This is an optimization exercise on Yosys and OpenROAD, whose aim is small area and a short achievable clock period, not a production implementation. Where RTL was checked, it was by simulation tests only, not by an equivalence proof against the original. The series may have gaps, and a smaller design here may also do less where the tests do not look. Function not checked in runs 3 to 11: the RTL went through the layout flow alone. Power and IR drop assume default switching activity.

`design.v`:
```
module SimpleRam(
   input wire reset_i,
   input wire clk_i,
   input wire wr_i,
   input wire rd_i,
   input wire [LOG2_SIZE - 1: 0] addr_i,
   input wire [DATA_WIDTH - 1:0] data_i,
   output wire [DATA_WIDTH - 1:0] data_o
);
   parameter LOG2_SIZE = 5;
   parameter SIZE = 2**LOG2_SIZE;
   parameter DATA_WIDTH = 16;
   reg [DATA_WIDTH - 1:0] storage[SIZE-1:0];
   reg [DATA_WIDTH - 1:0] out;
   assign data_o = out;
   always @ (posedge clk_i)
   begin
      if (reset_i)
      begin
         out <= 16'h0;
      end
      else
      begin
         if (wr_i)
         begin
            storage[addr_i] <= data_i;
         end
         if (rd_i)
         begin
            out <= storage[addr_i];
         end
      end
   end
endmodule
`timescale 1ns / 1ps
module simple_debug(
   input wire [15:0] data_i,               
   output wire [15:0] data_o,              
   input wire [24:0] addr_i,               
   input wire read_i,                      
   input wire write_i,                     
   input wire [1:0] cs_i,                  
   input wire clk_i,                       
   input wire reset_i,                     
   input wire irq_i,                       
   output wire irq_o,                      
   output wire [4:0] leds_o                
);
   localparam DATA_WIDTH = 16;
   localparam COUNTER_WIDTH = 16;
   reg stage_1;
   reg stage_2;
   reg stage_3;
   wire chip_select = cs_i[0] && cs_i[1];
   wire [DATA_WIDTH - 1:0] data_to_iface = data_i;
   reg [DATA_WIDTH - 1:0] data_from_iface;
   assign data_o = data_from_iface;
   reg [15:0] stored_data;
   reg	[COUNTER_WIDTH - 1:0] counter;  
   assign leds_o[0] = 1;
   assign leds_o[1] = counter[0];
   assign leds_o[2] = counter[COUNTER_WIDTH - 1];
   assign leds_o[3] = irq_i;
   assign leds_o[4] = stored_data[0];
   reg irq;
   assign irq_o = irq;
   parameter RAM_ADDRESS_START = 25'h2000;
   parameter RAM_SIZE = 32;
   parameter RAM_SIZE_LOG2 = 5;
   wire ram_accessed = (({cs_i[0], addr_i} >= RAM_ADDRESS_START) && ({cs_i[0], addr_i} < (RAM_ADDRESS_START + RAM_SIZE*2))) ? 1 : 0;
	wire clear_irq = ({cs_i[0], addr_i} == 25'h0);
   wire [DATA_WIDTH - 1:0] ram_d;
   SimpleRam #(.DATA_WIDTH(DATA_WIDTH),
               .SIZE(RAM_SIZE),
               .LOG2_SIZE(RAM_SIZE_LOG2))
             RAM0(.reset_i(!reset_i),
                  .clk_i(clk_i),
                  .rd_i(!read_i && ram_accessed),
                  .wr_i(!write_i && ram_accessed),
                  .addr_i(addr_i[RAM_SIZE_LOG2:1]),  
                  .data_i(data_to_iface),
                  .data_o(ram_d));
   wire iface_accessed = {stage_2, stage_3} == 2'b01;
   always @ (posedge clk_i) 
   begin
      if (!reset_i)
      begin
         counter <= 0;
         stage_3 <= 0;
         stage_2 <= 0;
         stage_1 <= 0;
         data_from_iface <= 0;
         irq <= 0;
      end
      else
      begin
			if (counter == {COUNTER_WIDTH{1'b1}})
			begin
				irq <= 1;
			end
         counter <= counter + 1;
         stage_3 <= stage_2;
         stage_2 <= stage_1;
         stage_1 <= chip_select;
         if (iface_accessed)
         begin
            if (!read_i)
            begin
               if (ram_accessed)
               begin
                  data_from_iface <= ram_d;
               end
               else
               begin
                  data_from_iface <= (addr_i[DATA_WIDTH - 1:0] | cs_i[0]);
               end
            end
            if (!write_i)
            begin
               if (!ram_accessed)
               begin
						if (clear_irq)
						begin
							irq <= data_to_iface[0];
						end
						else
						begin
	                  stored_data <= data_to_iface;
						end
               end
            end
         end
      end
   end
endmodule
```
`config.mk`:
```
export PLATFORM = sky130hd
export DESIGN_NAME = simple_debug
export DESIGN_NICKNAME = simple_debug
export VERILOG_FILES = /design/flow/design.v
export SDC_FILE = /design/flow/constraint.sdc
export NUM_CORES = 4
export LEC_CHECK = 0
export CAP_MARGIN = 20
export CORE_MARGIN = 2
export CORE_UTILIZATION = 40
export SLEW_MARGIN = 20
```
`run.sh`:
```
#!/bin/bash
# synth_recipe.tcl (not shown) runs the flow's synth.tcl, then flattens the netlist and writes it again
# the make line also repeats each setting of config.mk as NAME=value (left out here)
make -C /OpenROAD-flow-scripts/flow DESIGN_CONFIG=/design/flow/config.mk WORK_HOME=/design/flow/orfs CLKGATE_MAP_FILE= SYNTH_SCRIPT=/design/flow/synth_recipe.tcl finish
```
`constraint.sdc`:
```
create_clock -name core_clock -period 3.0 [get_ports {clk_i}]
set_input_delay 0.6000 -clock core_clock [delete_from_list [all_inputs] [get_ports {clk_i}]]
set_output_delay 0.6000 -clock core_clock [all_outputs]
set_load 0.01 [all_outputs]
```
Figure 1. M1 wires (run 1).
Supply wires on this layer in grey.
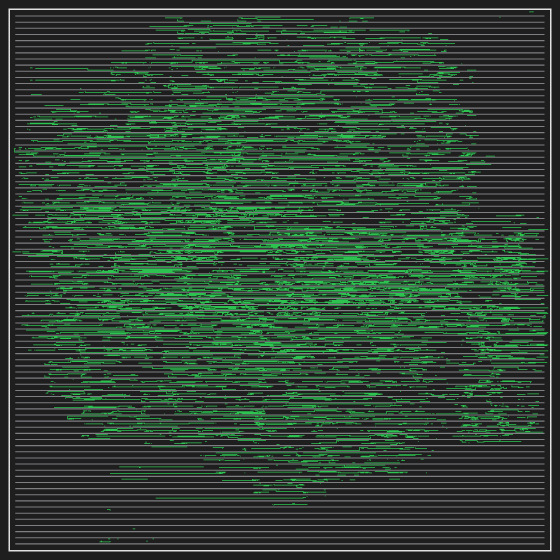
nets with wire on the layer: 1,405
share of all routed wire: 44%
main direction: horizontal
wire length on this layer: 25.2 mm

Figure 2. Metal 2 (run 1).
Cells faint in the background.
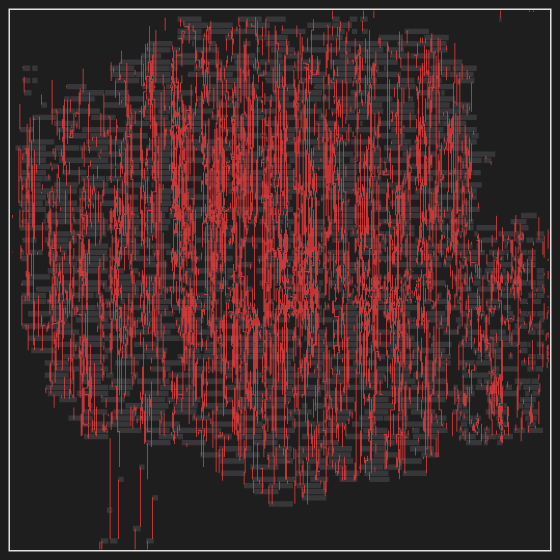
share of all routed wire: 46%
nets with wire on the layer: 1,259
main direction: vertical
wire length on this layer: 26.2 mm
longest straight run: 79.9 um

Figure 3. The metal 3 layer (run 1).
Cells faint in the background.
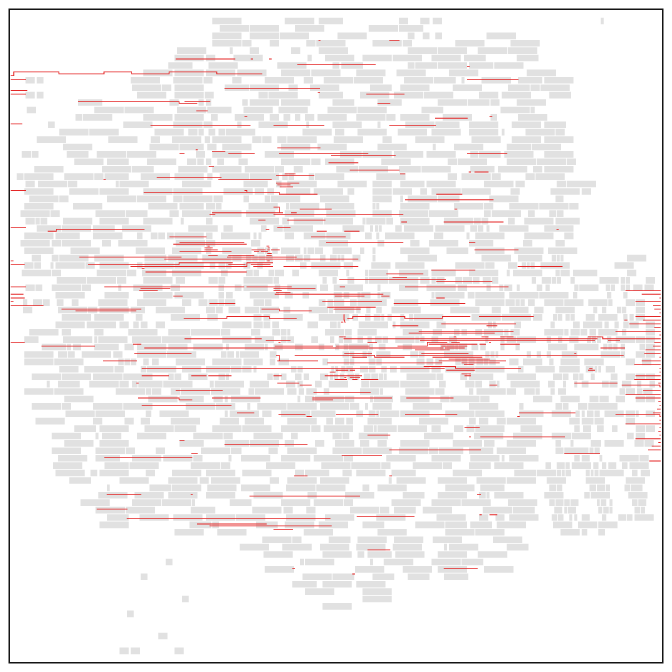
nets with wire on the layer: 199
share of all routed wire: 7.2%
wire length on this layer: 4,110 um
longest straight run: 111 um
main direction: horizontal

Figure 4. M4 wires (run 1).
Supply wires on this layer in grey. Cells faint in the background.
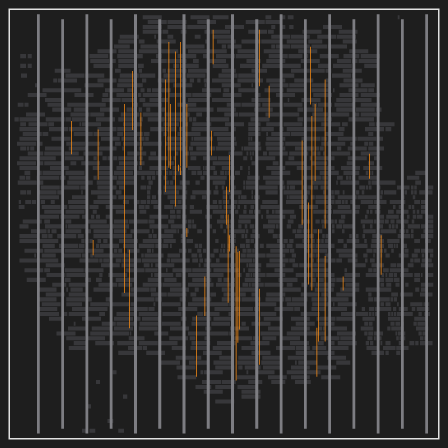
share of all routed wire: 2.8%
wire length on this layer: 1,610 um
longest straight run: 105 um

==> run 1: per-stage QoR <==
stage                     hold slack [ns]  util (%)  cells
after floorplan                     0.412         -   1247
after global placement              0.452      45.0   2079
after detailed placement            0.442      45.0   2079
after CTS                           0.474      48.3   2185
after global routing                0.492      48.3   2185
final                               0.469      48.3   2186
==> run 1: report_power, final <==
| part | internal, W | total [W] | leakage (nW) | switching, W |
|---|---|---|---|---|
| clock | 0.00389 | 0.00681 | 0.870 | 0.00292 |
| sequential | 0.00858 | 0.00858 | 5.03 | 0.00000444 |
| combinational | 0.000329 | 0.000829 | 3.06 | 0.000500 |
| total | 0.0128 | 0.0162 | 8.96 | 0.00343 |
==> run 1: area by class of cell <==
cell class / count / area [um2] / area share, %
Clock inverter: 43 / 337 / 1.27
Timing Repair Buffer: 204 / 2130 / 8.05
Tap cell: 704 / 881 / 3.32
Antenna cell: 1 / 2.50 / 0.00945
Multi-Input combinational cell: 604 / 5240 / 19.8
Inverter: 2 / 7.51 / 0.0283
Sequential cell: 565 / 16400 / 62.1
Clock buffer: 63 / 1450 / 5.47
==> run 1: logic make-up after synthesis <==
kind of cell             after synthesis  share of synthesized area, %
adder cells (fa/ha/maj)                1                        0.0565
buffers and inverters                 78                          2.27
flip-flops                           565                          74.2
AO/OA/AOI/OAI                        189                          5.33
multiplexers                         218                          12.8
XOR/XNOR                              11                         0.435
AND/OR/NAND/NOR                      184                          4.89
other                                  1                        0.0169
==> run 1: cell usage after synthesis (3+ instances only) <==
cell type,instances
edfxtp_1,513
mux2i_1,163
o22ai_1,54
dfxtp_1,52
mux4_2,51
a21oi_1,46
nor2_1,43
o21ai_0,36
buf_2,23
buf_4,23
nand2_1,23
a22oi_1,17
clkbuf_1,16
nand3_1,16
and2_1,15
buf_6,11
nor2b_1,10
nor3_1,10
or4_1,10
nor4_1,9
and3_1,7
or3_1,6
xnor2_1,6
a31oi_1,5
nand4b_1,5
xor2_1,5
a21boi_0,4
a221oi_1,4
a311oi_1,4
mux2_2,4
or4b_1,4
or4bb_1,4
a211o_1,3
nand2b_1,3
nand4_1,3
nand4bb_1,3
==> run 1: per-layer routing <==
| layer | wire [um] | vias up | track usage (%) |
|---|---|---|---|
| met5 | 0 | - | 0 |
| met4 | 1610 | 0 | 6.53 |
| met3 | 4110 | 103 | 3.84 |
| met2 | 26200 | 493 | 31.1 |
| met1 | 25200 | 6284 | 28.5 |
| li1 | - | 5404 | - |
==> run 1: final timing paths <==
check / start / end / slack (ns) / depth (start not counted)
hold / removal: counter[0] / counter[0] / 0.47 / 1
setup / recovery: addr_i[3] / RAM0.out[9] / 0.26 / 8
hold reg to reg: counter[0] / counter[0] / 0.47 / 1
setup reg to reg: RAM0.storage[10][0] / RAM0.out[0] / 0.83 / 5
==> run 1: registers in the layout, indices dropped and copies added, names as in the netlist <==
signal	flops
RAM0.out	16
RAM0.storage	512
counter	16
data_from_iface	16
irq	1
stage_1	1
stage_2	1
stage_3	1
stored_data	1
==> run 1: worst max-delay path: stages <==
cell	delay, ns
clkdlybuf4s50_1	0.47
buf_4	0.20
or4bb_1	0.35
buf_4	0.19
o22ai_1	0.06
nor4_1	0.88
and3_1	0.37
a21oi_1	0.09
==> impl_metrics.toml, run 1 <==
[grt]
grt_pass1_wl_um = 82600
first_global_vias = 11976
grt_util_overall_pct = 20.0
globalRouteOverflowTotal = 0

[drt]
drt-vias-per-instance = 5.62
postRouteAntennaNets = 0
detail_route.drc_violations = 0
routedWlPerCell_um = 26.1

[yosys]
synth_cell_type_count = 65
post-synth-top-area-cell = "edfxtp_1"
asyncSetResetFlopFracSynth_pct = 0
avgSynthCellArea_um2 = 17.8
synth.yosys.seq_area_share_pct = 74.2
yosysWarningCount = 2
post_synth_inst_count = 1247
post_synth_net_total = 1296
syn_area_um2 = 22100
synth_edf_count = 513
synth.area.top_cells = "edfxtp_1, mux2i_1, mux4_2"

[timing]
post_route_setup_tns_ns = 0
tightestPinTransition_ns = 1.02
max_transition_margin_pct = 31.5
final_min_period_over_clock_period_pct = 91.2
maxSlewViolCount = 0
clock_skew_ns = 0.0214
max_freq_mhz = 366
rsz0062_at_grt = "false"

[layout]
final_area_um2 = 26500
layout.cells.most_common = "edfxtp_1"
most-common-layout-cells = "edfxtp_1, mux2i_1, buf_4"
layout.filler_cells = 4631
final_net_count = 1482

[placed_design]
place.detailed.hpwl_um = 37400
place_ws_ns = -0.207
placed_area_um2 = 24700
port-buffer-count = 66

[critical_path]
cp-end-kind = "register"
arrival_ns = 3.22

[power_and_ir_drop]
vdd_ir_drop_max_uv = 612
design_power_total_w = 0.0162
p_per_area_nw_per_um2 = 612

[clocking]
cts.sinks = 565
cts_buffer_depth = 3
cts_tree = "yes"
clkSlewWorstSetupHoldPaths_ns = 0.06
cts_resized = 0
cts_inserted_buffers = 56
cts_root_buffer = "clkbuf_16"
cts_htree_levels = 2
holdBufCountCts = 0

[floorplan]
die_width_um = 239
std_cell_rows = 86
number_of_ports_placed_on_the_die_boundary = 70
die-area_um2 = 57300
core_area_um2 = 54900
starting_utilization_of_the_core_area_pct = 40.4

[flow_run]
max-cap-violations = 0

[hold_path]
min-delay-path-class = "reg -> reg"

[status]
outcome = "finished clean"
Figure 5. Signal routing as the flow saved it (run 1).
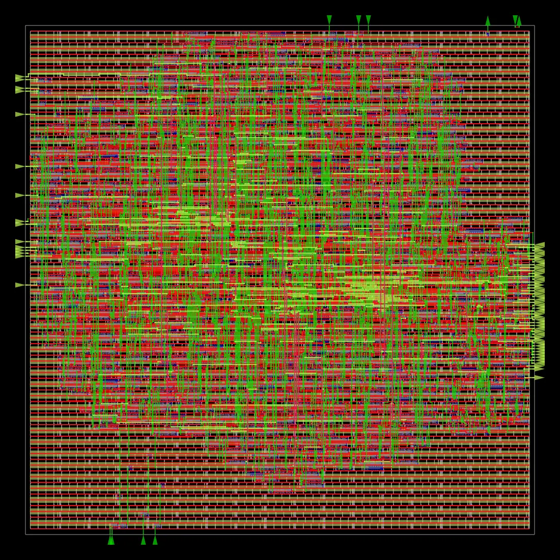

## Run 2: what changed since run 1
--- a/config.mk
+++ b/config.mk
@@ -8,4 +8,5 @@
 export CAP_MARGIN = 20
 export CORE_MARGIN = 2
 export CORE_UTILIZATION = 40
+export SETUP_SLACK_MARGIN = 1.5
 export SLEW_MARGIN = 20
Figure 6. Signal routing as the flow saved it (run 2).
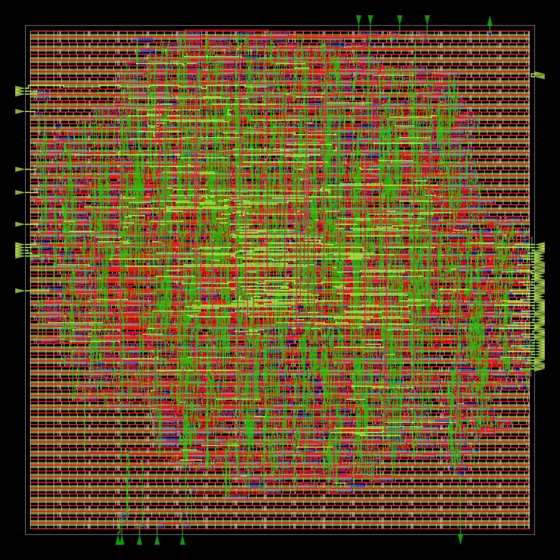
WL met1: 27,200 um
highest layer used for signal routing: met4

Figure 7. The metal 3 layer (run 2).
Cells faint in the background.
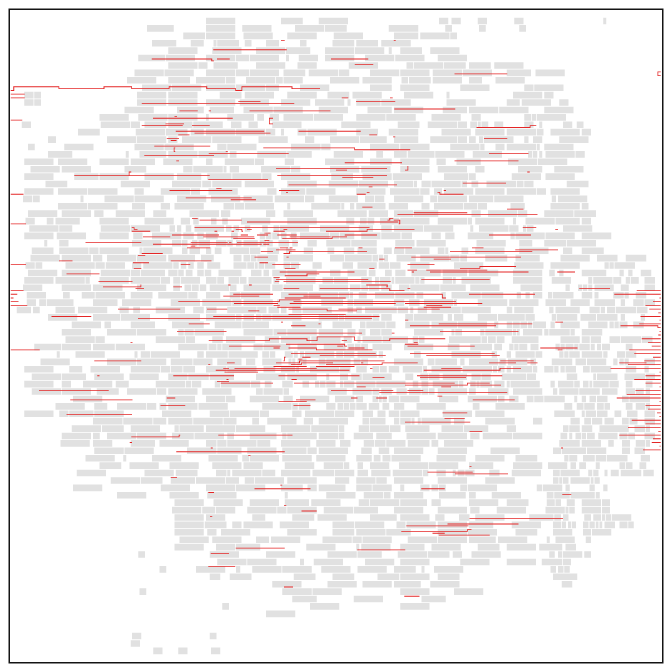
main direction: horizontal
longest straight run: 85.6 um

==> run 2 against run 1 <==
  * Die area did not move
  * Largest cell class unchanged
  * Non-clock buffer count grew 117
  * Utilization increased by 6.1 points
  * Final cell count up 5.6%
  * Wire length grew 14%
  * Synthesized cell count unchanged
  * Still clean on timing, DRC and antenna
  * Critical endpoint is now RAM0.storage[15][9]
  * Clock skew decreased by 0.0070 ns
  * Synthesized area unchanged
  * Sequential cell count unchanged
==> impl_metrics.toml, run 2 <==
[critical_path]
crit_path_frequent_cell = "buf_6"
arrival_ns = 2.45
worstPathCellList = "buf_6 -> nor4_4 -> nand4b_1 -> nor2_4 -> buf_6 -> buf_6 -> nand4_1 -> buf_4 -> nor2_4 -> clkbuf_16"
cpPeakStageDelay_ns = 0.34
timing.critical_path.buf_inv = 5

[yosys]
post-synth-top-area-cell = "edfxtp_1"
avgSynthCellArea_um2 = 17.8
asyncSetResetFlopFracSynth_pct = 0
synth_edf_count = 513
post_synth_net_total = 1296
yosys.cell_count.top_type = "edfxtp_1"

[timing]
maxSlewViolCount = 0
max_freq_mhz = 468
final_min_period_over_clock_period_pct = 71.2
clock_skew_ns = 0.0144
max_transition_margin_pct = 59.9
rsz0062_at_grt = "true"

[placed_design]
place.detailed.hpwl_um = 37200
place_ws_ns = -0.265
port-buffer-count = 66

[floorplan]
std_cell_rows = 86
number_of_ports_placed_on_the_die_boundary = 70
die_width_um = 239
core_area_um2 = 54900

[grt]
global_route.peak_usage_layer = "met2"
globalRouteOverflowTotal = 0
global_route.usage.met3_pct = 3.56
met1_usage_pct = 31.6
first_global_vias = 13027

[layout]
most-common-layout-cells = "edfxtp_1, mux2i_1, buf_4"
layout.filler_cells = 4228
final-seq-area_um2 = 16500
multi_input_area_um2 = 6380
largest-register = "RAM0.storage"
layout.cells.most_common = "edfxtp_1"
final_net_count = 1601

[hold_path]
worst_hold_startpoint = "addr_i[11]"
min-delay-path-class = "in -> reg"

[clocking]
cts.sinks = 565
cts_inserted_buffers = 58

[drt]
postRouteAntennaNets = 0

[power_and_ir_drop]
vdd_ir_drop_max_uv = 369

[status]
outcome = "finished clean"

[flow_run]
max-cap-violations = 0
Figure 8. Metal 2 (run 2).
Cells faint in the background.
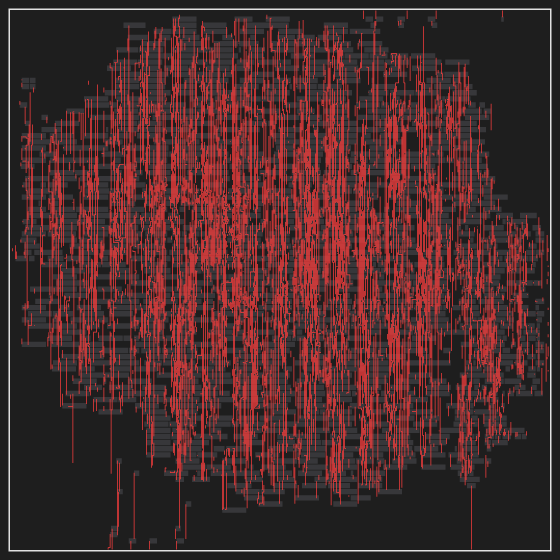
main direction: vertical
longest straight run: 102 um
share of all routed wire: 47%

Figure 9. M1 wires (run 2).
Supply wires on this layer in grey.
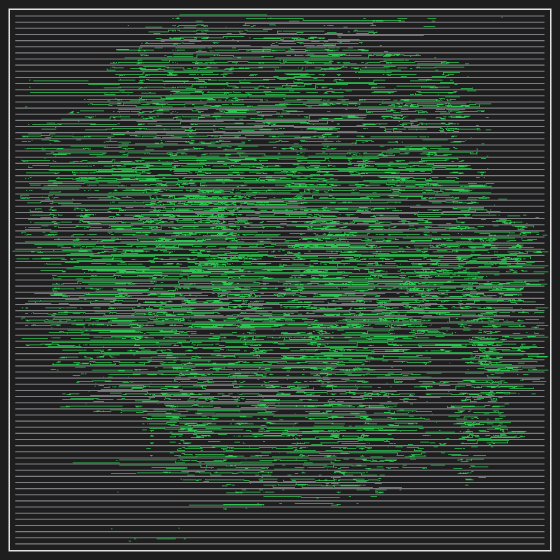
share of all routed wire: 42%
wire length on this layer: 27.2 mm
nets with wire on the layer: 1,513
longest straight run: 66.2 um

## run 2: changes by cell type in the layout (fill, tap and decap cells not counted), sizes merged, moves of 3 or more
| cell | delta |
|---|---|
| buf | +145 |
| bufbuf | +4 |
| clkbuf | +26 |
| clkdlybuf4s15 | +3 |
| clkdlybuf4s50 | -42 |
| clkinv | -12 |
| clkinvlp | -3 |
| dlygate4sd2 | +3 |
## run 2: kinds of logic (layout without fill, tap and decap cells)
kind of cell	count (synthesis)	count (layout)	share of synthesized area (%)
AOI/OAI and AO/OA	189	189	5.33
xor gates and xnor gates	11	11	0.435
adders and majority gates	1	1	0.0565
buffers and inverters	78	433	2.27
DFF	565	565	74.2
muxes	218	218	12.8
other	1	3	0.0169
and+or+nand+nor	184	184	4.89
## run 2: cell type report
cell class	count	share of cell area, %
inverters	2	0.0252
multi-input cells	604	21.4
repair buffers	321	14.2
clock buffers	85	5.56
clock inverters	25	0.642
flip-flops and latches	565	55.2
diodes	2	0.0168
well taps	704	2.95
## run 2: layer usage
layer  up-vias  share of wire (%)  wire length [um]
met1      7000                 42             27200
met3       127                7.2              4700
met2       577                 47             30800
li1       5690                  -                 -
met5         -                  0                 0
met4         0                3.5              2250
## run 2: path summary, 6_finish.rpt
kind | endpoint | slack (ns) | cells after the start
worst max-delay path | RAM0.storage[15][9] | 0.86 | 10
worst max register to register | RAM0.out[7] | 1.13 | 5
worst min register to register | stage_2 | 0.45 | 1
worst min-delay path | data_from_iface[11] | 0.26 | 3
## run 2: where the power goes
group	internal (W)	leakage, nW	switching [W]	total (W)
Clock	0.00407	0.910	0.00291	0.00698
Sequential	0.00858	5.04	0.00000639	0.00859
Combinational	0.000519	4.25	0.000618	0.00114
Total	0.0132	10.2	0.00354	0.0167
## run 2: tightest hold or removal path: stages
cell and delay [ns]:
buf_6 0.08, a21oi_1 0.04, a21oi_1 0.10
## run 2: repair_timing
action,4_1_cts,5_1_grt
cloned,28,6
resized for setup,447,47
setup endpoints to repair,574,572
pin swaps,73,35
buffers inserted,79,13
## run 2: metrics by stage
step | setup TNS [ns] | instances | total power, W
after CTS | 0 | 2287 | 0.0168
after floorplan | 0 | 1247 | 0.00917
after detailed placement | -3.60 | 2070 | 0.00960
after global routing | 0 | 2307 | 0.0171
after global placement | -0.932 | 2070 | 0.00959
final | 0 | 2308 | 0.0167
Figure 10. M4 wires (run 2).
Supply wires on this layer in grey. Cells faint in the background.
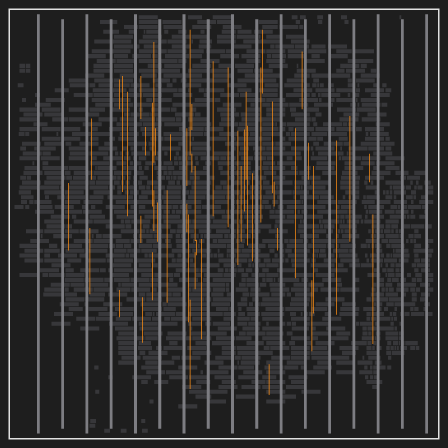

## Run 3: what changed since run 2
==> design.v (replaced) <==
module SimpleRam(
   input wire clk_i,
   input wire wr_i,
   input wire [4:0] waddr_i,
   input wire [15:0] wdata_i,
   input wire [4:0] raddr_i,
   output wire [15:0] rdata_o
);
   reg [15:0] storage[31:0];
   always @ (posedge clk_i)
   begin
      if (wr_i)
         storage[waddr_i] <= wdata_i;
   end
   assign rdata_o = storage[raddr_i];
endmodule
`timescale 1ns / 1ps
module simple_debug(
   input wire [15:0] data_i,
   output wire [15:0] data_o,
   input wire [24:0] addr_i,
   input wire read_i,
   input wire write_i,
   input wire [1:0] cs_i,
   input wire clk_i,
   input wire reset_i,
   input wire irq_i,
   output wire irq_o,
   output wire [4:0] leds_o
);
   reg stage_1, stage_2, stage_3;
   reg [15:0] counter;
   reg [15:0] data_q;
   reg irq;
   reg led;
   wire chip_select = cs_i[0] & cs_i[1];
   wire [25:0] a = {cs_i[0], addr_i};
   wire ram_accessed = (a[25:6] == 20'h80);
   wire clear_irq = (a == 26'h0);
   wire access = ~stage_2 & stage_3;
   reg p_wr, p_rd, p_rst;
   reg [4:0] p_addr;
   reg [15:0] p_data;
   reg [15:0] rd_q;         
   wire [15:0] ram_word;
   SimpleRam RAM0(.clk_i(clk_i), .wr_i(p_wr), .waddr_i(p_addr), .wdata_i(p_data),
                  .raddr_i(p_addr), .rdata_o(ram_word));
   wire [15:0] rd_now = p_rst ? 16'h0 : (p_rd ? ram_word : rd_q);
   assign data_o = data_q;
   assign irq_o = irq;
   assign leds_o = {led, irq_i, counter[15], counter[0], 1'b1};
   always @ (posedge clk_i)
   begin
      p_wr <= reset_i & ~write_i & ram_accessed;
      p_rd <= ~read_i & ram_accessed;
      p_rst <= ~reset_i;
      p_addr <= addr_i[5:1];
      p_data <= data_i;
      rd_q <= rd_now;
      if (!reset_i)
      begin
         counter <= 0;
         stage_3 <= 0;
         stage_2 <= 0;
         stage_1 <= 0;
         data_q <= 0;
         irq <= 0;
      end
      else
      begin
         if (&counter)
            irq <= 1;
         counter <= counter + 1;
         stage_3 <= stage_2;
         stage_2 <= stage_1;
         stage_1 <= chip_select;
         if (access)
         begin
            if (!read_i)
               data_q <= ram_accessed ? rd_now : (addr_i[15:0] | {15'b0, cs_i[0]});
            if (!write_i && !ram_accessed)
            begin
               if (clear_irq)
                  irq <= data_i[0];
               else
                  led <= data_i[0];
            end
         end
      end
   end
endmodule
Figure 11. M4 wires (run 3).
Supply wires on this layer in grey. Cells faint in the background.
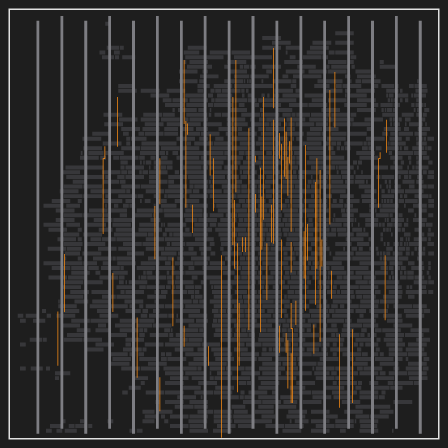
longest straight run: 114 um
share of all routed wire: 3.8%
main direction: vertical
nets with wire on the layer: 42

Figure 12. M1 wires (run 3).
Supply wires on this layer in grey.
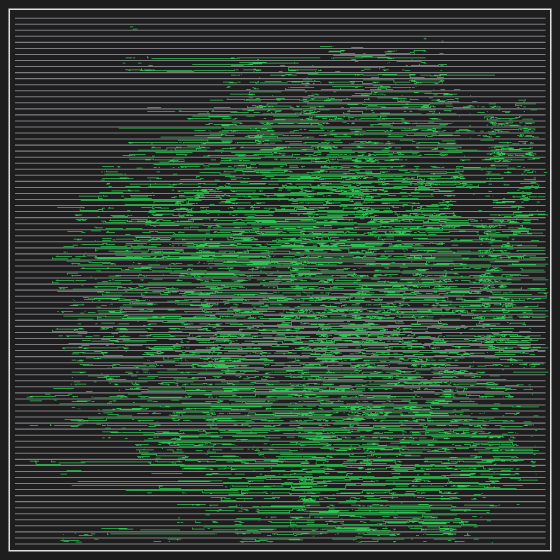
nets with wire on the layer: 1,564
share of all routed wire: 41%
longest straight run: 68.1 um

==> run 3 against run 2 <==
  * Still clean on timing, DRC and antenna
  * Utilization down 0.59 points
  * Critical path depth down 1
  * First-iteration DRC count up 15%
  * Synthesized cell count up 2.0%
  * Global-route usage down 1.1 points
==> impl_metrics.toml, run 3 <==
[yosys]
yosysWarningCount = 2
asyncSetResetFlopFracSynth_pct = 0
yosys.cell_count.top_type = "edfxtp_1"
post_synth_net_total = 1321
avgSynthCellArea_um2 = 18.0
synth_largest_type_area_fraction_pct = 67.4
synth_edf_count = 513
post-synth-top-area-cell = "edfxtp_1"

[timing]
final_min_period_over_clock_period_pct = 78.3
max_transition_margin_pct = 47.3
post_route_setup_tns_ns = 0
max_freq_mhz = 426
maxSlewViolCount = 0
clock_skew_ns = 0.0224
tightestPinTransition_ns = 0.791
rsz0062_at_grt = "true"

[clocking]
cts_inserted_buffers = 61
cts.sinks = 589

[floorplan]
number_of_ports_placed_on_the_die_boundary = 70
die_width_um = 243
core_area_um2 = 56500
std_cell_rows = 87

[layout]
most-common-layout-cells = "edfxtp_1, buf_4, mux2i_1"
layout.filler_cells = 4357
final-instance-count-excl-fill = 2418
largest-register = "RAM0.storage"
final_net_count = 1660
layout.cells.most_common = "edfxtp_1"
largest_register_ff_count = 512

[grt]
first_global_vias = 13298
globalRouteOverflowTotal = 0

[critical_path]
arrival_ns = 2.87

[hold_path]
min-delay-path-class = "in -> reg"

[power_and_ir_drop]
vdd_ir_drop_max_uv = 479
design_power_total_w = 0.0175

[placed_design]
place.detailed.hpwl_um = 37700
place_inst = 2135
port-buffer-count = 66

[status]
outcome = "finished clean"

[flow_run]
max-cap-violations = 0

[drt]
postRouteAntennaNets = 0
Figure 13. Metal 2 (run 3).
Cells faint in the background.
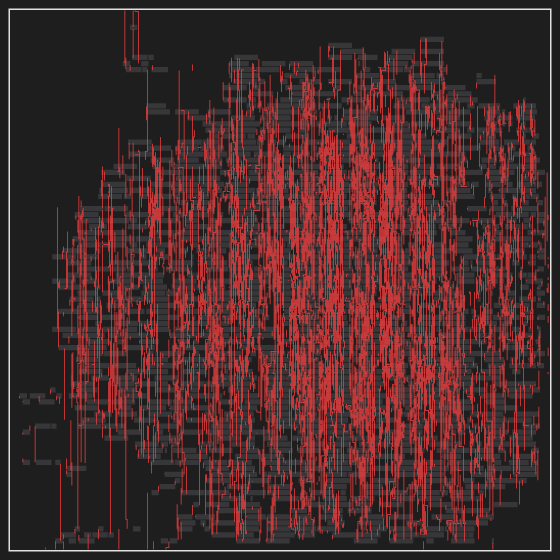
longest straight run: 101 um
share of all routed wire: 46%

Figure 14. The metal 3 layer (run 3).
Cells faint in the background.
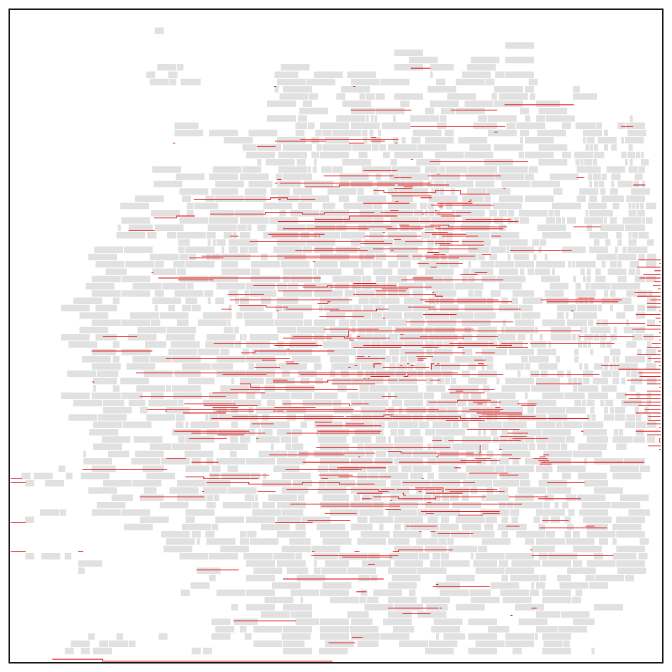
nets with wire on the layer: 256
share of all routed wire: 9.2%
main direction: horizontal
longest straight run: 120 um
wire length on this layer: 6,150 um

==> run 3: layout make-up <==
type,count,area [um2],area share (%)
inverter,4,16.3,0.0536
timing repair buffer,345,4200,13.8
clock inverter,31,278,0.915
clock buffer,83,1680,5.54
multi-input combinational,610,6270,20.7
tap,756,946,3.12
sequential,589,17000,55.9
==> run 3: stage by stage <==
| stage | instance area, um2 | utilization, % | setup WS, ns |
|---|---|---|---|
| floorplan | 23200 | - | 0.846 |
| global placement | 25000 | 44.3 | 0.263 |
| detailed placement | 25100 | 44.3 | 0.291 |
| CTS | 29100 | 51.5 | 0.623 |
| global route | 30400 | 53.7 | 0.578 |
| finish | 30400 | 53.7 | 0.652 |
==> run 3: what timing repair did <==
action,CTS,global route
cloned,18,14
gates resized for setup,351,140
pin swaps,32,65
setup buffers,71,66
setup endpoints to repair,573,573
==> run 3: worst max-delay path, stage by stage (launching register included) <==
cell	delay [ns]
dfxtp_4	0.35
buf_12	0.14
buf_12	0.13
buf_16	0.14
mux4_2	0.55
a22o_1	0.27
a211oi_2	0.23
a311oi_4	0.18
a21oi_1	0.17
a21oi_1	0.07
==> run 3: cells by family after synthesis <==
kind of cell / share of synthesized area [%]
adders and majority gates: 0.0547
DFF: 74.0
buffers and inverters: 2.65
and+or+nand+nor: 4.66
AOI/OAI and AO/OA: 6.03
muxes: 12.1
xor gates and xnor gates: 0.460
other: 0.0164
==> run 3: final timing paths <==
check | from | end | slack [ns] | depth (start not counted)
setup / recovery | p_addr[0] | data_q[7] | 0.65 | 9
hold / removal | addr_i[1] | p_addr[0] | 0.16 | 1
setup reg to reg | p_addr[0] | data_q[7] | 0.65 | 9
hold reg to reg | stage_2 | stage_3 | 0.46 | 1
==> run 3: per-layer routing <==
layer | routed length (um) | vias to the layer above | GRT usage (%)
li1 | - | 5797 | -
met1 | 27400 | 7090 | 30.1
met2 | 31100 | 682 | 34.7
met3 | 6150 | 157 | 4.04
met4 | 2520 | 0 | 5.85
met5 | 0 | - | 0
==> run 3: power by group <==
part	total [W]	internal, W	switching, W
logic	0.00105	0.000464	0.000588
clock network	0.00746	0.00433	0.00313
registers	0.00894	0.00891	0.0000301
Figure 15. Signal routing as the flow saved it (run 3).
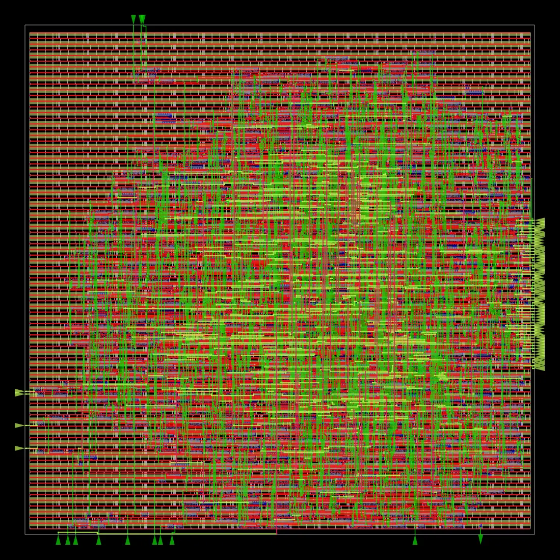

## Run 4: what changed since run 3
--- a/design.v
+++ b/design.v
@@ -1,9 +1,22 @@
+module SimpleRamAoi3(
+   input wire a1, a2, b1, b2, c1, c2,
+   output wire y
+);
+   assign y = ~((a1 & a2) | (b1 & b2) | (c1 & c2));
+endmodule
+module SimpleRamNand11(
+   input wire [10:0] n,
+   output wire y
+);
+   assign y = ~&n;
+endmodule
 module SimpleRam(
    input wire clk_i,
    input wire wr_i,
    input wire [4:0] waddr_i,
    input wire [15:0] wdata_i,
-   input wire [4:0] raddr_i,
+   input wire [32:0] rsel_i,       
+   input wire [15:0] hold_i,
    output wire [15:0] rdata_o
 );
    reg [15:0] storage[31:0];
@@ -12,7 +25,24 @@
       if (wr_i)
          storage[waddr_i] <= wdata_i;
    end
-   assign rdata_o = storage[raddr_i];
+   genvar b, g;
+   generate
+      for (b = 0; b < 16; b = b + 1) begin : bits
+         wire [32:0] col;
+         wire [10:0] n;
+         for (g = 0; g < 32; g = g + 1) begin : words
+            assign col[g] = storage[g][b];
+         end
+         assign col[32] = hold_i[b];
+         for (g = 0; g < 11; g = g + 1) begin : groups
+            SimpleRamAoi3 aoi(.a1(col[3*g]), .a2(rsel_i[3*g]),
+                              .b1(col[3*g+1]), .b2(rsel_i[3*g+1]),
+                              .c1(col[3*g+2]), .c2(rsel_i[3*g+2]),
+                              .y(n[g]));
+         end
+         SimpleRamNand11 comb(.n(n), .y(rdata_o[b]));
+      end
+   endgenerate
 endmodule
 `timescale 1ns / 1ps
 module simple_debug(
@@ -42,10 +72,11 @@
    reg [4:0] p_addr;
    reg [15:0] p_data;
    reg [15:0] rd_q;         
-   wire [15:0] ram_word;
+   wire p_read = p_rd & ~p_rst;
+   wire [32:0] rsel = {~p_rd & ~p_rst, {32{p_read}} & (32'b1 << p_addr)};
+   wire [15:0] rd_now;
    SimpleRam RAM0(.clk_i(clk_i), .wr_i(p_wr), .waddr_i(p_addr), .wdata_i(p_data),
-                  .raddr_i(p_addr), .rdata_o(ram_word));
-   wire [15:0] rd_now = p_rst ? 16'h0 : (p_rd ? ram_word : rd_q);
+                  .rsel_i(rsel), .hold_i(rd_q), .rdata_o(rd_now));
    assign data_o = data_q;
    assign irq_o = irq;
    assign leds_o = {led, irq_i, counter[15], counter[0], 1'b1};
--- a/config.mk
+++ b/config.mk
@@ -8,5 +8,5 @@
 export CAP_MARGIN = 20
 export CORE_MARGIN = 2
 export CORE_UTILIZATION = 40
-export SETUP_SLACK_MARGIN = 1.5
 export SLEW_MARGIN = 20
+export SYNTH_HIERARCHICAL = 1
Figure 16. Signal routing as the flow saved it (run 4).
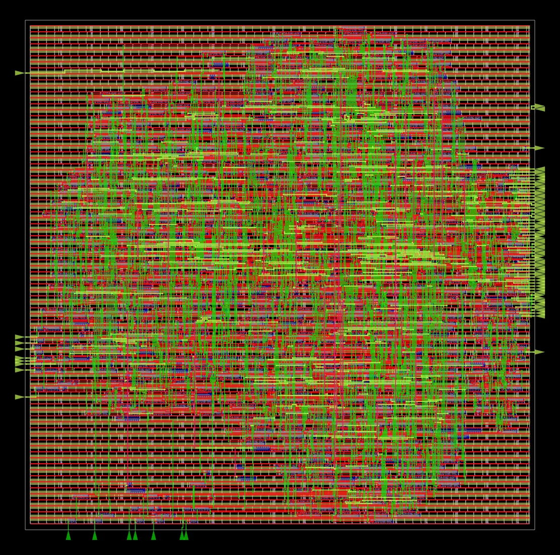
total met3 wirelength after detailed routing: 5150 um
routed len/inst: 27.1 um
WL met1: 22,900 um

Figure 17. The metal 3 layer (run 4).
Cells faint in the background.
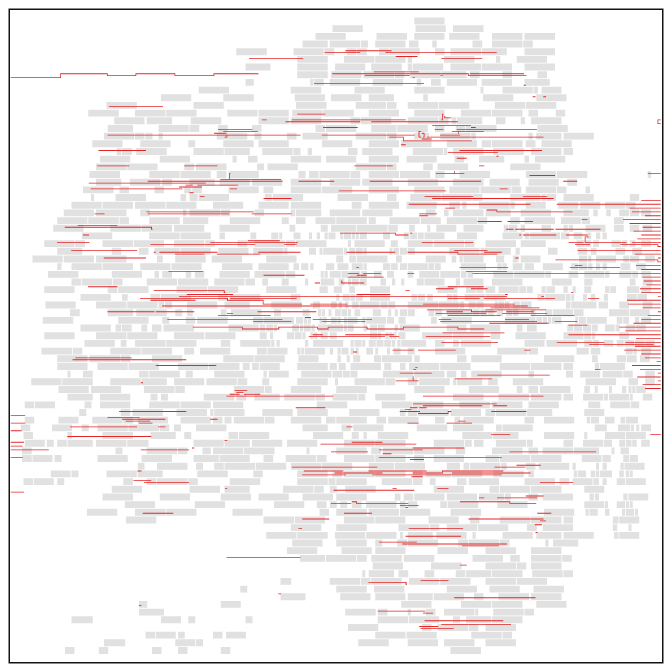
share of all routed wire: 9.2%
nets with wire on the layer: 233
wire length on this layer: 5,150 um
main direction: horizontal

Figure 18. Metal 2 (run 4).
Cells faint in the background.
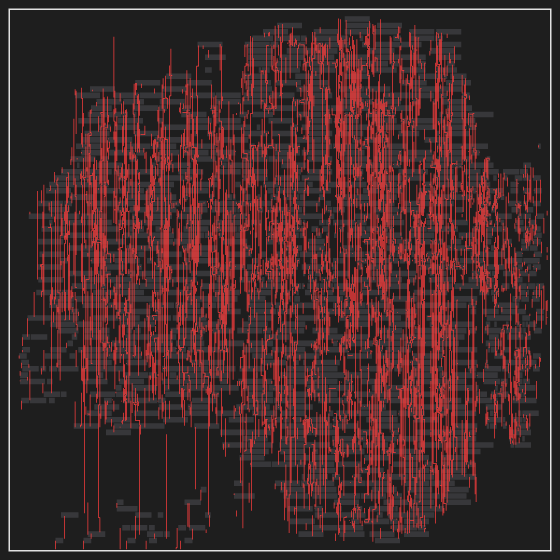
main direction: vertical
share of all routed wire: 47%
wire length on this layer: 26.5 mm

Figure 19. M4 wires (run 4).
Supply wires on this layer in grey. Cells faint in the background.
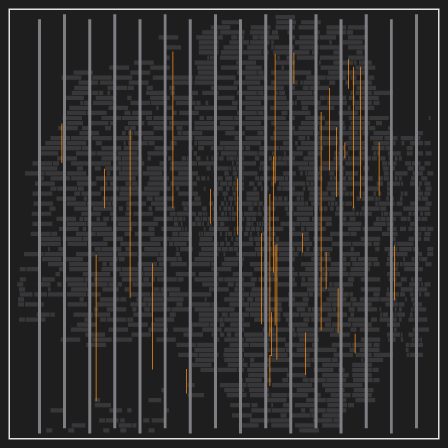
share of all routed wire: 2.4%
main direction: vertical

==> run 4 against run 3 <==
  * Final area decreased by 17%
  * Wire length decreased by 17%
  * Register-to-register slack got worse by 0.56 ns
  * Maximum frequency decreased by 19%
  * Largest cell class unchanged
  * Critical endpoint is now data_q[14]
  * Synthesized area decreased by 9.8%
  * Critical path type unchanged
  * Synthesized cell count decreased by 14%
  * Worst setup slack got worse by 0.56 ns
  * Sequential power about the same
==> impl_metrics.toml, run 4 <==
[status]
outcome = "finished clean"

[clocking]
cts.sinks = 589
cts_resized = 0
cts_setup_buffers = 0
cts_root_buffer = "clkbuf_16"

[layout]
largest-register = "RAM0.storage"
final_net_count = 1384
largest_register_ff_count = 512
final_area_um2 = 25100
most-common-layout-cells = "edfxtp_1, a222oi_1, buf_4"
layout.cells.most_common = "edfxtp_1"

[floorplan]
die_width_um = 231
core_area_um2 = 51100
number_of_ports_placed_on_the_die_boundary = 70
std_cell_rows = 83

[critical_path]
setup.worst_path.class = "reg -> reg"
worst_r2r_startpoint = "p_rst"
arrival_ns = 3.41
cpPeakStageDelay_ns = 0.54
critical_path.slowest_cell = "a222oi_1"
critical_path.startpoint = "p_rst"
worstPathCellList = "buf_4 -> and3b_1 -> nand2_1 -> nor2_1 -> buf_12 -> a222oi_1 -> nand4_1 -> or3_1 -> a41oi_1 -> a21oi_1"

[grt]
globalRouteOverflowTotal = 0
first_global_vias = 12075

[flow_run]
max-cap-violations = 0

[placed_design]
place_ws_ns = 0.0837
place.detailed.hpwl_um = 33800
placed_area_um2 = 23100
port-buffer-count = 66

[yosys]
synth_largest_type_area_fraction_pct = 74.7
yosysWarningCount = 8
asyncSetResetFlopFracSynth_pct = 0
avgSynthCellArea_um2 = 18.7
post-synth-top-area-cell = "edfxtp_1"
synth_edf_count = 513
yosys.cell_count.top_type = "edfxtp_1"
post_synth_net_total = 1149

[timing]
max_freq_mhz = 343
tightestPinTransition_ns = 0.909
rsz0062_at_grt = "true"
max_transition_margin_pct = 39.4
final_min_period_over_clock_period_pct = 97.1
setup-violations-final = 0
maxSlewViolCount = 0
clock_skew_ns = 0.0224
setup_slack_ns = 0.0875

[power_and_ir_drop]
design_power_total_w = 0.0169
vdd_ir_drop_max_uv = 456

[hold_path]
worst_hold_startpoint = "data_i[4]"
min-delay-path-class = "in -> reg"

[drt]
postRouteAntennaNets = 0
run 4: kinds of logic (layout without fill, tap and decap cells):
family,Yosys count,after routing,share of synthesized area (%)
xor gates and xnor gates,12,12,0.510
other,1,1,0.0182
and+or+nand+nor,236,236,6.23
DFF,589,589,82.1
adders and majority gates,1,1,0.0607
buffers and inverters,30,316,0.856
AOI/OAI and AO/OA,231,231,10.2
run 4: critical path: cells and delay by family (launching register included):
kind / cells / cell delay [ns]
simple gates: 5 / 1.31
compound gates: 3 / 0.85
flops: 1 / 0.34
buf+inv: 2 / 0.27
run 4: metal layers:
| layer | share of wire [%] | track usage (%) | up-vias |
|---|---|---|---|
| met5 | 0 | 0 | - |
| li1 | - | - | 5328 |
| met4 | 2.4 | 6.63 | 0 |
| met3 | 9.2 | 3.31 | 76 |
| met1 | 41 | 29.2 | 6317 |
| met2 | 47 | 33.6 | 657 |
run 4: path summary, 6_finish.rpt:
kind	endpoint	slack [ns]	depth (start not counted)
hold reg to reg	stage_2	0.44	1
setup / recovery	data_q[14]	0.09	10
setup reg to reg	data_q[14]	0.09	10
hold / removal	p_data[4]	0.43	1
run 4: layout make-up:
cell class | instances | area [um2]
Clock buffer | 73 | 1590
Clock inverter | 40 | 434
Fill cell | 4238 | 26000
Inverter | 6 | 22.5
Multi-Input combinational cell | 481 | 3550
Sequential cell | 589 | 16900
Tap cell | 680 | 851
Timing Repair Buffer | 197 | 1740
run 4: metrics by stage:
stage | std cells | utilization [%] | TNS (ns)
2_1_floorplan | 1100 | - | 0
3_3_place_gp | 1953 | 45.1 | 0
3_5_place_dp | 1953 | 45.2 | 0
4_1_cts | 2066 | 49.1 | 0
5_1_grt | 2066 | 49.2 | -0.000441
6_report | 2066 | 49.2 | 0
run 4: per-module statistics from Yosys (local to each module, per instance):
module           times used  flip-flops and latches  cells  area, um2
SimpleRamNand11          16                       0      4       23.8
SimpleRamAoi3           176                       0      1       10.0
simple_debug              1                      77    301       2860
SimpleRam                 1                     512    559      15600
run 4: where the power goes:
part	total, W	internal [W]	leakage (nW)	switching [W]
sequential	0.00896	0.00892	5.23	0.0000405
combinational	0.000295	0.000100	1.93	0.000195
clock	0.00765	0.00454	0.999	0.00311
total	0.0169	0.0136	8.16	0.00334
Figure 20. M1 wires (run 4).
Supply wires on this layer in grey.
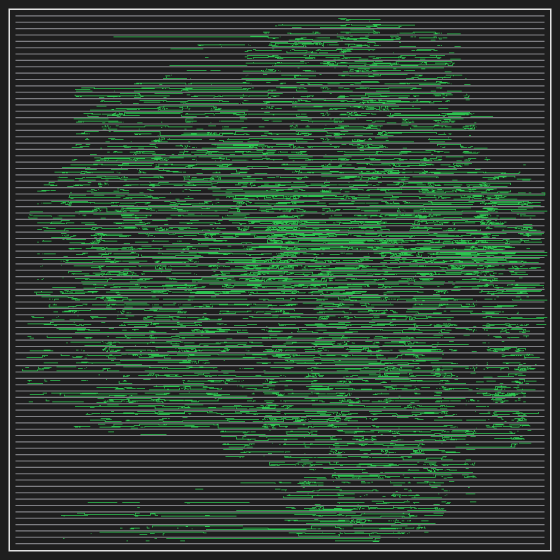

## Run 5: what changed since run 4
--- a/config.mk
+++ b/config.mk
@@ -8,5 +8,6 @@
 export CAP_MARGIN = 20
 export CORE_MARGIN = 2
 export CORE_UTILIZATION = 40
+export SETUP_SLACK_MARGIN = 1.2
 export SLEW_MARGIN = 20
 export SYNTH_HIERARCHICAL = 1
Figure 21. M1 wires (run 5).
Supply wires on this layer in grey.
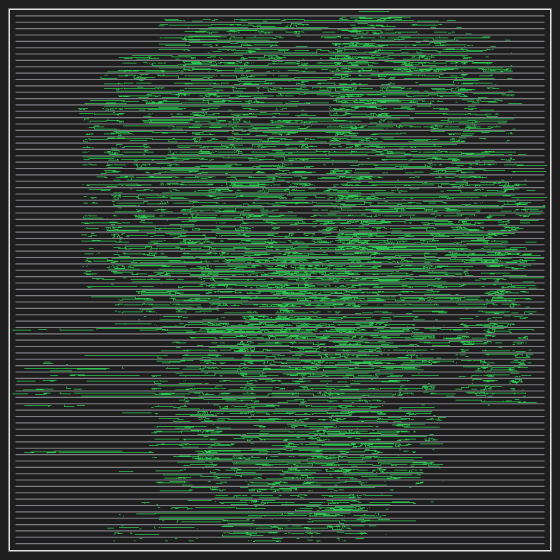
longest straight run: 61.2 um
nets with wire on the layer: 1,355
wire length on this layer: 24.1 mm
main direction: horizontal

Figure 22. Signal routing as the flow saved it (run 5).
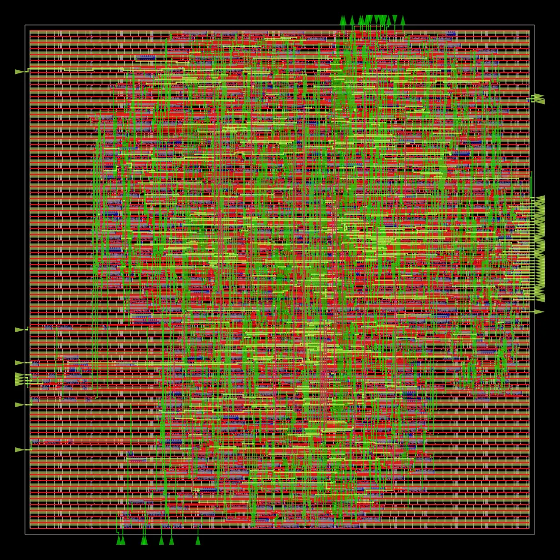
routed wire length on met2: 26,000 um
routed via count: 12,548
GRT Util Overall: 20.8%

==> run 5 against run 4 <==
  * Still clean
  * Die area stayed put
  * Power down 0.43%
  * Via count increased by 1.4%
  * Utilization up 1.9 points
  * Wire length grew 2.4%
  * Final area up 3.8%
  * Clock-buffer cell count up 3
==> impl_metrics.toml, run 5 <==
[yosys]
post-synth-top-area-cell = "edfxtp_1"
avgSynthCellArea_um2 = 18.7
asyncSetResetFlopFracSynth_pct = 0
yosys.cell_count.top_type = "edfxtp_1"
yosysWarningCount = 8
synth_largest_type_area_fraction_pct = 74.7
post_synth_net_total = 1149
synth_edf_count = 513

[clocking]
cts_root_buffer = "clkbuf_16"
clkSlewWorstSetupHoldPaths_ns = 0.06
cts.sinks = 589

[grt]
first_global_vias = 11966
globalRouteOverflowTotal = 0

[layout]
finish.utilization_pct = 51.0
most-common-layout-cells = "edfxtp_1, a222oi_1, buf_4"
largest_register_ff_count = 512
layout.cells.most_common = "edfxtp_1"
final_net_count = 1419

[status]
outcome = "finished clean"

[timing]
maxSlewViolCount = 0
clock_skew_ns = 0.0230
setup-violations-final = 0
tightestPinTransition_ns = 1.04
max_transition_margin_pct = 30.4
max_freq_mhz = 370
post_route_setup_tns_ns = 0
final_min_period_over_clock_period_pct = 90.1

[floorplan]
die_width_um = 231
core_area_um2 = 51100
std_cell_rows = 83

[critical_path]
arrival_ns = 3.21

[placed_design]
place.detailed.hpwl_um = 33000
port-buffer-count = 66

[flow_run]
max-cap-violations = 0

[drt]
postRouteAntennaNets = 0
routedWlPerCell_um = 27.3

[power_and_ir_drop]
vdd_ir_drop_max_uv = 437
design_power_total_w = 0.0168

[hold_path]
min-delay-path-class = "in -> reg"
Figure 23. The metal 3 layer (run 5).
Cells faint in the background.
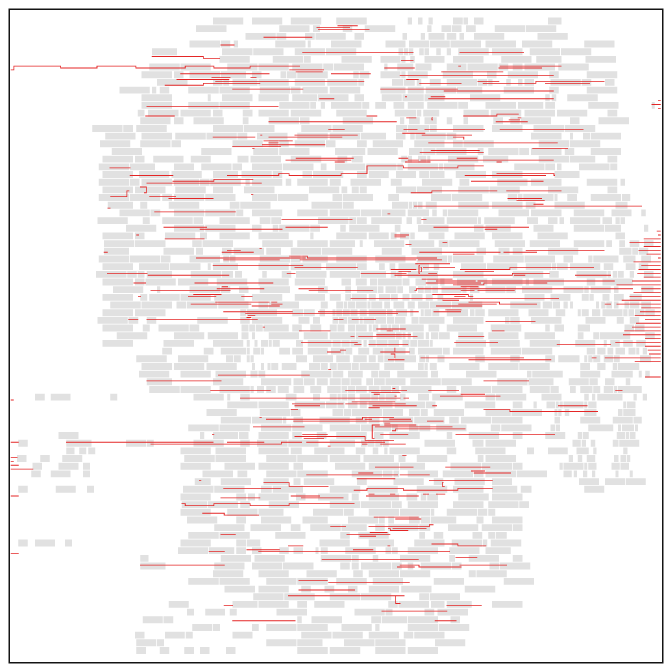
nets with wire on the layer: 239
longest straight run: 80.5 um
main direction: horizontal

Figure 24. M4 wires (run 5).
Supply wires on this layer in grey. Cells faint in the background.
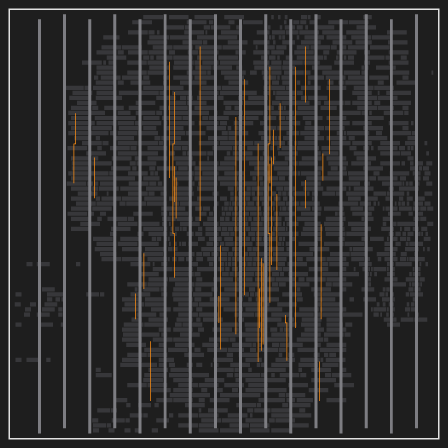
main direction: vertical
nets with wire on the layer: 21
share of all routed wire: 2.8%
wire length on this layer: 1,580 um
longest straight run: 141 um

-- run 5: routing by layer --
metal	vias to the layer above	track usage, %	wire length (um)
met2	683	31.1	26000
met4	0	5.83	1580
met5	-	0	0
li1	5398	-	-
met1	6387	30.8	24100
met3	80	4.21	5560
-- run 5: layout make-up --
type / count / area, um2
clock buffers: 76 / 1570
multi-input cells: 488 / 4110
clock inverters: 32 / 419
repair buffers: 227 / 2140
inverters: 6 / 22.5
well taps: 680 / 851
fillers: 4125 / 25000
flip-flops and latches: 589 / 17000
-- run 5: worst paths after layout --
kind | from | to | slack, ns | cells after the start
worst max-delay path | p_addr[2] | data_q[8] | 0.30 | 8
worst min-delay path | addr_i[3] | p_addr[2] | 0.29 | 1
worst max register to register | p_addr[2] | data_q[8] | 0.30 | 8
worst min register to register | counter[0] | counter[0] | 0.45 | 1
-- run 5: cell families after synthesis --
family,synth area share [%]
flip-flops,82.1
XOR/XNOR,0.510
AND/OR/NAND/NOR,6.23
buffers and inverters,0.856
adder cells (fa/ha/maj),0.0607
AO/OA/AOI/OAI,10.2
other,0.0182
-- run 5: where the power goes --
part           internal, W  switching (W)  leakage (nW)
combinational     0.000122       0.000245          2.30
clock              0.00447        0.00306         0.979
sequential         0.00891      0.0000248          5.24
total               0.0135        0.00333          8.52
-- run 5: critical path, cell delays in order, from the launching register on --
cell	delay, ns
dfxtp_4	0.41
nor2_1	0.12
nand2_4	0.14
nor2_4	0.09
a222oi_1	0.63
nand4_1	0.41
or3_4	0.49
a41oi_2	0.20
a21oi_1	0.08
-- run 5: stage by stage --
step	hold WS (ns)	cells	setup slack [ns]	area (um2)
2_1_floorplan	0.412	1100	0.964	20800
3_3_place_gp	0.428	1897	0.233	22700
3_5_place_dp	0.432	1897	0.223	22700
4_1_cts	0.392	2054	0.392	25500
5_1_grt	0.270	2098	0.298	26100
6_report	0.294	2098	0.296	26100
-- run 5: repair_timing --
item / 4_1_cts / 5_1_grt
setup buffers: 41 / 37
pin swaps: 82 / 67
hold buffers: 0 / 0
gates resized for setup: 180 / 40
setup endpoints to repair: 117 / 55
gates cloned: 8 / 7
-- run 5: modules after synthesis, one instance, submodules excluded --
| module | copies in the design | cell area (um2) |
|---|---|---|
| SimpleRamNand11 | 16 | 23.8 |
| simple_debug | 1 | 2860 |
| SimpleRam | 1 | 15600 |
| SimpleRamAoi3 | 176 | 10.0 |
Figure 25. Metal 2 (run 5).
Cells faint in the background.
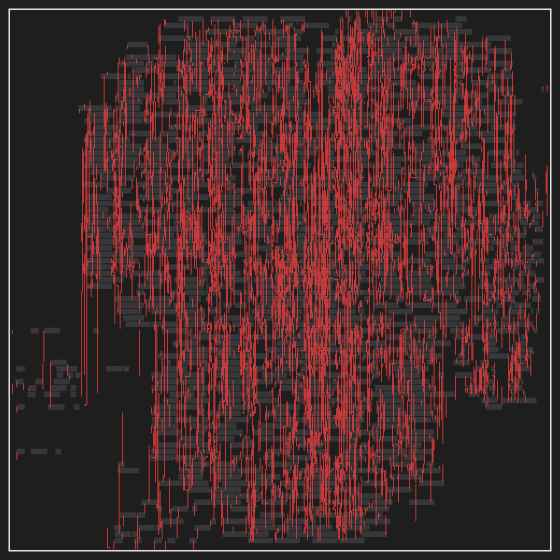

## Run 6: what changed since run 5
--- a/config.mk
+++ b/config.mk
@@ -8,6 +8,6 @@
 export CAP_MARGIN = 20
 export CORE_MARGIN = 2
 export CORE_UTILIZATION = 40
-export SETUP_SLACK_MARGIN = 1.2
+export CTS_BUF_LIST = sky130_fd_sc_hd__clkbuf_4 sky130_fd_sc_hd__clkbuf_8
 export SLEW_MARGIN = 20
 export SYNTH_HIERARCHICAL = 1
Figure 26. Metal 2 (run 6).
Cells faint in the background.
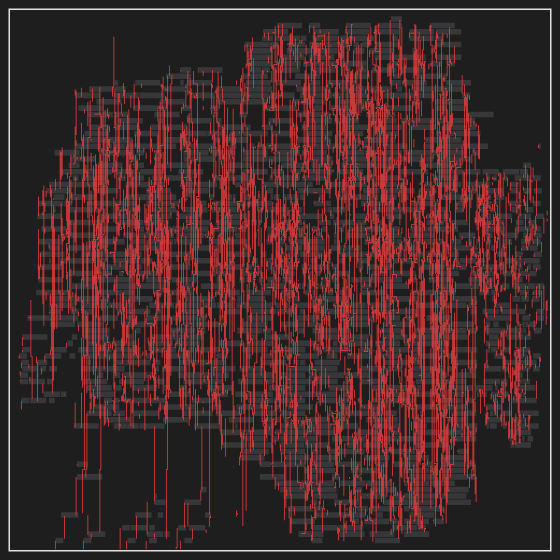
main direction: vertical
longest straight run: 83.3 um

Figure 27. Signal routing as the flow saved it (run 6).
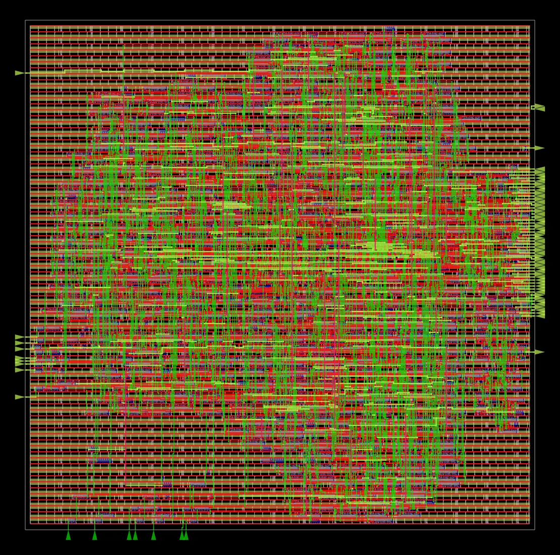
GRT Util Overall: 20.9%
routed len/inst: 26.2 um

Figure 28. M4 wires (run 6).
Supply wires on this layer in grey. Cells faint in the background.
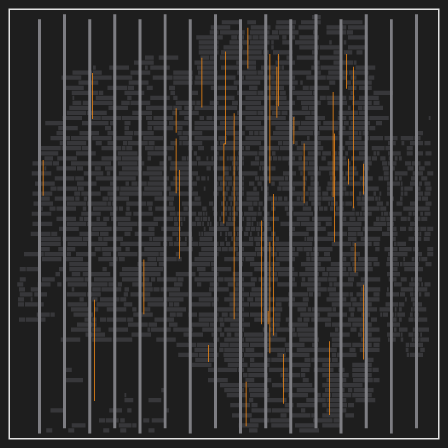
wire length on this layer: 1,230 um
nets with wire on the layer: 21
share of all routed wire: 2.2%
longest straight run: 111 um
main direction: vertical

Figure 29. M1 wires (run 6).
Supply wires on this layer in grey.
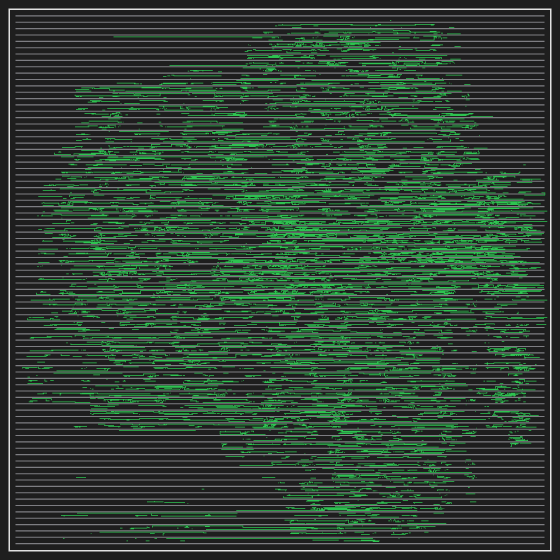
main direction: horizontal
nets with wire on the layer: 1,339
share of all routed wire: 41%

==> run 6 against run 5 <==
  * Critical endpoint is now data_q[6]
  * Critical path depth increased by 2
  * Via count decreased by 0.66%
  * First-iteration DRC count decreased by 18%
  * Synthesized cell count unchanged
  * Still clean on timing, DRC and antenna
  * Sequential power about the same
  * Register-to-register slack got worse by 0.24 ns
  * Sequential cell count unchanged
  * Non-clock buffer count decreased by 30
==> impl_metrics.toml, run 6 <==
[critical_path]
arrival_ns = 3.48
r2r.worst_path.cells = 10
critical_path.slowest_cell = "a222oi_1"
worstPathCellList = "buf_4 -> and3b_1 -> nand3_2 -> nor2_1 -> buf_12 -> a222oi_1 -> nand4_1 -> or3_4 -> a41oi_1 -> a21oi_1"
cpPeakStageDelay_ns = 0.54
rrSetupSlack_ns = 0.06

[yosys]
asyncSetResetFlopFracSynth_pct = 0
avgSynthCellArea_um2 = 18.7
post-synth-top-area-cell = "edfxtp_1"
yosysWarningCount = 8
post_synth_net_total = 1149
yosys.cell_count.top_type = "edfxtp_1"

[clocking]
cts_setup_buffers = 0
cts.sinks = 589
cts_root_buffer = "clkbuf_8"

[timing]
post_route_setup_tns_ns = 0
setup-violations-final = 0
max_freq_mhz = 340
max_transition_margin_pct = 39.4
final_min_period_over_clock_period_pct = 98.1
maxSlewViolCount = 0

[floorplan]
std_cell_rows = 83
die_width_um = 231

[layout]
most-common-layout-cells = "edfxtp_1, a222oi_1, buf_4"
layout.cells.most_common = "edfxtp_1"
layout.filler_cells = 4253
finish.utilization_pct = 49.0
largest_register_ff_count = 512
final_net_count = 1420

[grt]
first_global_vias = 12395

[hold_path]
min-delay-path-class = "in -> reg"

[drt]
num_vias = 12465
postRouteAntennaNets = 0

[status]
outcome = "finished clean"

[flow_run]
max-cap-violations = 0
-- run 6: metrics by stage --
stage | setup slack, ns | cell area [um2] | hold WS [ns] | total power (W)
2_1_floorplan | 0.707 | 20600 | 0.412 | 0.00921
3_3_place_gp | 0.0102 | 23100 | 0.429 | 0.00941
3_5_place_dp | 0.0837 | 23100 | 0.431 | 0.00942
4_1_cts | 0.0442 | 25000 | 0.310 | 0.0164
5_1_grt | 0.00307 | 25100 | 0.328 | 0.0168
6_report | 0.0571 | 25100 | 0.378 | 0.0163
-- run 6: cell type report --
class                      instances  area, um2  area share, %
sequential                       589      16900           67.6
multi-input combinational        481       3550           14.2
timing repair buffer             197       1740           6.96
clock buffer                     143       1710           6.83
tap                              680        851           3.39
clock inverter                    33        248          0.989
inverter                           6       22.5         0.0899
antenna                            1       2.50        0.00999
-- run 6: worst max-delay path, delay by kind of cell (launching register included) --
family	cells	cell delay (ns)
simple gates	5	1.33
compound gates	3	0.85
flops	1	0.33
buf+inv	2	0.28
-- run 6: modules after synthesis (local to each module, per instance) --
module | area [um2] | cells inside | copies in the design | flip-flops and latches
SimpleRam | 15600 | 559 | 1 | 512
SimpleRamAoi3 | 10.0 | 1 | 176 | 0
SimpleRamNand11 | 23.8 | 4 | 16 | 0
simple_debug | 2860 | 301 | 1 | 77
-- run 6: cell families (layout without fill, tap and decap cells) --
logic type	Yosys count	count (layout)	share of synthesized area, %
DFF	589	589	82.1
other	1	2	0.0182
AOI/OAI and AO/OA	231	231	10.2
and+or+nand+nor	236	236	6.23
buffers and inverters	30	379	0.856
adders and majority gates	1	1	0.0607
xor gates and xnor gates	12	12	0.510
-- run 6: path summary, 6_finish.rpt --
check | from | end
setup reg to reg | p_rst | data_q[6]
hold / removal | data_i[4] | p_data[4]
hold reg to reg | stage_1 | stage_2
setup / recovery | p_rst | data_q[6]
-- run 6: timing repair --
item,CTS,global route
endpoints found under the setup margin,0,14
hold endpoints to repair,0,0
hold buffers,0,0
gates resized for setup,0,9
-- run 6: power by group --
group          internal (W)  total, W  switching, W
clock               0.00392   0.00702       0.00310
sequential          0.00892   0.00896     0.0000404
combinational      0.000100  0.000295      0.000194
-- run 6: routing by layer --
metal / vias to the layer above / part of all wire [%] / routed length (um) / GRT usage [%]
met4: 0 / 2.2 / 1230 / 5.81
met3: 80 / 9.2 / 5160 / 4.70
met1: 6364 / 41 / 23000 / 28.9
met5: - / 0 / 0 / 0
li1: 5410 / - / - / -
met2: 611 / 47 / 26500 / 33.5
Figure 30. The metal 3 layer (run 6).
Cells faint in the background.
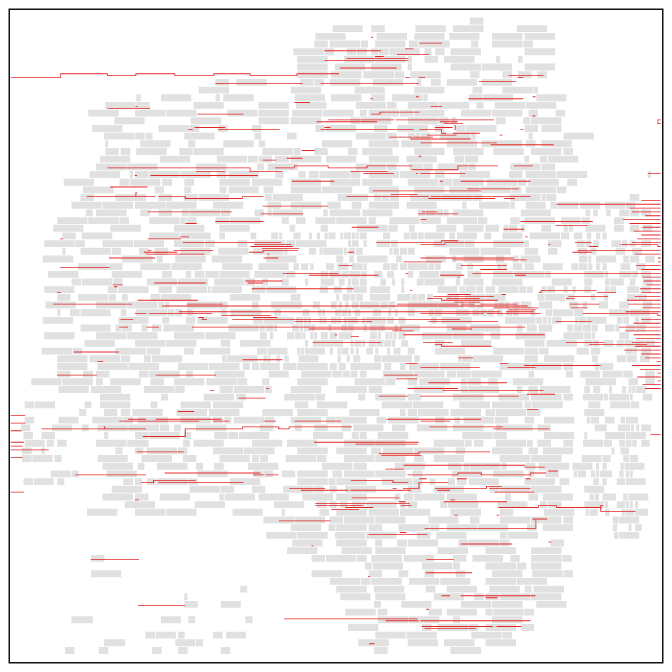

## Run 7: what changed since run 6
--- a/design.v
+++ b/design.v
@@ -63,30 +63,23 @@
    reg [15:0] data_q;
    reg irq;
    reg led;
+   reg [15:0] rd_q;         
    wire chip_select = cs_i[0] & cs_i[1];
    wire [25:0] a = {cs_i[0], addr_i};
    wire ram_accessed = (a[25:6] == 20'h80);
    wire clear_irq = (a == 26'h0);
    wire access = ~stage_2 & stage_3;
-   reg p_wr, p_rd, p_rst;
-   reg [4:0] p_addr;
-   reg [15:0] p_data;
-   reg [15:0] rd_q;         
-   wire p_read = p_rd & ~p_rst;
-   wire [32:0] rsel = {~p_rd & ~p_rst, {32{p_read}} & (32'b1 << p_addr)};
+   wire ram_rd = reset_i & ~read_i & ram_accessed;
+   wire ram_wr = reset_i & ~write_i & ram_accessed;
+   wire [32:0] rsel = {reset_i & ~ram_rd, {32{ram_rd}} & (32'b1 << addr_i[5:1])};
    wire [15:0] rd_now;
-   SimpleRam RAM0(.clk_i(clk_i), .wr_i(p_wr), .waddr_i(p_addr), .wdata_i(p_data),
+   SimpleRam RAM0(.clk_i(clk_i), .wr_i(ram_wr), .waddr_i(addr_i[5:1]), .wdata_i(data_i),
                   .rsel_i(rsel), .hold_i(rd_q), .rdata_o(rd_now));
    assign data_o = data_q;
    assign irq_o = irq;
    assign leds_o = {led, irq_i, counter[15], counter[0], 1'b1};
    always @ (posedge clk_i)
    begin
-      p_wr <= reset_i & ~write_i & ram_accessed;
-      p_rd <= ~read_i & ram_accessed;
-      p_rst <= ~reset_i;
-      p_addr <= addr_i[5:1];
-      p_data <= data_i;
       rd_q <= rd_now;
       if (!reset_i)
       begin
@@ -108,7 +101,7 @@
          if (access)
          begin
             if (!read_i)
-               data_q <= ram_accessed ? rd_now : (addr_i[15:0] | {15'b0, cs_i[0]});
+               data_q <= ram_accessed ? rd_q : (addr_i[15:0] | {15'b0, cs_i[0]});
             if (!write_i && !ram_accessed)
             begin
                if (clear_irq)
--- a/config.mk
+++ b/config.mk
@@ -8,6 +8,6 @@
 export CAP_MARGIN = 20
 export CORE_MARGIN = 2
 export CORE_UTILIZATION = 40
-export CTS_BUF_LIST = sky130_fd_sc_hd__clkbuf_4 sky130_fd_sc_hd__clkbuf_8
+export SETUP_SLACK_MARGIN = 1.2
 export SLEW_MARGIN = 20
 export SYNTH_HIERARCHICAL = 1
Figure 31. The metal 3 layer (run 7).
Cells faint in the background.
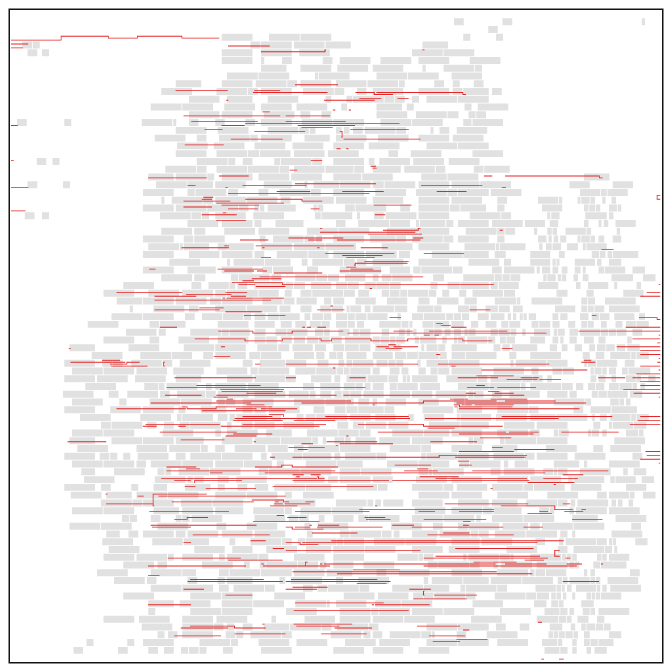
nets with wire on the layer: 264
longest straight run: 98.0 um

Figure 32. Signal routing as the flow saved it (run 7).
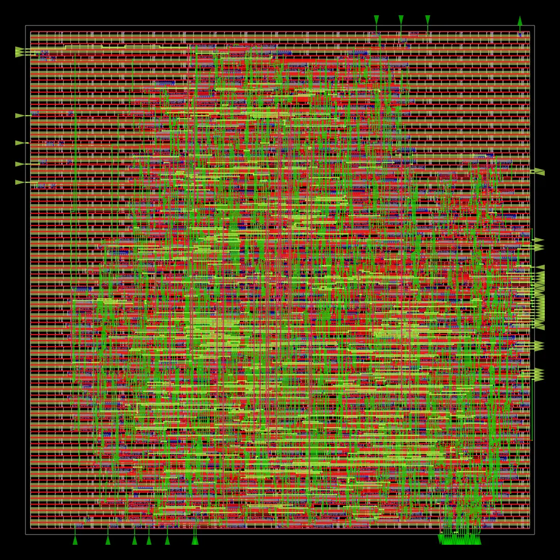
routed via count: 13,084
GRT Util Overall: 22.5%
WL met1: 24,300 um
routed wire length: 60,200 um

Figure 33. Metal 2 (run 7).
Cells faint in the background.
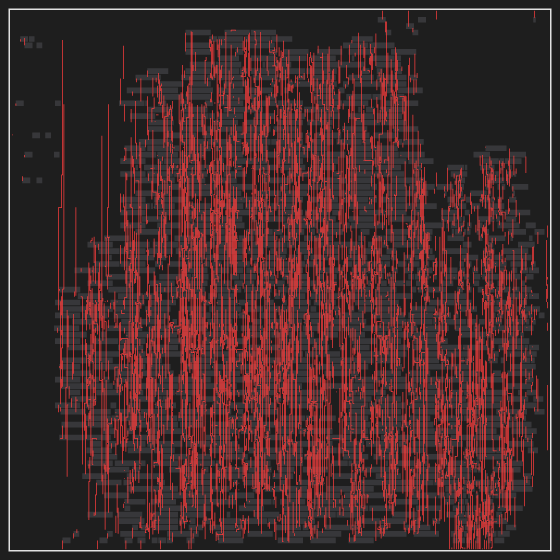
longest straight run: 91.5 um
wire length on this layer: 27.3 mm
share of all routed wire: 45%
main direction: vertical

Figure 34. M4 wires (run 7).
Supply wires on this layer in grey. Cells faint in the background.
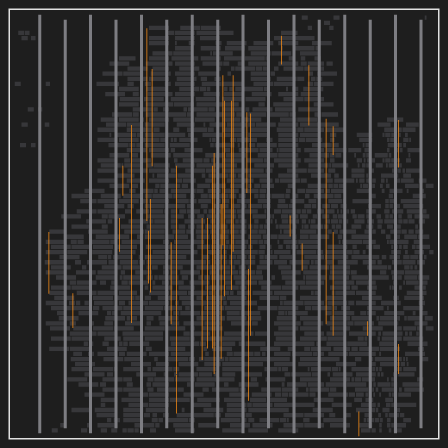
wire length on this layer: 1,970 um
longest straight run: 118 um
main direction: vertical
nets with wire on the layer: 23

==> run 7 against run 6 <==
  * Still clean
  * First-iteration DRC count grew 16%
  * Sequential share of layout area shrank 7.3 points
  * Global-route usage grew 1.5 points
  * Critical path depth grew 3
  * Hold slack lost 0.043 ns
  * Non-clock buffer count grew 143
  * Highest routed layer unchanged
==> impl_metrics.toml, run 7 <==
[status]
outcome = "finished clean"

[floorplan]
starting_utilization_of_the_core_area_pct = 40.3
std_cell_rows = 82
die_width_um = 229

[timing]
maxSlewViolCount = 0
max_transition_margin_pct = 40.9
post_route_setup_tns_ns = 0
max_freq_mhz = 402
setup-violations-final = 0
final_min_period_over_clock_period_pct = 83.0
finalHoldWorstSlack_ns = 0.335

[layout]
antenna_fix_cells = 0
final_area_um2 = 27300
final_net_count = 1510
largest-register = "RAM0.storage"
most-common-layout-cells = "edfxtp_1, a222oi_1, buf_4"
largest_register_ff_count = 512
layout.cells.most_common = "edfxtp_1"

[yosys]
yosys.cell_count.top_type = "edfxtp_1"
post-synth-top-area-cell = "edfxtp_1"
post_synth_net_total = 1140
asyncSetResetFlopFracSynth_pct = 0
avgSynthCellArea_um2 = 18.5

[flow_run]
max-cap-violations = 0

[power_and_ir_drop]
p_int_w = 0.0127
clock_power_share_pct = 43.8
power.switching_fraction_pct = 20.0
power.share.combinational_pct = 2.3
switching_power_w = 0.00319
p_seq_share_pct = 53.9

[clocking]
cts_root_buffer = "clkbuf_16"
cts_buffer_depth = 3
holdBufCountCts = 0
clkSlewWorstSetupHoldPaths_ns = 0.06
cts.sinks = 565

[drt]
postRouteAntennaNets = 0
routedWlPerCell_um = 27.6

[critical_path]
timing.critical_path.buf_inv = 6
cpPeakStageDelay_ns = 0.45
path_delay_family = "simple AND/OR/NAND/NOR gates"
worstPathCellList = "buf_8 -> nor4_4 -> buf_4 -> and3_4 -> nand2_8 -> buf_8 -> buf_6 -> nor3_4 -> buf_12 -> buf_4 -> a222oi_1 -> nand4_1 -> or3_1"
arrival_ns = 3.00
critical_path.slowest_cell = "a222oi_1"

[grt]
first_global_vias = 12717

[placed_design]
placed_area_um2 = 23800
-- run 7: cell count changes after synthesis, moves of 5 or more --
cell	before	now
dfxtp_1	76	52
nor4_1	8	25
nor2_1	85	74
clkbuf_1	11	21
a41oi_1	9	0
nor3_1	6	15
nand3_1	26	33
a211oi_1	0	6
a311oi_1	0	5
nand2_1	13	8
o31ai_1	5	0
-- run 7: layout make-up --
class,instances,area [um2]
well taps,672,841
clock inverters,25,273
repair buffers,340,4020
clock buffers,80,1590
fillers,3889,22700
flip-flops and latches,565,16400
inverters,5,18.8
multi-input cells,493,4100
-- run 7: cell families after synthesis --
family	share of synthesized area, %
AOI/OAI and AO/OA	10.2
xor gates and xnor gates	0.434
adders and majority gates	0.0621
buffers and inverters	0.720
DFF	81.6
other	0.0186
and+or+nand+nor	7.02
-- run 7: per-module statistics from Yosys, one instance, submodules excluded --
module / flops+latches / cell area [um2] / cells
simple_debug: 53 / 2410 / 292
SimpleRam: 512 / 15600 / 559
SimpleRamAoi3: 0 / 10.0 / 1
SimpleRamNand11: 0 / 23.8 / 4
-- run 7: power by group through the flow --
stage	registers, W	logic [W]	clock network (W)
2_1_floorplan	0.00876	0.0000706	0
3_3_place_gp	0.00875	0.000354	0
3_5_place_dp	0.00875	0.000364	0
4_1_cts	0.00859	0.000368	0.00706
5_1_grt	0.00858	0.000397	0.00738
6_report	0.00859	0.000373	0.00698
-- run 7: path summary, 6_finish.rpt --
kind,slack (ns),cells past startpoint,start,endpoint
max,0.51,13,addr_i[24],rd_q[7]
min,0.33,4,addr_i[9],data_q[9]
max reg2reg,1.10,3,RAM0.storage[12][6],rd_q[6]
min reg2reg,0.45,1,counter[0],counter[0]
-- run 7: timing repair --
action,in CTS,in global routing
pin swaps,48,42
resized for setup,171,74
endpoints found under the setup margin,557,548
gates cloned,21,7
setup buffers,43,21
-- run 7: routing by layer --
| layer | GRT usage (%) | up-vias | wire [um] |
|---|---|---|---|
| li1 | - | 5618 | - |
| met1 | 31.3 | 6583 | 24300 |
| met5 | 0 | - | 0 |
| met3 | 5.46 | 80 | 6560 |
| met2 | 34.2 | 803 | 27300 |
| met4 | 8.58 | 0 | 1970 |
-- run 7: per-stage QoR --
| step | util (%) | power (W) | cells | worst slack, ns |
|---|---|---|---|---|
| 2_1_floorplan | - | 0.00883 | 1091 | 0.156 |
| 3_3_place_gp | 47.6 | 0.00911 | 1983 | -0.634 |
| 3_5_place_dp | 47.6 | 0.00912 | 1983 | -0.648 |
| 4_1_cts | 53.6 | 0.0160 | 2152 | 0.593 |
| 5_1_grt | 54.6 | 0.0164 | 2180 | 0.435 |
| 6_report | 54.6 | 0.0159 | 2180 | 0.511 |
-- run 7: tightest hold or removal path: stages --
cell and delay (ns):
buf_8 0.08, buf_4 0.10, nor2_1 0.04, a21oi_1 0.10
Figure 35. M1 wires (run 7).
Supply wires on this layer in grey.
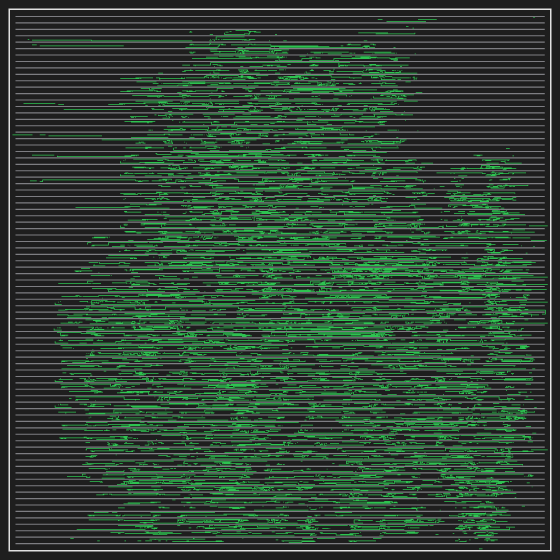

## Run 8: what changed since run 7
==> design.v (replaced) <==
module SimpleRamAoi3(
   input wire a1, a2, b1, b2, c1, c2,
   output wire y
);
   assign y = ~((a1 & a2) | (b1 & b2) | (c1 & c2));
endmodule
module SimpleRamAoi2(
   input wire a1, a2, b1, b2,
   output wire y
);
   assign y = ~((a1 & a2) | (b1 & b2));
endmodule
module SimpleRamAnd4(
   input wire a, b, c, d,
   output wire y
);
   assign y = a & b & c & d;
endmodule
module SimpleRamAnd3(
   input wire a, b, c,
   output wire y
);
   assign y = a & b & c;
endmodule
module SimpleRamNand3(
   input wire a, b, c,
   output wire y
);
   assign y = ~(a & b & c);
endmodule
module SimpleRam(
   input wire clk_i,
   input wire wr_i,                
   input wire rd_i,                
   input wire clr_i,               
   input wire [4:0] addr_i,
   input wire [15:0] data_i,
   output reg [15:0] data_o
);
   reg [15:0] storage[31:0];
   always @ (posedge clk_i)
   begin
      if (wr_i)
         storage[addr_i] <= data_i;
   end
   wire [31:0] rsel = {32{~clr_i}} & (32'b1 << addr_i);
   wire [15:0] word;
   genvar b, g;
   generate
      for (b = 0; b < 16; b = b + 1) begin : bits
         wire [31:0] col;
         wire [10:0] n;
         wire [2:0] m;
         for (g = 0; g < 32; g = g + 1) begin : words
            assign col[g] = storage[g][b];
         end
         for (g = 0; g < 10; g = g + 1) begin : groups
            SimpleRamAoi3 aoi(.a1(col[3*g]), .a2(rsel[3*g]),
                              .b1(col[3*g+1]), .b2(rsel[3*g+1]),
                              .c1(col[3*g+2]), .c2(rsel[3*g+2]),
                              .y(n[g]));
         end
         SimpleRamAoi2 aoi2(.a1(col[30]), .a2(rsel[30]), .b1(col[31]), .b2(rsel[31]), .y(n[10]));
         SimpleRamAnd4 and_0(.a(n[0]), .b(n[1]), .c(n[2]), .d(n[3]), .y(m[0]));
         SimpleRamAnd4 and_1(.a(n[4]), .b(n[5]), .c(n[6]), .d(n[7]), .y(m[1]));
         SimpleRamAnd3 and_2(.a(n[8]), .b(n[9]), .c(n[10]), .y(m[2]));
         SimpleRamNand3 out(.a(m[0]), .b(m[1]), .c(m[2]), .y(word[b]));
      end
   endgenerate
   always @ (posedge clk_i)
   begin
      if (rd_i)
         data_o <= word;
   end
endmodule
`timescale 1ns / 1ps
module simple_debug(
   input wire [15:0] data_i,
   output wire [15:0] data_o,
   input wire [24:0] addr_i,
   input wire read_i,
   input wire write_i,
   input wire [1:0] cs_i,
   input wire clk_i,
   input wire reset_i,
   input wire irq_i,
   output wire irq_o,
   output wire [4:0] leds_o
);
   reg stage_1, stage_2, stage_3;
   reg [15:0] counter;
   reg [15:0] data_q;
   reg irq;
   reg led;
   wire chip_select = cs_i[0] & cs_i[1];
   wire [25:0] a = {cs_i[0], addr_i};
   wire ram_accessed = (a[25:6] == 20'h80);
   wire clear_irq = (a == 26'h0);
   wire access = ~stage_2 & stage_3;
   wire [15:0] ram_d;
   SimpleRam RAM0(.clk_i(clk_i),
                  .wr_i(reset_i & ~write_i & ram_accessed),
                  .rd_i(~reset_i | (~read_i & ram_accessed)),
                  .clr_i(~reset_i),
                  .addr_i(addr_i[5:1]),
                  .data_i(data_i),
                  .data_o(ram_d));
   assign data_o = data_q;
   assign irq_o = irq;
   assign leds_o = {led, irq_i, counter[15], counter[0], 1'b1};
   always @ (posedge clk_i)
   begin
      if (!reset_i)
      begin
         counter <= 0;
         stage_3 <= 0;
         stage_2 <= 0;
         stage_1 <= 0;
         data_q <= 0;
         irq <= 0;
      end
      else
      begin
         if (&counter)
            irq <= 1;
         counter <= counter + 1;
         stage_3 <= stage_2;
         stage_2 <= stage_1;
         stage_1 <= chip_select;
         if (access)
         begin
            if (!read_i)
               data_q <= ram_accessed ? ram_d : (addr_i[15:0] | {15'b0, cs_i[0]});
            if (!write_i && !ram_accessed)
            begin
               if (clear_irq)
                  irq <= data_i[0];
               else
                  led <= data_i[0];
            end
         end
      end
   end
endmodule
Figure 36. M1 wires (run 8).
Supply wires on this layer in grey.
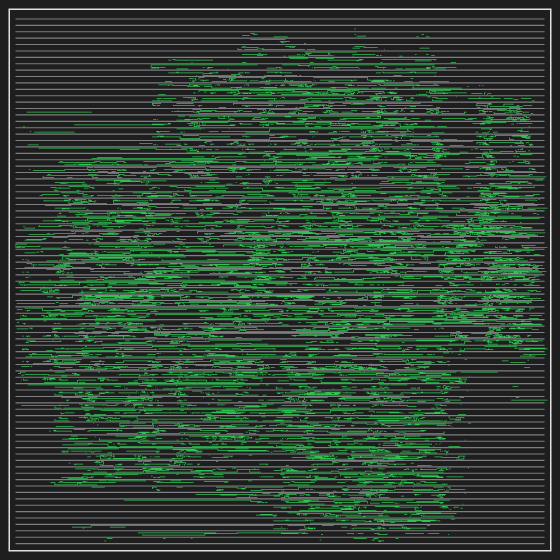
share of all routed wire: 40%
nets with wire on the layer: 1,462
wire length on this layer: 23.9 mm
main direction: horizontal
longest straight run: 77.5 um

Figure 37. The metal 3 layer (run 8).
Cells faint in the background.
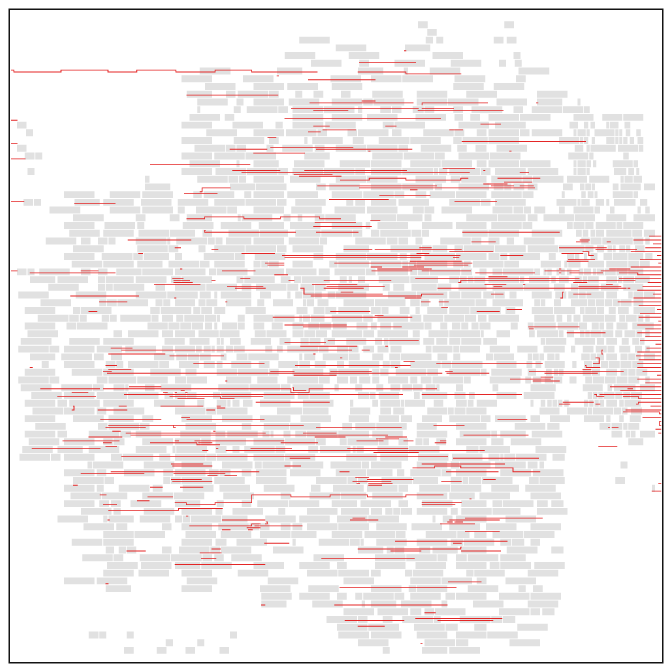
share of all routed wire: 9.8%
longest straight run: 118 um
main direction: horizontal
nets with wire on the layer: 278

Figure 38. Signal routing as the flow saved it (run 8).
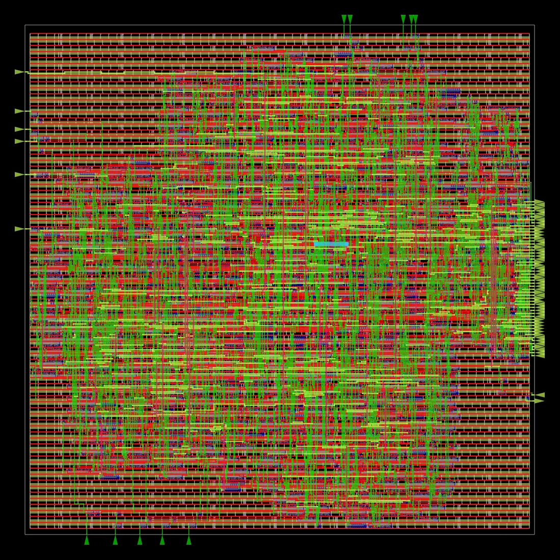
total met3 wirelength after detailed routing: 5850 um
routed len/inst: 27.0 um
highest layer used for signal routing: met5
routed via count: 13,083

Figure 39. Metal 2 (run 8).
Cells faint in the background.
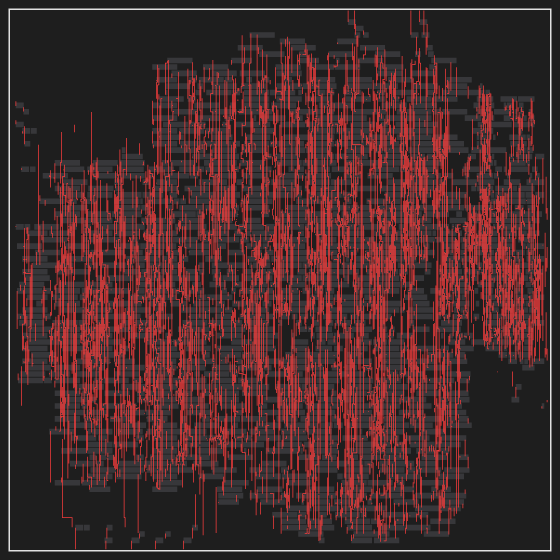
wire length on this layer: 28.4 mm
nets with wire on the layer: 1,392
longest straight run: 94.2 um

==> run 8 against run 7 <==
  * Final area increased by 3.0%
  * Non-clock buffer count up 58
  * Largest power group unchanged
  * Final cell count grew 1.5%
  * Synthesized cell count down 2.1%
  * Critical endpoint is now RAM0.storage[21][10]
  * Clock skew fell by 0.025 ns
  * Critical path depth unchanged
  * First-iteration DRC count is 12% lower
  * Utilization increased by 1.4 points
  * Largest cell class unchanged
  * Global-route usage down 0.35 points
  * Die area up 0.93%
==> impl_metrics.toml, run 8 <==
[status]
outcome = "finished clean"

[layout]
most-common-layout-cells = "edfxtp_1, buf_4, a222oi_1"
final_net_count = 1548
antenna_fix_cells = 0
final_area_um2 = 28100
largest-register = "RAM0.storage"
layout.cells.most_common = "edfxtp_1"

[timing]
final_min_period_over_clock_period_pct = 80.6
post_route_setup_tns_ns = 0
max_freq_mhz = 414
setup-violations-final = 0
maxSlewViolCount = 0

[grt]
grt_util_overall_pct = 22.1
global_route.peak_usage_layer = "met2"
first_global_vias = 12848
met1_usage_pct = 29.8
global_route.usage.met3_pct = 6.51

[placed_design]
placed_area_um2 = 24100
place_inst = 1985

[clocking]
cts.sinks = 565
clkSlewWorstSetupHoldPaths_ns = 0.06

[power_and_ir_drop]
p_int_w = 0.0130
clock_power_share_pct = 42.6
switching_power_w = 0.00333

[flow_run]
max-cap-violations = 0

[critical_path]
arrival_ns = 2.75

[floorplan]
std_cell_rows = 82
run 8: per-module statistics from Yosys, one instance, submodules excluded:
module,times used,cells,flip-flops and latches
SimpleRamAnd4,32,1,0
SimpleRamAnd3,16,1,0
simple_debug,1,206,37
SimpleRamNand3,16,1,0
SimpleRamAoi2,16,1,0
SimpleRamAoi3,160,1,0
SimpleRam,1,622,528
run 8: what timing repair did:
action	in CTS	in global routing
setup buffers	87	13
gates resized for setup	363	114
hold buffers	0	0
pin swaps	79	57
setup endpoints to repair	567	545
cloned	23	4
run 8: area by class of cell:
class | instances | area [um2]
fill | 3766 | 22000
sequential | 565 | 16600
timing repair buffer | 398 | 4480
multi-input combinational | 472 | 4350
clock buffer | 64 | 1450
tap | 672 | 841
clock inverter | 36 | 360
inverter | 5 | 26.3
run 8: worst paths after layout:
kind	slack [ns]	depth (start not counted)	to	from
setup reg to reg	1.29	3	RAM0.data_o[4]	RAM0.storage[18][4]
hold / removal	0.33	3	data_q[3]	addr_i[3]
setup / recovery	0.58	13	RAM0.storage[21][10]	addr_i[24]
hold reg to reg	0.46	1	stage_2	stage_1
run 8: power groups by stage:
stage	combinational, W	clock [W]	sequential, W
6_report	0.000710	0.00695	0.00866
5_1_grt	0.000741	0.00735	0.00866
4_1_cts	0.000656	0.00705	0.00866
3_5_place_dp	0.000547	0	0.00883
3_3_place_gp	0.000536	0	0.00883
2_1_floorplan	0.000143	0	0.00882
run 8: logic make-up (layout without fill, tap and decap cells):
kind of cell / Yosys count / after routing / share of synthesized area, %
flops: 565 / 565 / 81.6
buf+inv: 32 / 503 / 0.861
fa+ha+maj: 1 / 1 / 0.0615
other cells: 1 / 1 / 0.0184
xor+xnor: 11 / 11 / 0.473
compound gates: 232 / 232 / 10.6
simple gates: 225 / 226 / 6.36
mux: 1 / 1 / 0.0492
run 8: layer usage:
| layer | vias up | share of wire, % |
|---|---|---|
| met4 | 2 | 2.6 |
| met5 | - | 0.022 |
| met3 | 85 | 9.8 |
| li1 | 5617 | - |
| met1 | 6686 | 40 |
| met2 | 693 | 48 |
run 8: worst max-delay path, stage by stage:
cell	delay [ns]
buf_2	0.12
nor4_4	0.33
and2_4	0.21
nand3_4	0.09
nor3_4	0.25
buf_4	0.17
buf_6	0.10
buf_6	0.10
nand4b_1	0.12
buf_4	0.16
buf_6	0.12
nor2_4	0.17
clkbuf_16	0.20
run 8: stage by stage:
step | power [W] | setup WS, ns | utilization, %
finish | 0.0163 | 0.583 | 56.1
global route | 0.0168 | 0.552 | 56.1
CTS | 0.0164 | 0.717 | 55.1
detailed placement | 0.00938 | -0.329 | 48.1
global placement | 0.00937 | -0.334 | 48.1
floorplan | 0.00896 | 0.113 | -
## Run 9: what changed since run 8
--- a/config.mk
+++ b/config.mk
@@ -5,6 +5,7 @@
 export SDC_FILE = /design/flow/constraint.sdc
 export NUM_CORES = 4
 export LEC_CHECK = 0
+export ABC_CLOCK_PERIOD_IN_PS = 800
 export CAP_MARGIN = 20
 export CORE_MARGIN = 2
 export CORE_UTILIZATION = 40
Figure 40. M4 wires (run 9).
Supply wires on this layer in grey. Cells faint in the background.
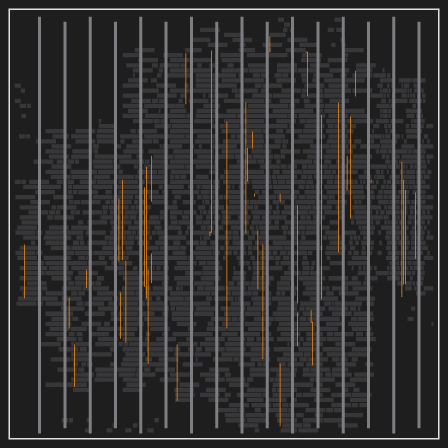
main direction: vertical
nets with wire on the layer: 27
longest straight run: 111 um
share of all routed wire: 2.6%

==> run 9 against run 8 <==
  * Sequential cell count unchanged
  * Register-to-register slack about the same
  * Clock-buffer cell count unchanged
  * Still clean on timing, DRC and antenna
  * Critical path type unchanged
==> impl_metrics.toml, run 9 <==
[flow_run]
max-cap-violations = 0

[timing]
post_route_setup_tns_ns = 0
setup_slack_ns = 0.583
setup-violations-final = 0
final_min_period_over_clock_period_pct = 80.6
max_freq_mhz = 414
maxSlewViolCount = 0

[power_and_ir_drop]
design_power_total_w = 0.0163

[critical_path]
crit_path_frequent_cell = "buf_6"
critical_path.slowest_cell = "nor4_4"
worstPathCellList = "buf_2 -> nor4_4 -> and2_4 -> nand3_4 -> nor3_4 -> buf_4 -> buf_6 -> buf_6 -> nand4b_1 -> buf_4 -> buf_6 -> nor2_4 -> clkbuf_16"
timing.critical_path.buf_inv = 7
cpPeakStageDelay_ns = 0.33
path_delay_family = "simple AND/OR/NAND/NOR gates"
arrival_ns = 2.75

[drt]
routedWlPerCell_um = 27.0

[grt]
global_route.peak_usage_layer = "met2"
met1_usage_pct = 29.8
first_global_vias = 12848
global_route.usage.met3_pct = 6.51

[clocking]
clkSlewWorstSetupHoldPaths_ns = 0.06

[status]
outcome = "finished clean"

[layout]
antenna_fix_cells = 0
layout.cells.most_common = "edfxtp_1"

[floorplan]
std_cell_rows = 82
-- run 9: cell counts after synthesis --
No cell type changed its count.
-- run 9: area by class of cell --
cell class,count,area [um2],area share (%)
flip-flops and latches,565,16600,59.1
well taps,672,841,2.99
repair buffers,398,4480,15.9
clock inverters,36,360,1.28
clock buffers,64,1450,5.17
inverters,5,26.3,0.0934
multi-input cells,472,4350,15.5
-- run 9: worst paths after layout --
path	start	end	slack, ns	depth (start not counted)
hold reg to reg	stage_1	stage_2	0.46	1
setup reg to reg	RAM0.storage[18][4]	RAM0.data_o[4]	1.29	3
hold / removal	addr_i[3]	data_q[3]	0.33	3
setup / recovery	addr_i[24]	RAM0.storage[21][10]	0.58	13
-- run 9: report_power, final --
group | switching [W] | leakage (nW) | internal (W) | total (W)
logic | 0.000411 | 3.33 | 0.000299 | 0.000710
clock network | 0.00290 | 0.889 | 0.00406 | 0.00695
registers | 0.0000215 | 5.07 | 0.00864 | 0.00866
-- run 9: worst register-to-register path, cell delays in order, from the launching register on --
cell and delay [ns]:
edfxtp_1 0.38, a222oi_1 0.67, and4_4 0.36, nand3_2 0.06
-- run 9: cells by family after synthesis --
family	synth area share [%]
AO/OA/AOI/OAI	10.6
XOR/XNOR	0.473
adder cells (fa/ha/maj)	0.0615
buffers and inverters	0.861
flip-flops	81.6
multiplexers	0.0492
other	0.0184
AND/OR/NAND/NOR	6.36
-- run 9: stage by stage --
step | util [%] | hold slack (ns) | cells
3_3_place_gp | 48.1 | 0.424 | 1985
3_5_place_dp | 48.1 | 0.417 | 1985
4_1_cts | 55.1 | 0.297 | 2195
2_1_floorplan | - | 0.412 | 1068
5_1_grt | 56.1 | 0.314 | 2212
6_report | 56.1 | 0.330 | 2212
-- run 9: modules after synthesis (local to each module, per instance), excerpt --
| module | copies in the design | flops+latches | cells inside | area, um2 |
|---|---|---|---|---|
| SimpleRamAnd4 | 32 | 0 | 1 | 8.76 |
| simple_debug | 1 | 37 | 206 | 1770 |
| SimpleRam | 1 | 528 | 622 | 16300 |
| SimpleRamNand3 | 16 | 0 | 1 | 5.00 |
| SimpleRamAoi3 | 160 | 0 | 1 | 10.0 |
| SimpleRamAnd3 | 16 | 0 | 1 | 6.26 |
-- run 9: per-layer routing --
metal,vias up,wire length [um]
li1,5617,-
met1,6686,23900
met2,693,28400
met3,85,5850
met4,2,1540
met5,-,13
-- run 9: repair_timing --
action                                  in CTS  in global routing
setup buffers                               87                 13
hold buffers                                 0                  0
gates cloned                                23                  4
pin swaps                                   79                 57
endpoints found under the setup margin     567                545
gates resized for setup                    363                114
hold endpoints to repair                     0                  0
## Run 10: what changed since run 9
--- a/config.mk
+++ b/config.mk
@@ -9,6 +9,8 @@
 export CAP_MARGIN = 20
 export CORE_MARGIN = 2
 export CORE_UTILIZATION = 40
+export CTS_CLUSTER_DIAMETER = 100
+export CTS_CLUSTER_SIZE = 24
 export SETUP_SLACK_MARGIN = 1.2
 export SLEW_MARGIN = 20
 export SYNTH_HIERARCHICAL = 1
Figure 41. The metal 3 layer (run 10).
Cells faint in the background.
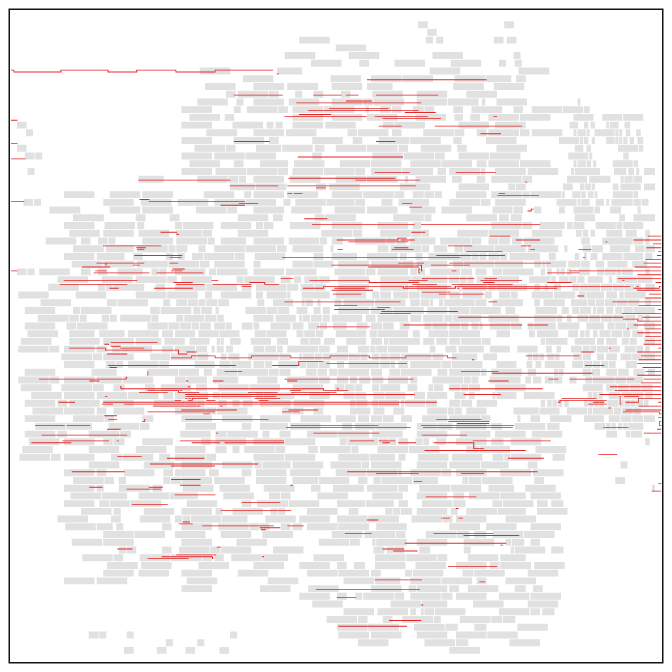
share of all routed wire: 8.0%
longest straight run: 117 um
main direction: horizontal
wire length on this layer: 4,740 um
nets with wire on the layer: 245

Figure 42. Signal routing as the flow saved it (run 10).
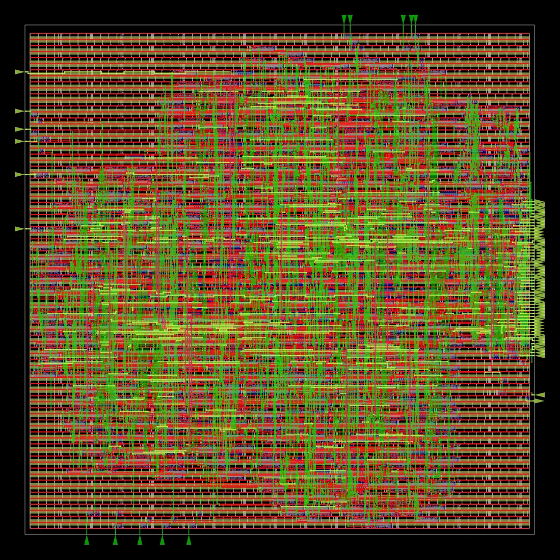
routed via count: 12,871
routed len/inst: 27.3 um
highest layer used for signal routing: met4

==> run 10 against run 9 <==
  * Non-clock buffer count is 21 higher
  * Clock power is 43% lower
  * Synthesized cell count stayed put
  * Final cell count is 1.9% lower
  * Critical path depth is 2 lower
  * Wire length is 0.72% lower
  * Maximum frequency is 1.8% lower
  * First-iteration DRC count is 3.4% higher
  * Combinational power is 0.6% higher
  * Clock-buffer cell count is 26 lower
  * Global-route usage is 0.89 points lower
==> impl_metrics.toml, run 10 <==
[critical_path]
r2r-end = "RAM0.data_o[0]"
rrSetupSlack_ns = 1.32
r2r.worst_path.cells = 3

[timing]
post_route_setup_tns_ns = 0
maxSlewViolCount = 0
max_freq_mhz = 406
setup-violations-final = 0
finalHoldWorstSlack_ns = 0.282
rsz0062_at_grt = "true"

[drt]
met2_wirelength_um = 28800
drt-vias-per-instance = 5.93
drt-total-wl_um = 59300
dr_wl_met3_um = 4740
m1WireLength_um = 24600

[floorplan]
std_cell_rows = 82

[layout]
layout.cells.most_common = "edfxtp_1"
most-common-layout-cells = "edfxtp_1, buf_4, a222oi_1"

[power_and_ir_drop]
p_int_w = 0.0106
power.share.combinational_pct = 5.4
power.switching_fraction_pct = 20.6
switching_power_w = 0.00274
p_per_area_nw_per_um2 = 487
p_seq_share_pct = 64.8
clock_power_share_pct = 29.9

[yosys]
synth_compound_area_share_pct = 10.6
synth_adder_area_share_pct = 0.0615
muxShareOfSynthArea_pct = 0.0492
post_synth_net_total = 1117
combinational_family_with_the_most_area_after_synthesis = "compound AO/OA/AOI/OAI gates"
post_synth_inst_count = 1068
synthSimpleGateAreaFrac_pct = 6.36

[hold_path]
worst_hold_startpoint = "addr_i[3]"
worst_hold_path.num_cells = 3
worstHoldEndpoint = "data_q[3]"

[grt]
first_global_vias = 12322

[status]
outcome = "finished clean"

[flow_run]
max-cap-violations = 0

[clocking]
clkSlewWorstSetupHoldPaths_ns = 0.10
Figure 43. M1 wires (run 10).
Supply wires on this layer in grey.
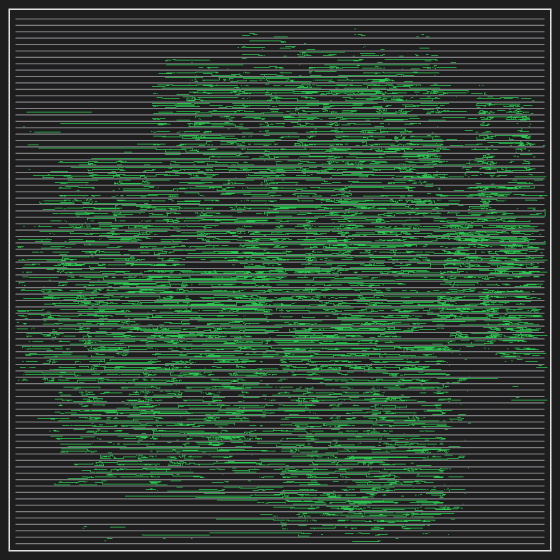
nets with wire on the layer: 1,458
share of all routed wire: 41%

Figure 44. Metal 2 (run 10).
Cells faint in the background.
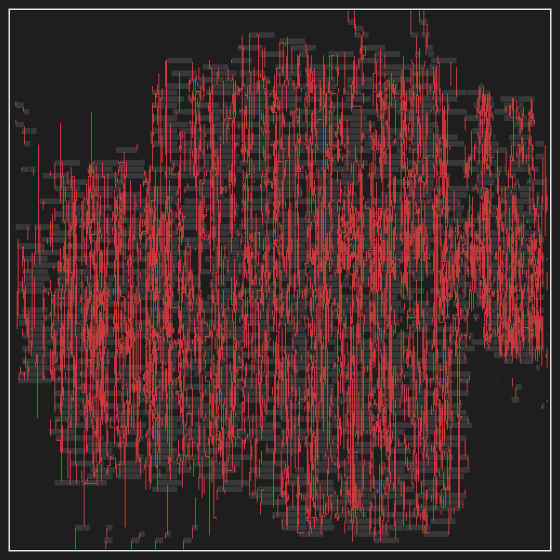
longest straight run: 122 um
nets with wire on the layer: 1,373
main direction: vertical
share of all routed wire: 48%

==> run 10: cell families (layout without fill, tap and decap cells) <==
logic type / Yosys count / count (layout)
XOR/XNOR: 11 / 11
buffers and inverters: 32 / 463
other: 1 / 1
flip-flops: 565 / 565
adder cells (fa/ha/maj): 1 / 1
AO/OA/AOI/OAI: 232 / 232
AND/OR/NAND/NOR: 225 / 225
multiplexers: 1 / 1
==> run 10: power groups by stage <==
stage	Combinational, W	Clock, W	Sequential, W
floorplan	0.000143	0	0.00882
global placement	0.000536	0	0.00883
detailed placement	0.000547	0	0.00883
CTS	0.000614	0.00403	0.00865
global route	0.000744	0.00426	0.00865
finish	0.000714	0.00398	0.00865
==> run 10: area by class of cell <==
cell class,count,area [um2]
timing repair buffer,419,4860
clock inverter,1,16.3
inverter,5,26.3
multi-input combinational,471,4360
fill,3806,22700
clock buffer,38,717
tap,672,841
sequential,565,16600
==> run 10: per-layer routing <==
layer	up-vias	GRT usage, %
li1	5560	-
met1	6631	30.5
met2	610	35.3
met3	70	2.85
met4	0	3.25
met5	-	0
==> run 10: worst max-delay path by stage <==
stage / startpoint / end / slack, ns / cells after the start
2_1_floorplan: addr_i[9] / RAM0.storage[12][0] / 0.11 / 8
3_3_place_gp: reset_i / RAM0.data_o[12] / -0.33 / 10
3_5_place_dp: reset_i / RAM0.data_o[12] / -0.33 / 10
4_1_cts: addr_i[6] / RAM0.storage[12][15] / 0.63 / 10
5_1_grt: addr_i[9] / RAM0.storage[11][13] / 0.51 / 14
6_report: addr_i[9] / RAM0.storage[12][15] / 0.54 / 11
==> run 10: what timing repair did <==
| action | CTS | global route |
|---|---|---|
| resized for setup | 299 | 195 |
| pin swaps | 36 | 78 |
| buffers inserted | 76 | 40 |
| cloned | 25 | 6 |
| hold buffers | 0 | 0 |
| endpoints found under the setup margin | 567 | 550 |
==> run 10: critical path, stage by stage <==
cell     delay [ns]
buf_8          0.10
nor4_4         0.30
and3_4         0.26
nand3_4        0.09
nor3_4         0.24
or4b_4         0.54
buf_6          0.14
buf_12         0.12
nor2_4         0.12
buf_6          0.12
buf_12         0.11
==> run 10: modules after synthesis, one instance, submodules excluded <==
| module | flip-flops and latches | cells inside |
|---|---|---|
| SimpleRamNand3 | 0 | 1 |
| SimpleRam | 528 | 622 |
| SimpleRamAoi3 | 0 | 1 |
| simple_debug | 37 | 206 |
| SimpleRamAnd4 | 0 | 1 |
| SimpleRamAnd3 | 0 | 1 |
| SimpleRamAoi2 | 0 | 1 |
==> run 10: through the flow <==
stage | power (W) | cell area [um2] | setup slack (ns) | instances | utilization, %
finish | 0.0133 | 27400 | 0.538 | 2171 | 54.7
CTS | 0.0133 | 26400 | 0.633 | 2125 | 52.6
global placement | 0.00937 | 24100 | -0.334 | 1985 | 48.1
detailed placement | 0.00938 | 24100 | -0.329 | 1985 | 48.1
floorplan | 0.00896 | 20600 | 0.113 | 1068 | -
global route | 0.0137 | 27400 | 0.509 | 2171 | 54.7
Figure 45. M4 wires (run 10).
Supply wires on this layer in grey. Cells faint in the background.
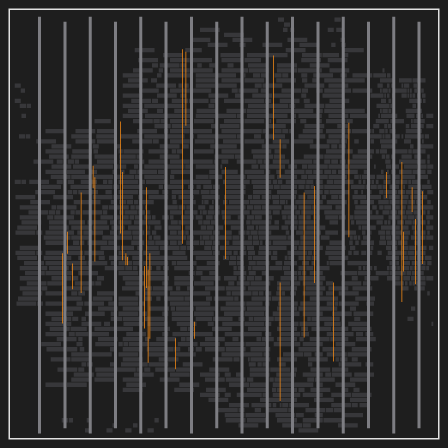

==> run 11: too many edits to list; what changed since run 10 <==
design.v: 144 -> 219 lines; modules unchanged: 5
  SdNor4: new, 3 lines
  SdNor3: new, 3 lines
  SdNor2: new, 3 lines
  SdNand3: new, 3 lines
  SdAnd2: new, 3 lines
  SdInv: new, 3 lines
  SimpleRamDecode: new, 53 lines
  SimpleRam: edited, 45 -> 47 lines
  simple_debug: edited, 68 -> 70 lines
==> module SimpleRamDecode as of run 11 <==
module SimpleRamDecode(
   input wire cs0_i,
   input wire [24:0] addr_i,
   input wire write_i,             
   input wire reset_i,             
   output wire inwin_o,
   output wire [31:0] wsel_o,
   output wire [31:0] rsel_o
);
   wire [4:0] g;
   SdNor4 g0(.a(cs0_i), .b(addr_i[24]), .c(addr_i[23]), .d(addr_i[22]), .y(g[0]));
   SdNor4 g1(.a(addr_i[21]), .b(addr_i[20]), .c(addr_i[19]), .d(addr_i[18]), .y(g[1]));
   SdNor4 g2(.a(addr_i[17]), .b(addr_i[16]), .c(addr_i[15]), .d(addr_i[14]), .y(g[2]));
   SdNor4 g3(.a(addr_i[12]), .b(addr_i[11]), .c(addr_i[10]), .d(addr_i[9]), .y(g[3]));
   SdNor3 g4(.a(addr_i[8]), .b(addr_i[7]), .c(addr_i[6]), .y(g[4]));
   wire h1, h2;
   SdNand3 h1g(.a(g[0]), .b(g[1]), .c(g[2]), .y(h1));
   SdNand3 h2g(.a(g[3]), .b(g[4]), .c(addr_i[13]), .y(h2));
   SdNor2 inw(.a(h1), .b(h2), .y(inwin_o));
   wire reset_n, wr, wr_n;         
   SdInv rinv(.a(reset_i), .y(reset_n));
   SdNor2 wrg(.a(reset_n), .b(write_i), .y(wr));
   SdInv wrinv(.a(wr), .y(wr_n));
   wire [5:1] an;
   genvar i;
   generate
      for (i = 1; i <= 5; i = i + 1) begin : ainv
         SdInv inv(.a(addr_i[i]), .y(an[i]));
      end
   endgenerate
   wire [7:0] d3n, pb, rb;
   generate
      for (i = 0; i < 8; i = i + 1) begin : pre3
         SdNand3 n(.a(i & 4 ? addr_i[5] : an[5]), .b(i & 2 ? addr_i[4] : an[4]),
                   .c(i & 1 ? addr_i[3] : an[3]), .y(d3n[i]));
         SdNor4 w(.a(h1), .b(h2), .c(wr_n), .d(d3n[i]), .y(pb[i]));
         SdInv r(.a(d3n[i]), .y(rb[i]));
      end
   endgenerate
   wire [3:0] pa, ra;
   generate
      for (i = 0; i < 4; i = i + 1) begin : pre2
         SdNor2 w(.a(i & 2 ? an[2] : addr_i[2]), .b(i & 1 ? an[1] : addr_i[1]), .y(pa[i]));
         SdNor3 r(.a(reset_n), .b(i & 2 ? an[2] : addr_i[2]), .c(i & 1 ? an[1] : addr_i[1]), .y(ra[i]));
      end
   endgenerate
   generate
      for (i = 0; i < 32; i = i + 1) begin : sel
         SdAnd2 w(.a(pa[i & 3]), .b(pb[i >> 2]), .y(wsel_o[i]));
         SdAnd2 r(.a(ra[i & 3]), .b(rb[i >> 2]), .y(rsel_o[i]));
      end
   endgenerate
endmodule
==> module SdNor4 as of run 11 <==
module SdNor4(input wire a, b, c, d, output wire y);
   assign y = ~(a | b | c | d);
endmodule
==> module SdNor3 as of run 11 <==
module SdNor3(input wire a, b, c, output wire y);
   assign y = ~(a | b | c);
endmodule
==> module SdAnd2 as of run 11 <==
module SdAnd2(input wire a, b, output wire y);
   assign y = a & b;
endmodule
==> module SdNand3 as of run 11 <==
module SdNand3(input wire a, b, c, output wire y);
   assign y = ~(a & b & c);
endmodule
==> module SdInv as of run 11 <==
module SdInv(input wire a, output wire y);
   assign y = ~a;
endmodule
==> module SdNor2 as of run 11 <==
module SdNor2(input wire a, b, output wire y);
   assign y = ~(a | b);
endmodule
--- a/config.mk
+++ b/config.mk
@@ -6,10 +6,10 @@
 export NUM_CORES = 4
 export LEC_CHECK = 0
-export ABC_CLOCK_PERIOD_IN_PS = 800
 export CAP_MARGIN = 20
 export CORE_MARGIN = 2
-export CORE_UTILIZATION = 40
+export CORE_UTILIZATION = 60
 export CTS_CLUSTER_DIAMETER = 100
 export CTS_CLUSTER_SIZE = 24
+export PLACE_DENSITY = 0.72
 export SETUP_SLACK_MARGIN = 1.2
 export SLEW_MARGIN = 20
Figure 46. M4 wires (run 11).
Supply wires on this layer in grey. Cells faint in the background.
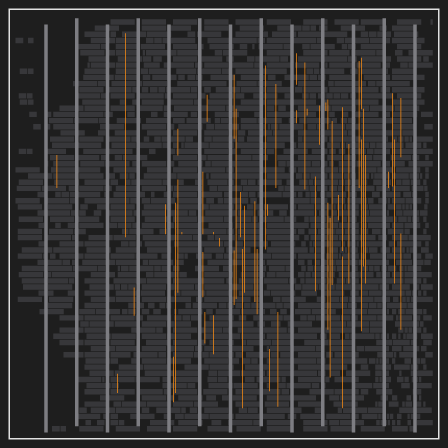
nets with wire on the layer: 43
share of all routed wire: 3.2%
longest straight run: 89.8 um
main direction: vertical

Figure 47. The metal 3 layer (run 11).
Cells faint in the background.
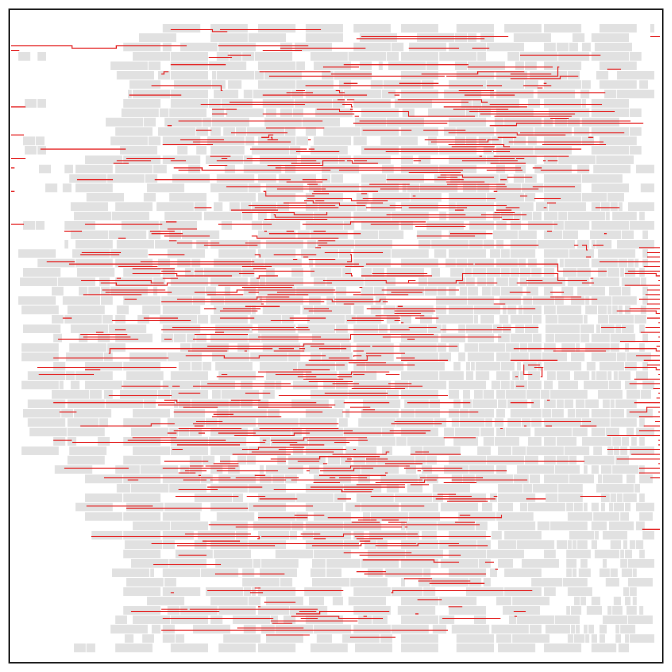
nets with wire on the layer: 349
longest straight run: 83.7 um
share of all routed wire: 15%
wire length on this layer: 9,300 um

==> run 11 against run 10 <==
  * Still clean
  * Synthesized area rose by 0.77%
  * Sequential share of layout area rose by 3.8 points
  * Final cell count fell by 15%
  * Largest cell class unchanged
  * Clock-buffer cell count rose by 9
  * Critical endpoint is now data_q[2]
  * Via count rose by 2.5%
==> impl_metrics.toml, run 11 <==
[critical_path]
critical_path.slowest_cell = "a211oi_1"
timing.critical_path.buf_inv = 6
cp-end-kind = "register"
crit_path_frequent_cell = "buf_6"
worstPathCellList = "buf_2 -> nor4_4 -> buf_4 -> buf_12 -> nand3_4 -> buf_6 -> nor2_4 -> buf_6 -> buf_8 -> mux2i_1 -> a211oi_1"
cpPeakStageDelay_ns = 0.49
path_delay_family = "buffers and inverters"

[drt]
drt-vias-per-instance = 7.11
num_vias = 13189
detail_route.drc_violations = 0
drt-total-wl_um = 60700

[timing]
max_transition_margin_pct = 46.0
setup-violations-final = 0
post_route_setup_tns_ns = 0
maxSlewViolCount = 0
finalHoldWorstSlack_ns = 0.368
max_freq_mhz = 457
rsz0062_at_grt = "true"

[clocking]
cts_inserted_buffers = 27
worst_skew_pair.late_latency_ns = 0.60
cts_buffer_depth = 3
cts_root_buffer = "clkbuf_16"
clkSlewWorstSetupHoldPaths_ns = 0.10
holdBufCountCts = 0

[floorplan]
std_cell_rows = 67
starting_utilization_of_the_core_area_pct = 61.0
die-area_um2 = 35700

[power_and_ir_drop]
vdd_ir_drop_max_uv = 516
p_leak_nw = 8.41
p_per_area_nw_per_um2 = 518

[grt]
grt_pass1_wl_um = 83600
grt_max_degree = 35
first_global_vias = 12396

[yosys]
avgSynthCellArea_um2 = 19.3
ys_top_cells_by_count = "edfxtp_1, a222oi_1, and2_1"
post_synth_net_total = 1111
post_synth_inst_count = 1062
synth_cell_type_count = 36
ys.flop_type = "edfxtp_1"
yosys_register_bits = 565
asyncSetResetFlopFracSynth_pct = 0
post-synth-top-area-cell = "edfxtp_1"
synth_edf_count = 529

[placed_design]
place.detailed.hpwl_um = 32900
place_inst = 1688

[layout]
layout.filler_cells = 1777
layout_cell_share_with_drive_strength_beyond_1_pct = 33.6
final-instance-count-excl-fill = 1855
area_growth_pct = 25.8
most-common-layout-cells = "edfxtp_1, a222oi_1, buf_4"
layout.cells.most_common = "edfxtp_1"
finish.utilization_pct = 76.7

[status]
outcome = "finished clean"

[flow_run]
max-cap-violations = 0
Figure 48. Signal routing as the flow saved it (run 11).
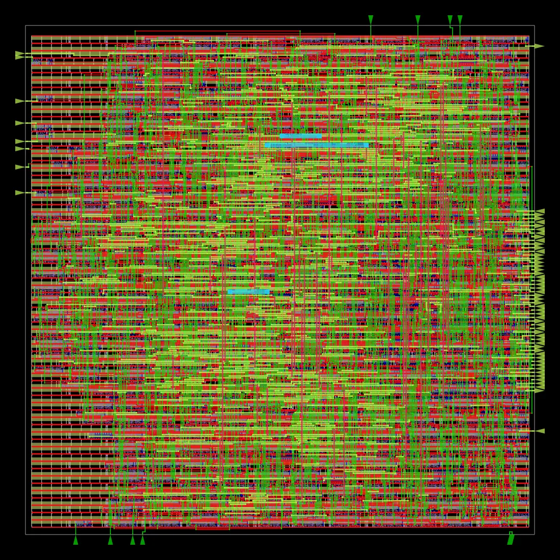
GRT Util Overall: 32.5%
routed len/inst: 32.7 um

Figure 49. Metal 2 (run 11).
Cells faint in the background.
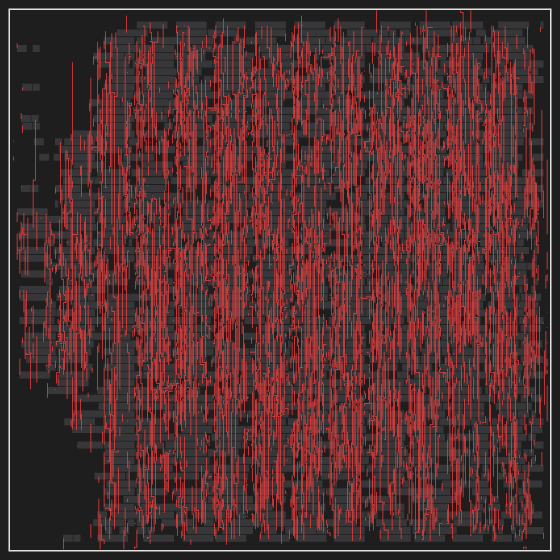
wire length on this layer: 27.5 mm
longest straight run: 76.2 um

-- run 11: cell count changes after synthesis, moves of 14 or more --
cell and delta:
inv_1 +16, nor2_1 -47, o21ai_0 -14, mux2i_1 +15, a211oi_1 +15, and2_1 +63
-- run 11: final timing paths --
kind	slack, ns	startpoint	cells past startpoint	to
worst max-delay path	0.81	addr_i[9]	11	data_q[2]
worst min-delay path	0.37	cs_i[0]	2	stage_1
worst max register to register	1.14	RAM0.storage[18][5]	3	RAM0.data_o[5]
worst min register to register	0.47	stage_1	1	stage_2
-- run 11: final cells by class --
type                            instances  area (um2)  area share, %
Clock buffer                           47         751           2.91
Inverter                               20         126          0.490
Clock inverter                          3        23.8         0.0922
Antenna cell                            1        2.50        0.00970
Multi-Input combinational cell        496        4640           18.0
Tap cell                              448         561           2.17
Timing Repair Buffer                  275        3080           11.9
Sequential cell                       565       16600           64.4
-- run 11: stage by stage --
step | setup slack, ns | cell area, um2 | power [W]
final | 0.813 | 25800 | 0.0134
after global routing | 0.748 | 25800 | 0.0136
after CTS | 0.955 | 25300 | 0.0133
after detailed placement | -0.294 | 23100 | 0.00933
after global placement | -0.244 | 23100 | 0.00932
after floorplan | 0.741 | 20700 | 0.00895
-- run 11: Yosys stat by module (local to each module, per instance), a selection --
module / flops+latches / cells inside
SdNand3: 0 / 1
SimpleRamNand3: 0 / 1
SimpleRamAoi2: 0 / 1
SdNor2: 0 / 1
SimpleRamAnd3: 0 / 1
SdNor4: 0 / 1
SdAnd2: 0 / 1
simple_debug: 37 / 182
SimpleRamAnd4: 0 / 1
SimpleRamAoi3: 0 / 1
SdNor3: 0 / 1
SimpleRam: 528 / 528
SdInv: 0 / 1
-- run 11: logic make-up after synthesis --
group           Yosys count  synth area share [%]
buf+inv                  33                 0.708
compound gates          202                  9.64
mux                      16                 0.781
other cells               1                0.0183
xor+xnor                 11                 0.470
fa+ha+maj                 1                0.0610
flops                   565                  81.0
simple gates            233                  7.35
-- run 11: power breakdown --
group | switching [W] | internal [W]
Combinational | 0.000403 | 0.000252
Clock | 0.00233 | 0.00173
Sequential | 0.0000288 | 0.00863
Total | 0.00277 | 0.0106
-- run 11: metal layers --
metal	part of all wire (%)	global-route usage [%]
met1	36	49.6
met2	45	48.7
met3	15	6.38
met4	3.2	8.56
met5	0.11	0
-- run 11: timing repair --
item,4_1_cts,5_1_grt
pin swaps,73,57
setup buffers,53,21
resized for setup,310,105
cloned,40,2
endpoints found under the setup margin,582,581

[port drivers added, routing unchanged]
Ports are ideal in the flow. The routed layouts listed here were re-timed in OpenROAD. Step 1 (the two cells are an assumption about what drives the block):
set clk [get_ports {clk_i}]
set_driving_cell -lib_cell sky130_fd_sc_hd__clkbuf_16 $clk
set_driving_cell -lib_cell sky130_fd_sc_hd__buf_2 [delete_from_list [all_inputs] $clk]
Step 2 also shifts input and output timing later by t, the mid clock arrival at the registers, as if the neighbouring blocks saw the same clock. Slacks: ideal ports / drivers / drivers and shift; pairs: ideal ports / drivers.
run | t, ns | setup WS [ns] | worst setup path after step 2 | slew at the worst register clock pin (ns)
run 1 | 0.655 | 0.265 / 0.293 / -0.362 | input to register | 0.07 / 0.07
run 2 | 0.659 | 0.864 / 0.887 / 0.228 | input to register | 0.06 / 0.06
run 3 | 0.677 | 0.652 / 0.652 / 0.539 | input to register | 0.07 / 0.07
run 4 | 0.669 | 0.087 / 0.087 / 0.087 | register to register | 0.07 / 0.07
run 5 | 0.671 | 0.296 / 0.296 / 0.296 | register to register | 0.07 / 0.07
run 6 | 0.714 | 0.057 / 0.057 / 0.057 | register to register | 0.07 / 0.07
run 7 | 0.673 | 0.511 / 0.515 / -0.158 | input to register | 0.07 / 0.07
run 8 | 0.654 | 0.583 / 0.597 / -0.057 | input to register | 0.06 / 0.06
run 9 | 0.654 | 0.583 / 0.597 / -0.057 | input to register | 0.06 / 0.06
run 10 | 0.632 | 0.538 / 0.539 / -0.093 | input to register | 0.10 / 0.10
run 11 | 0.631 | 0.813 / 0.801 / 0.169 | input to register | 0.11 / 0.11
With both steps, setup timing fails in 5 of these runs, where it was met with ideal ports. The setup slack of run 7, which loses most, moves by +0.004 ns with the drivers and by -0.669 ns with both steps.
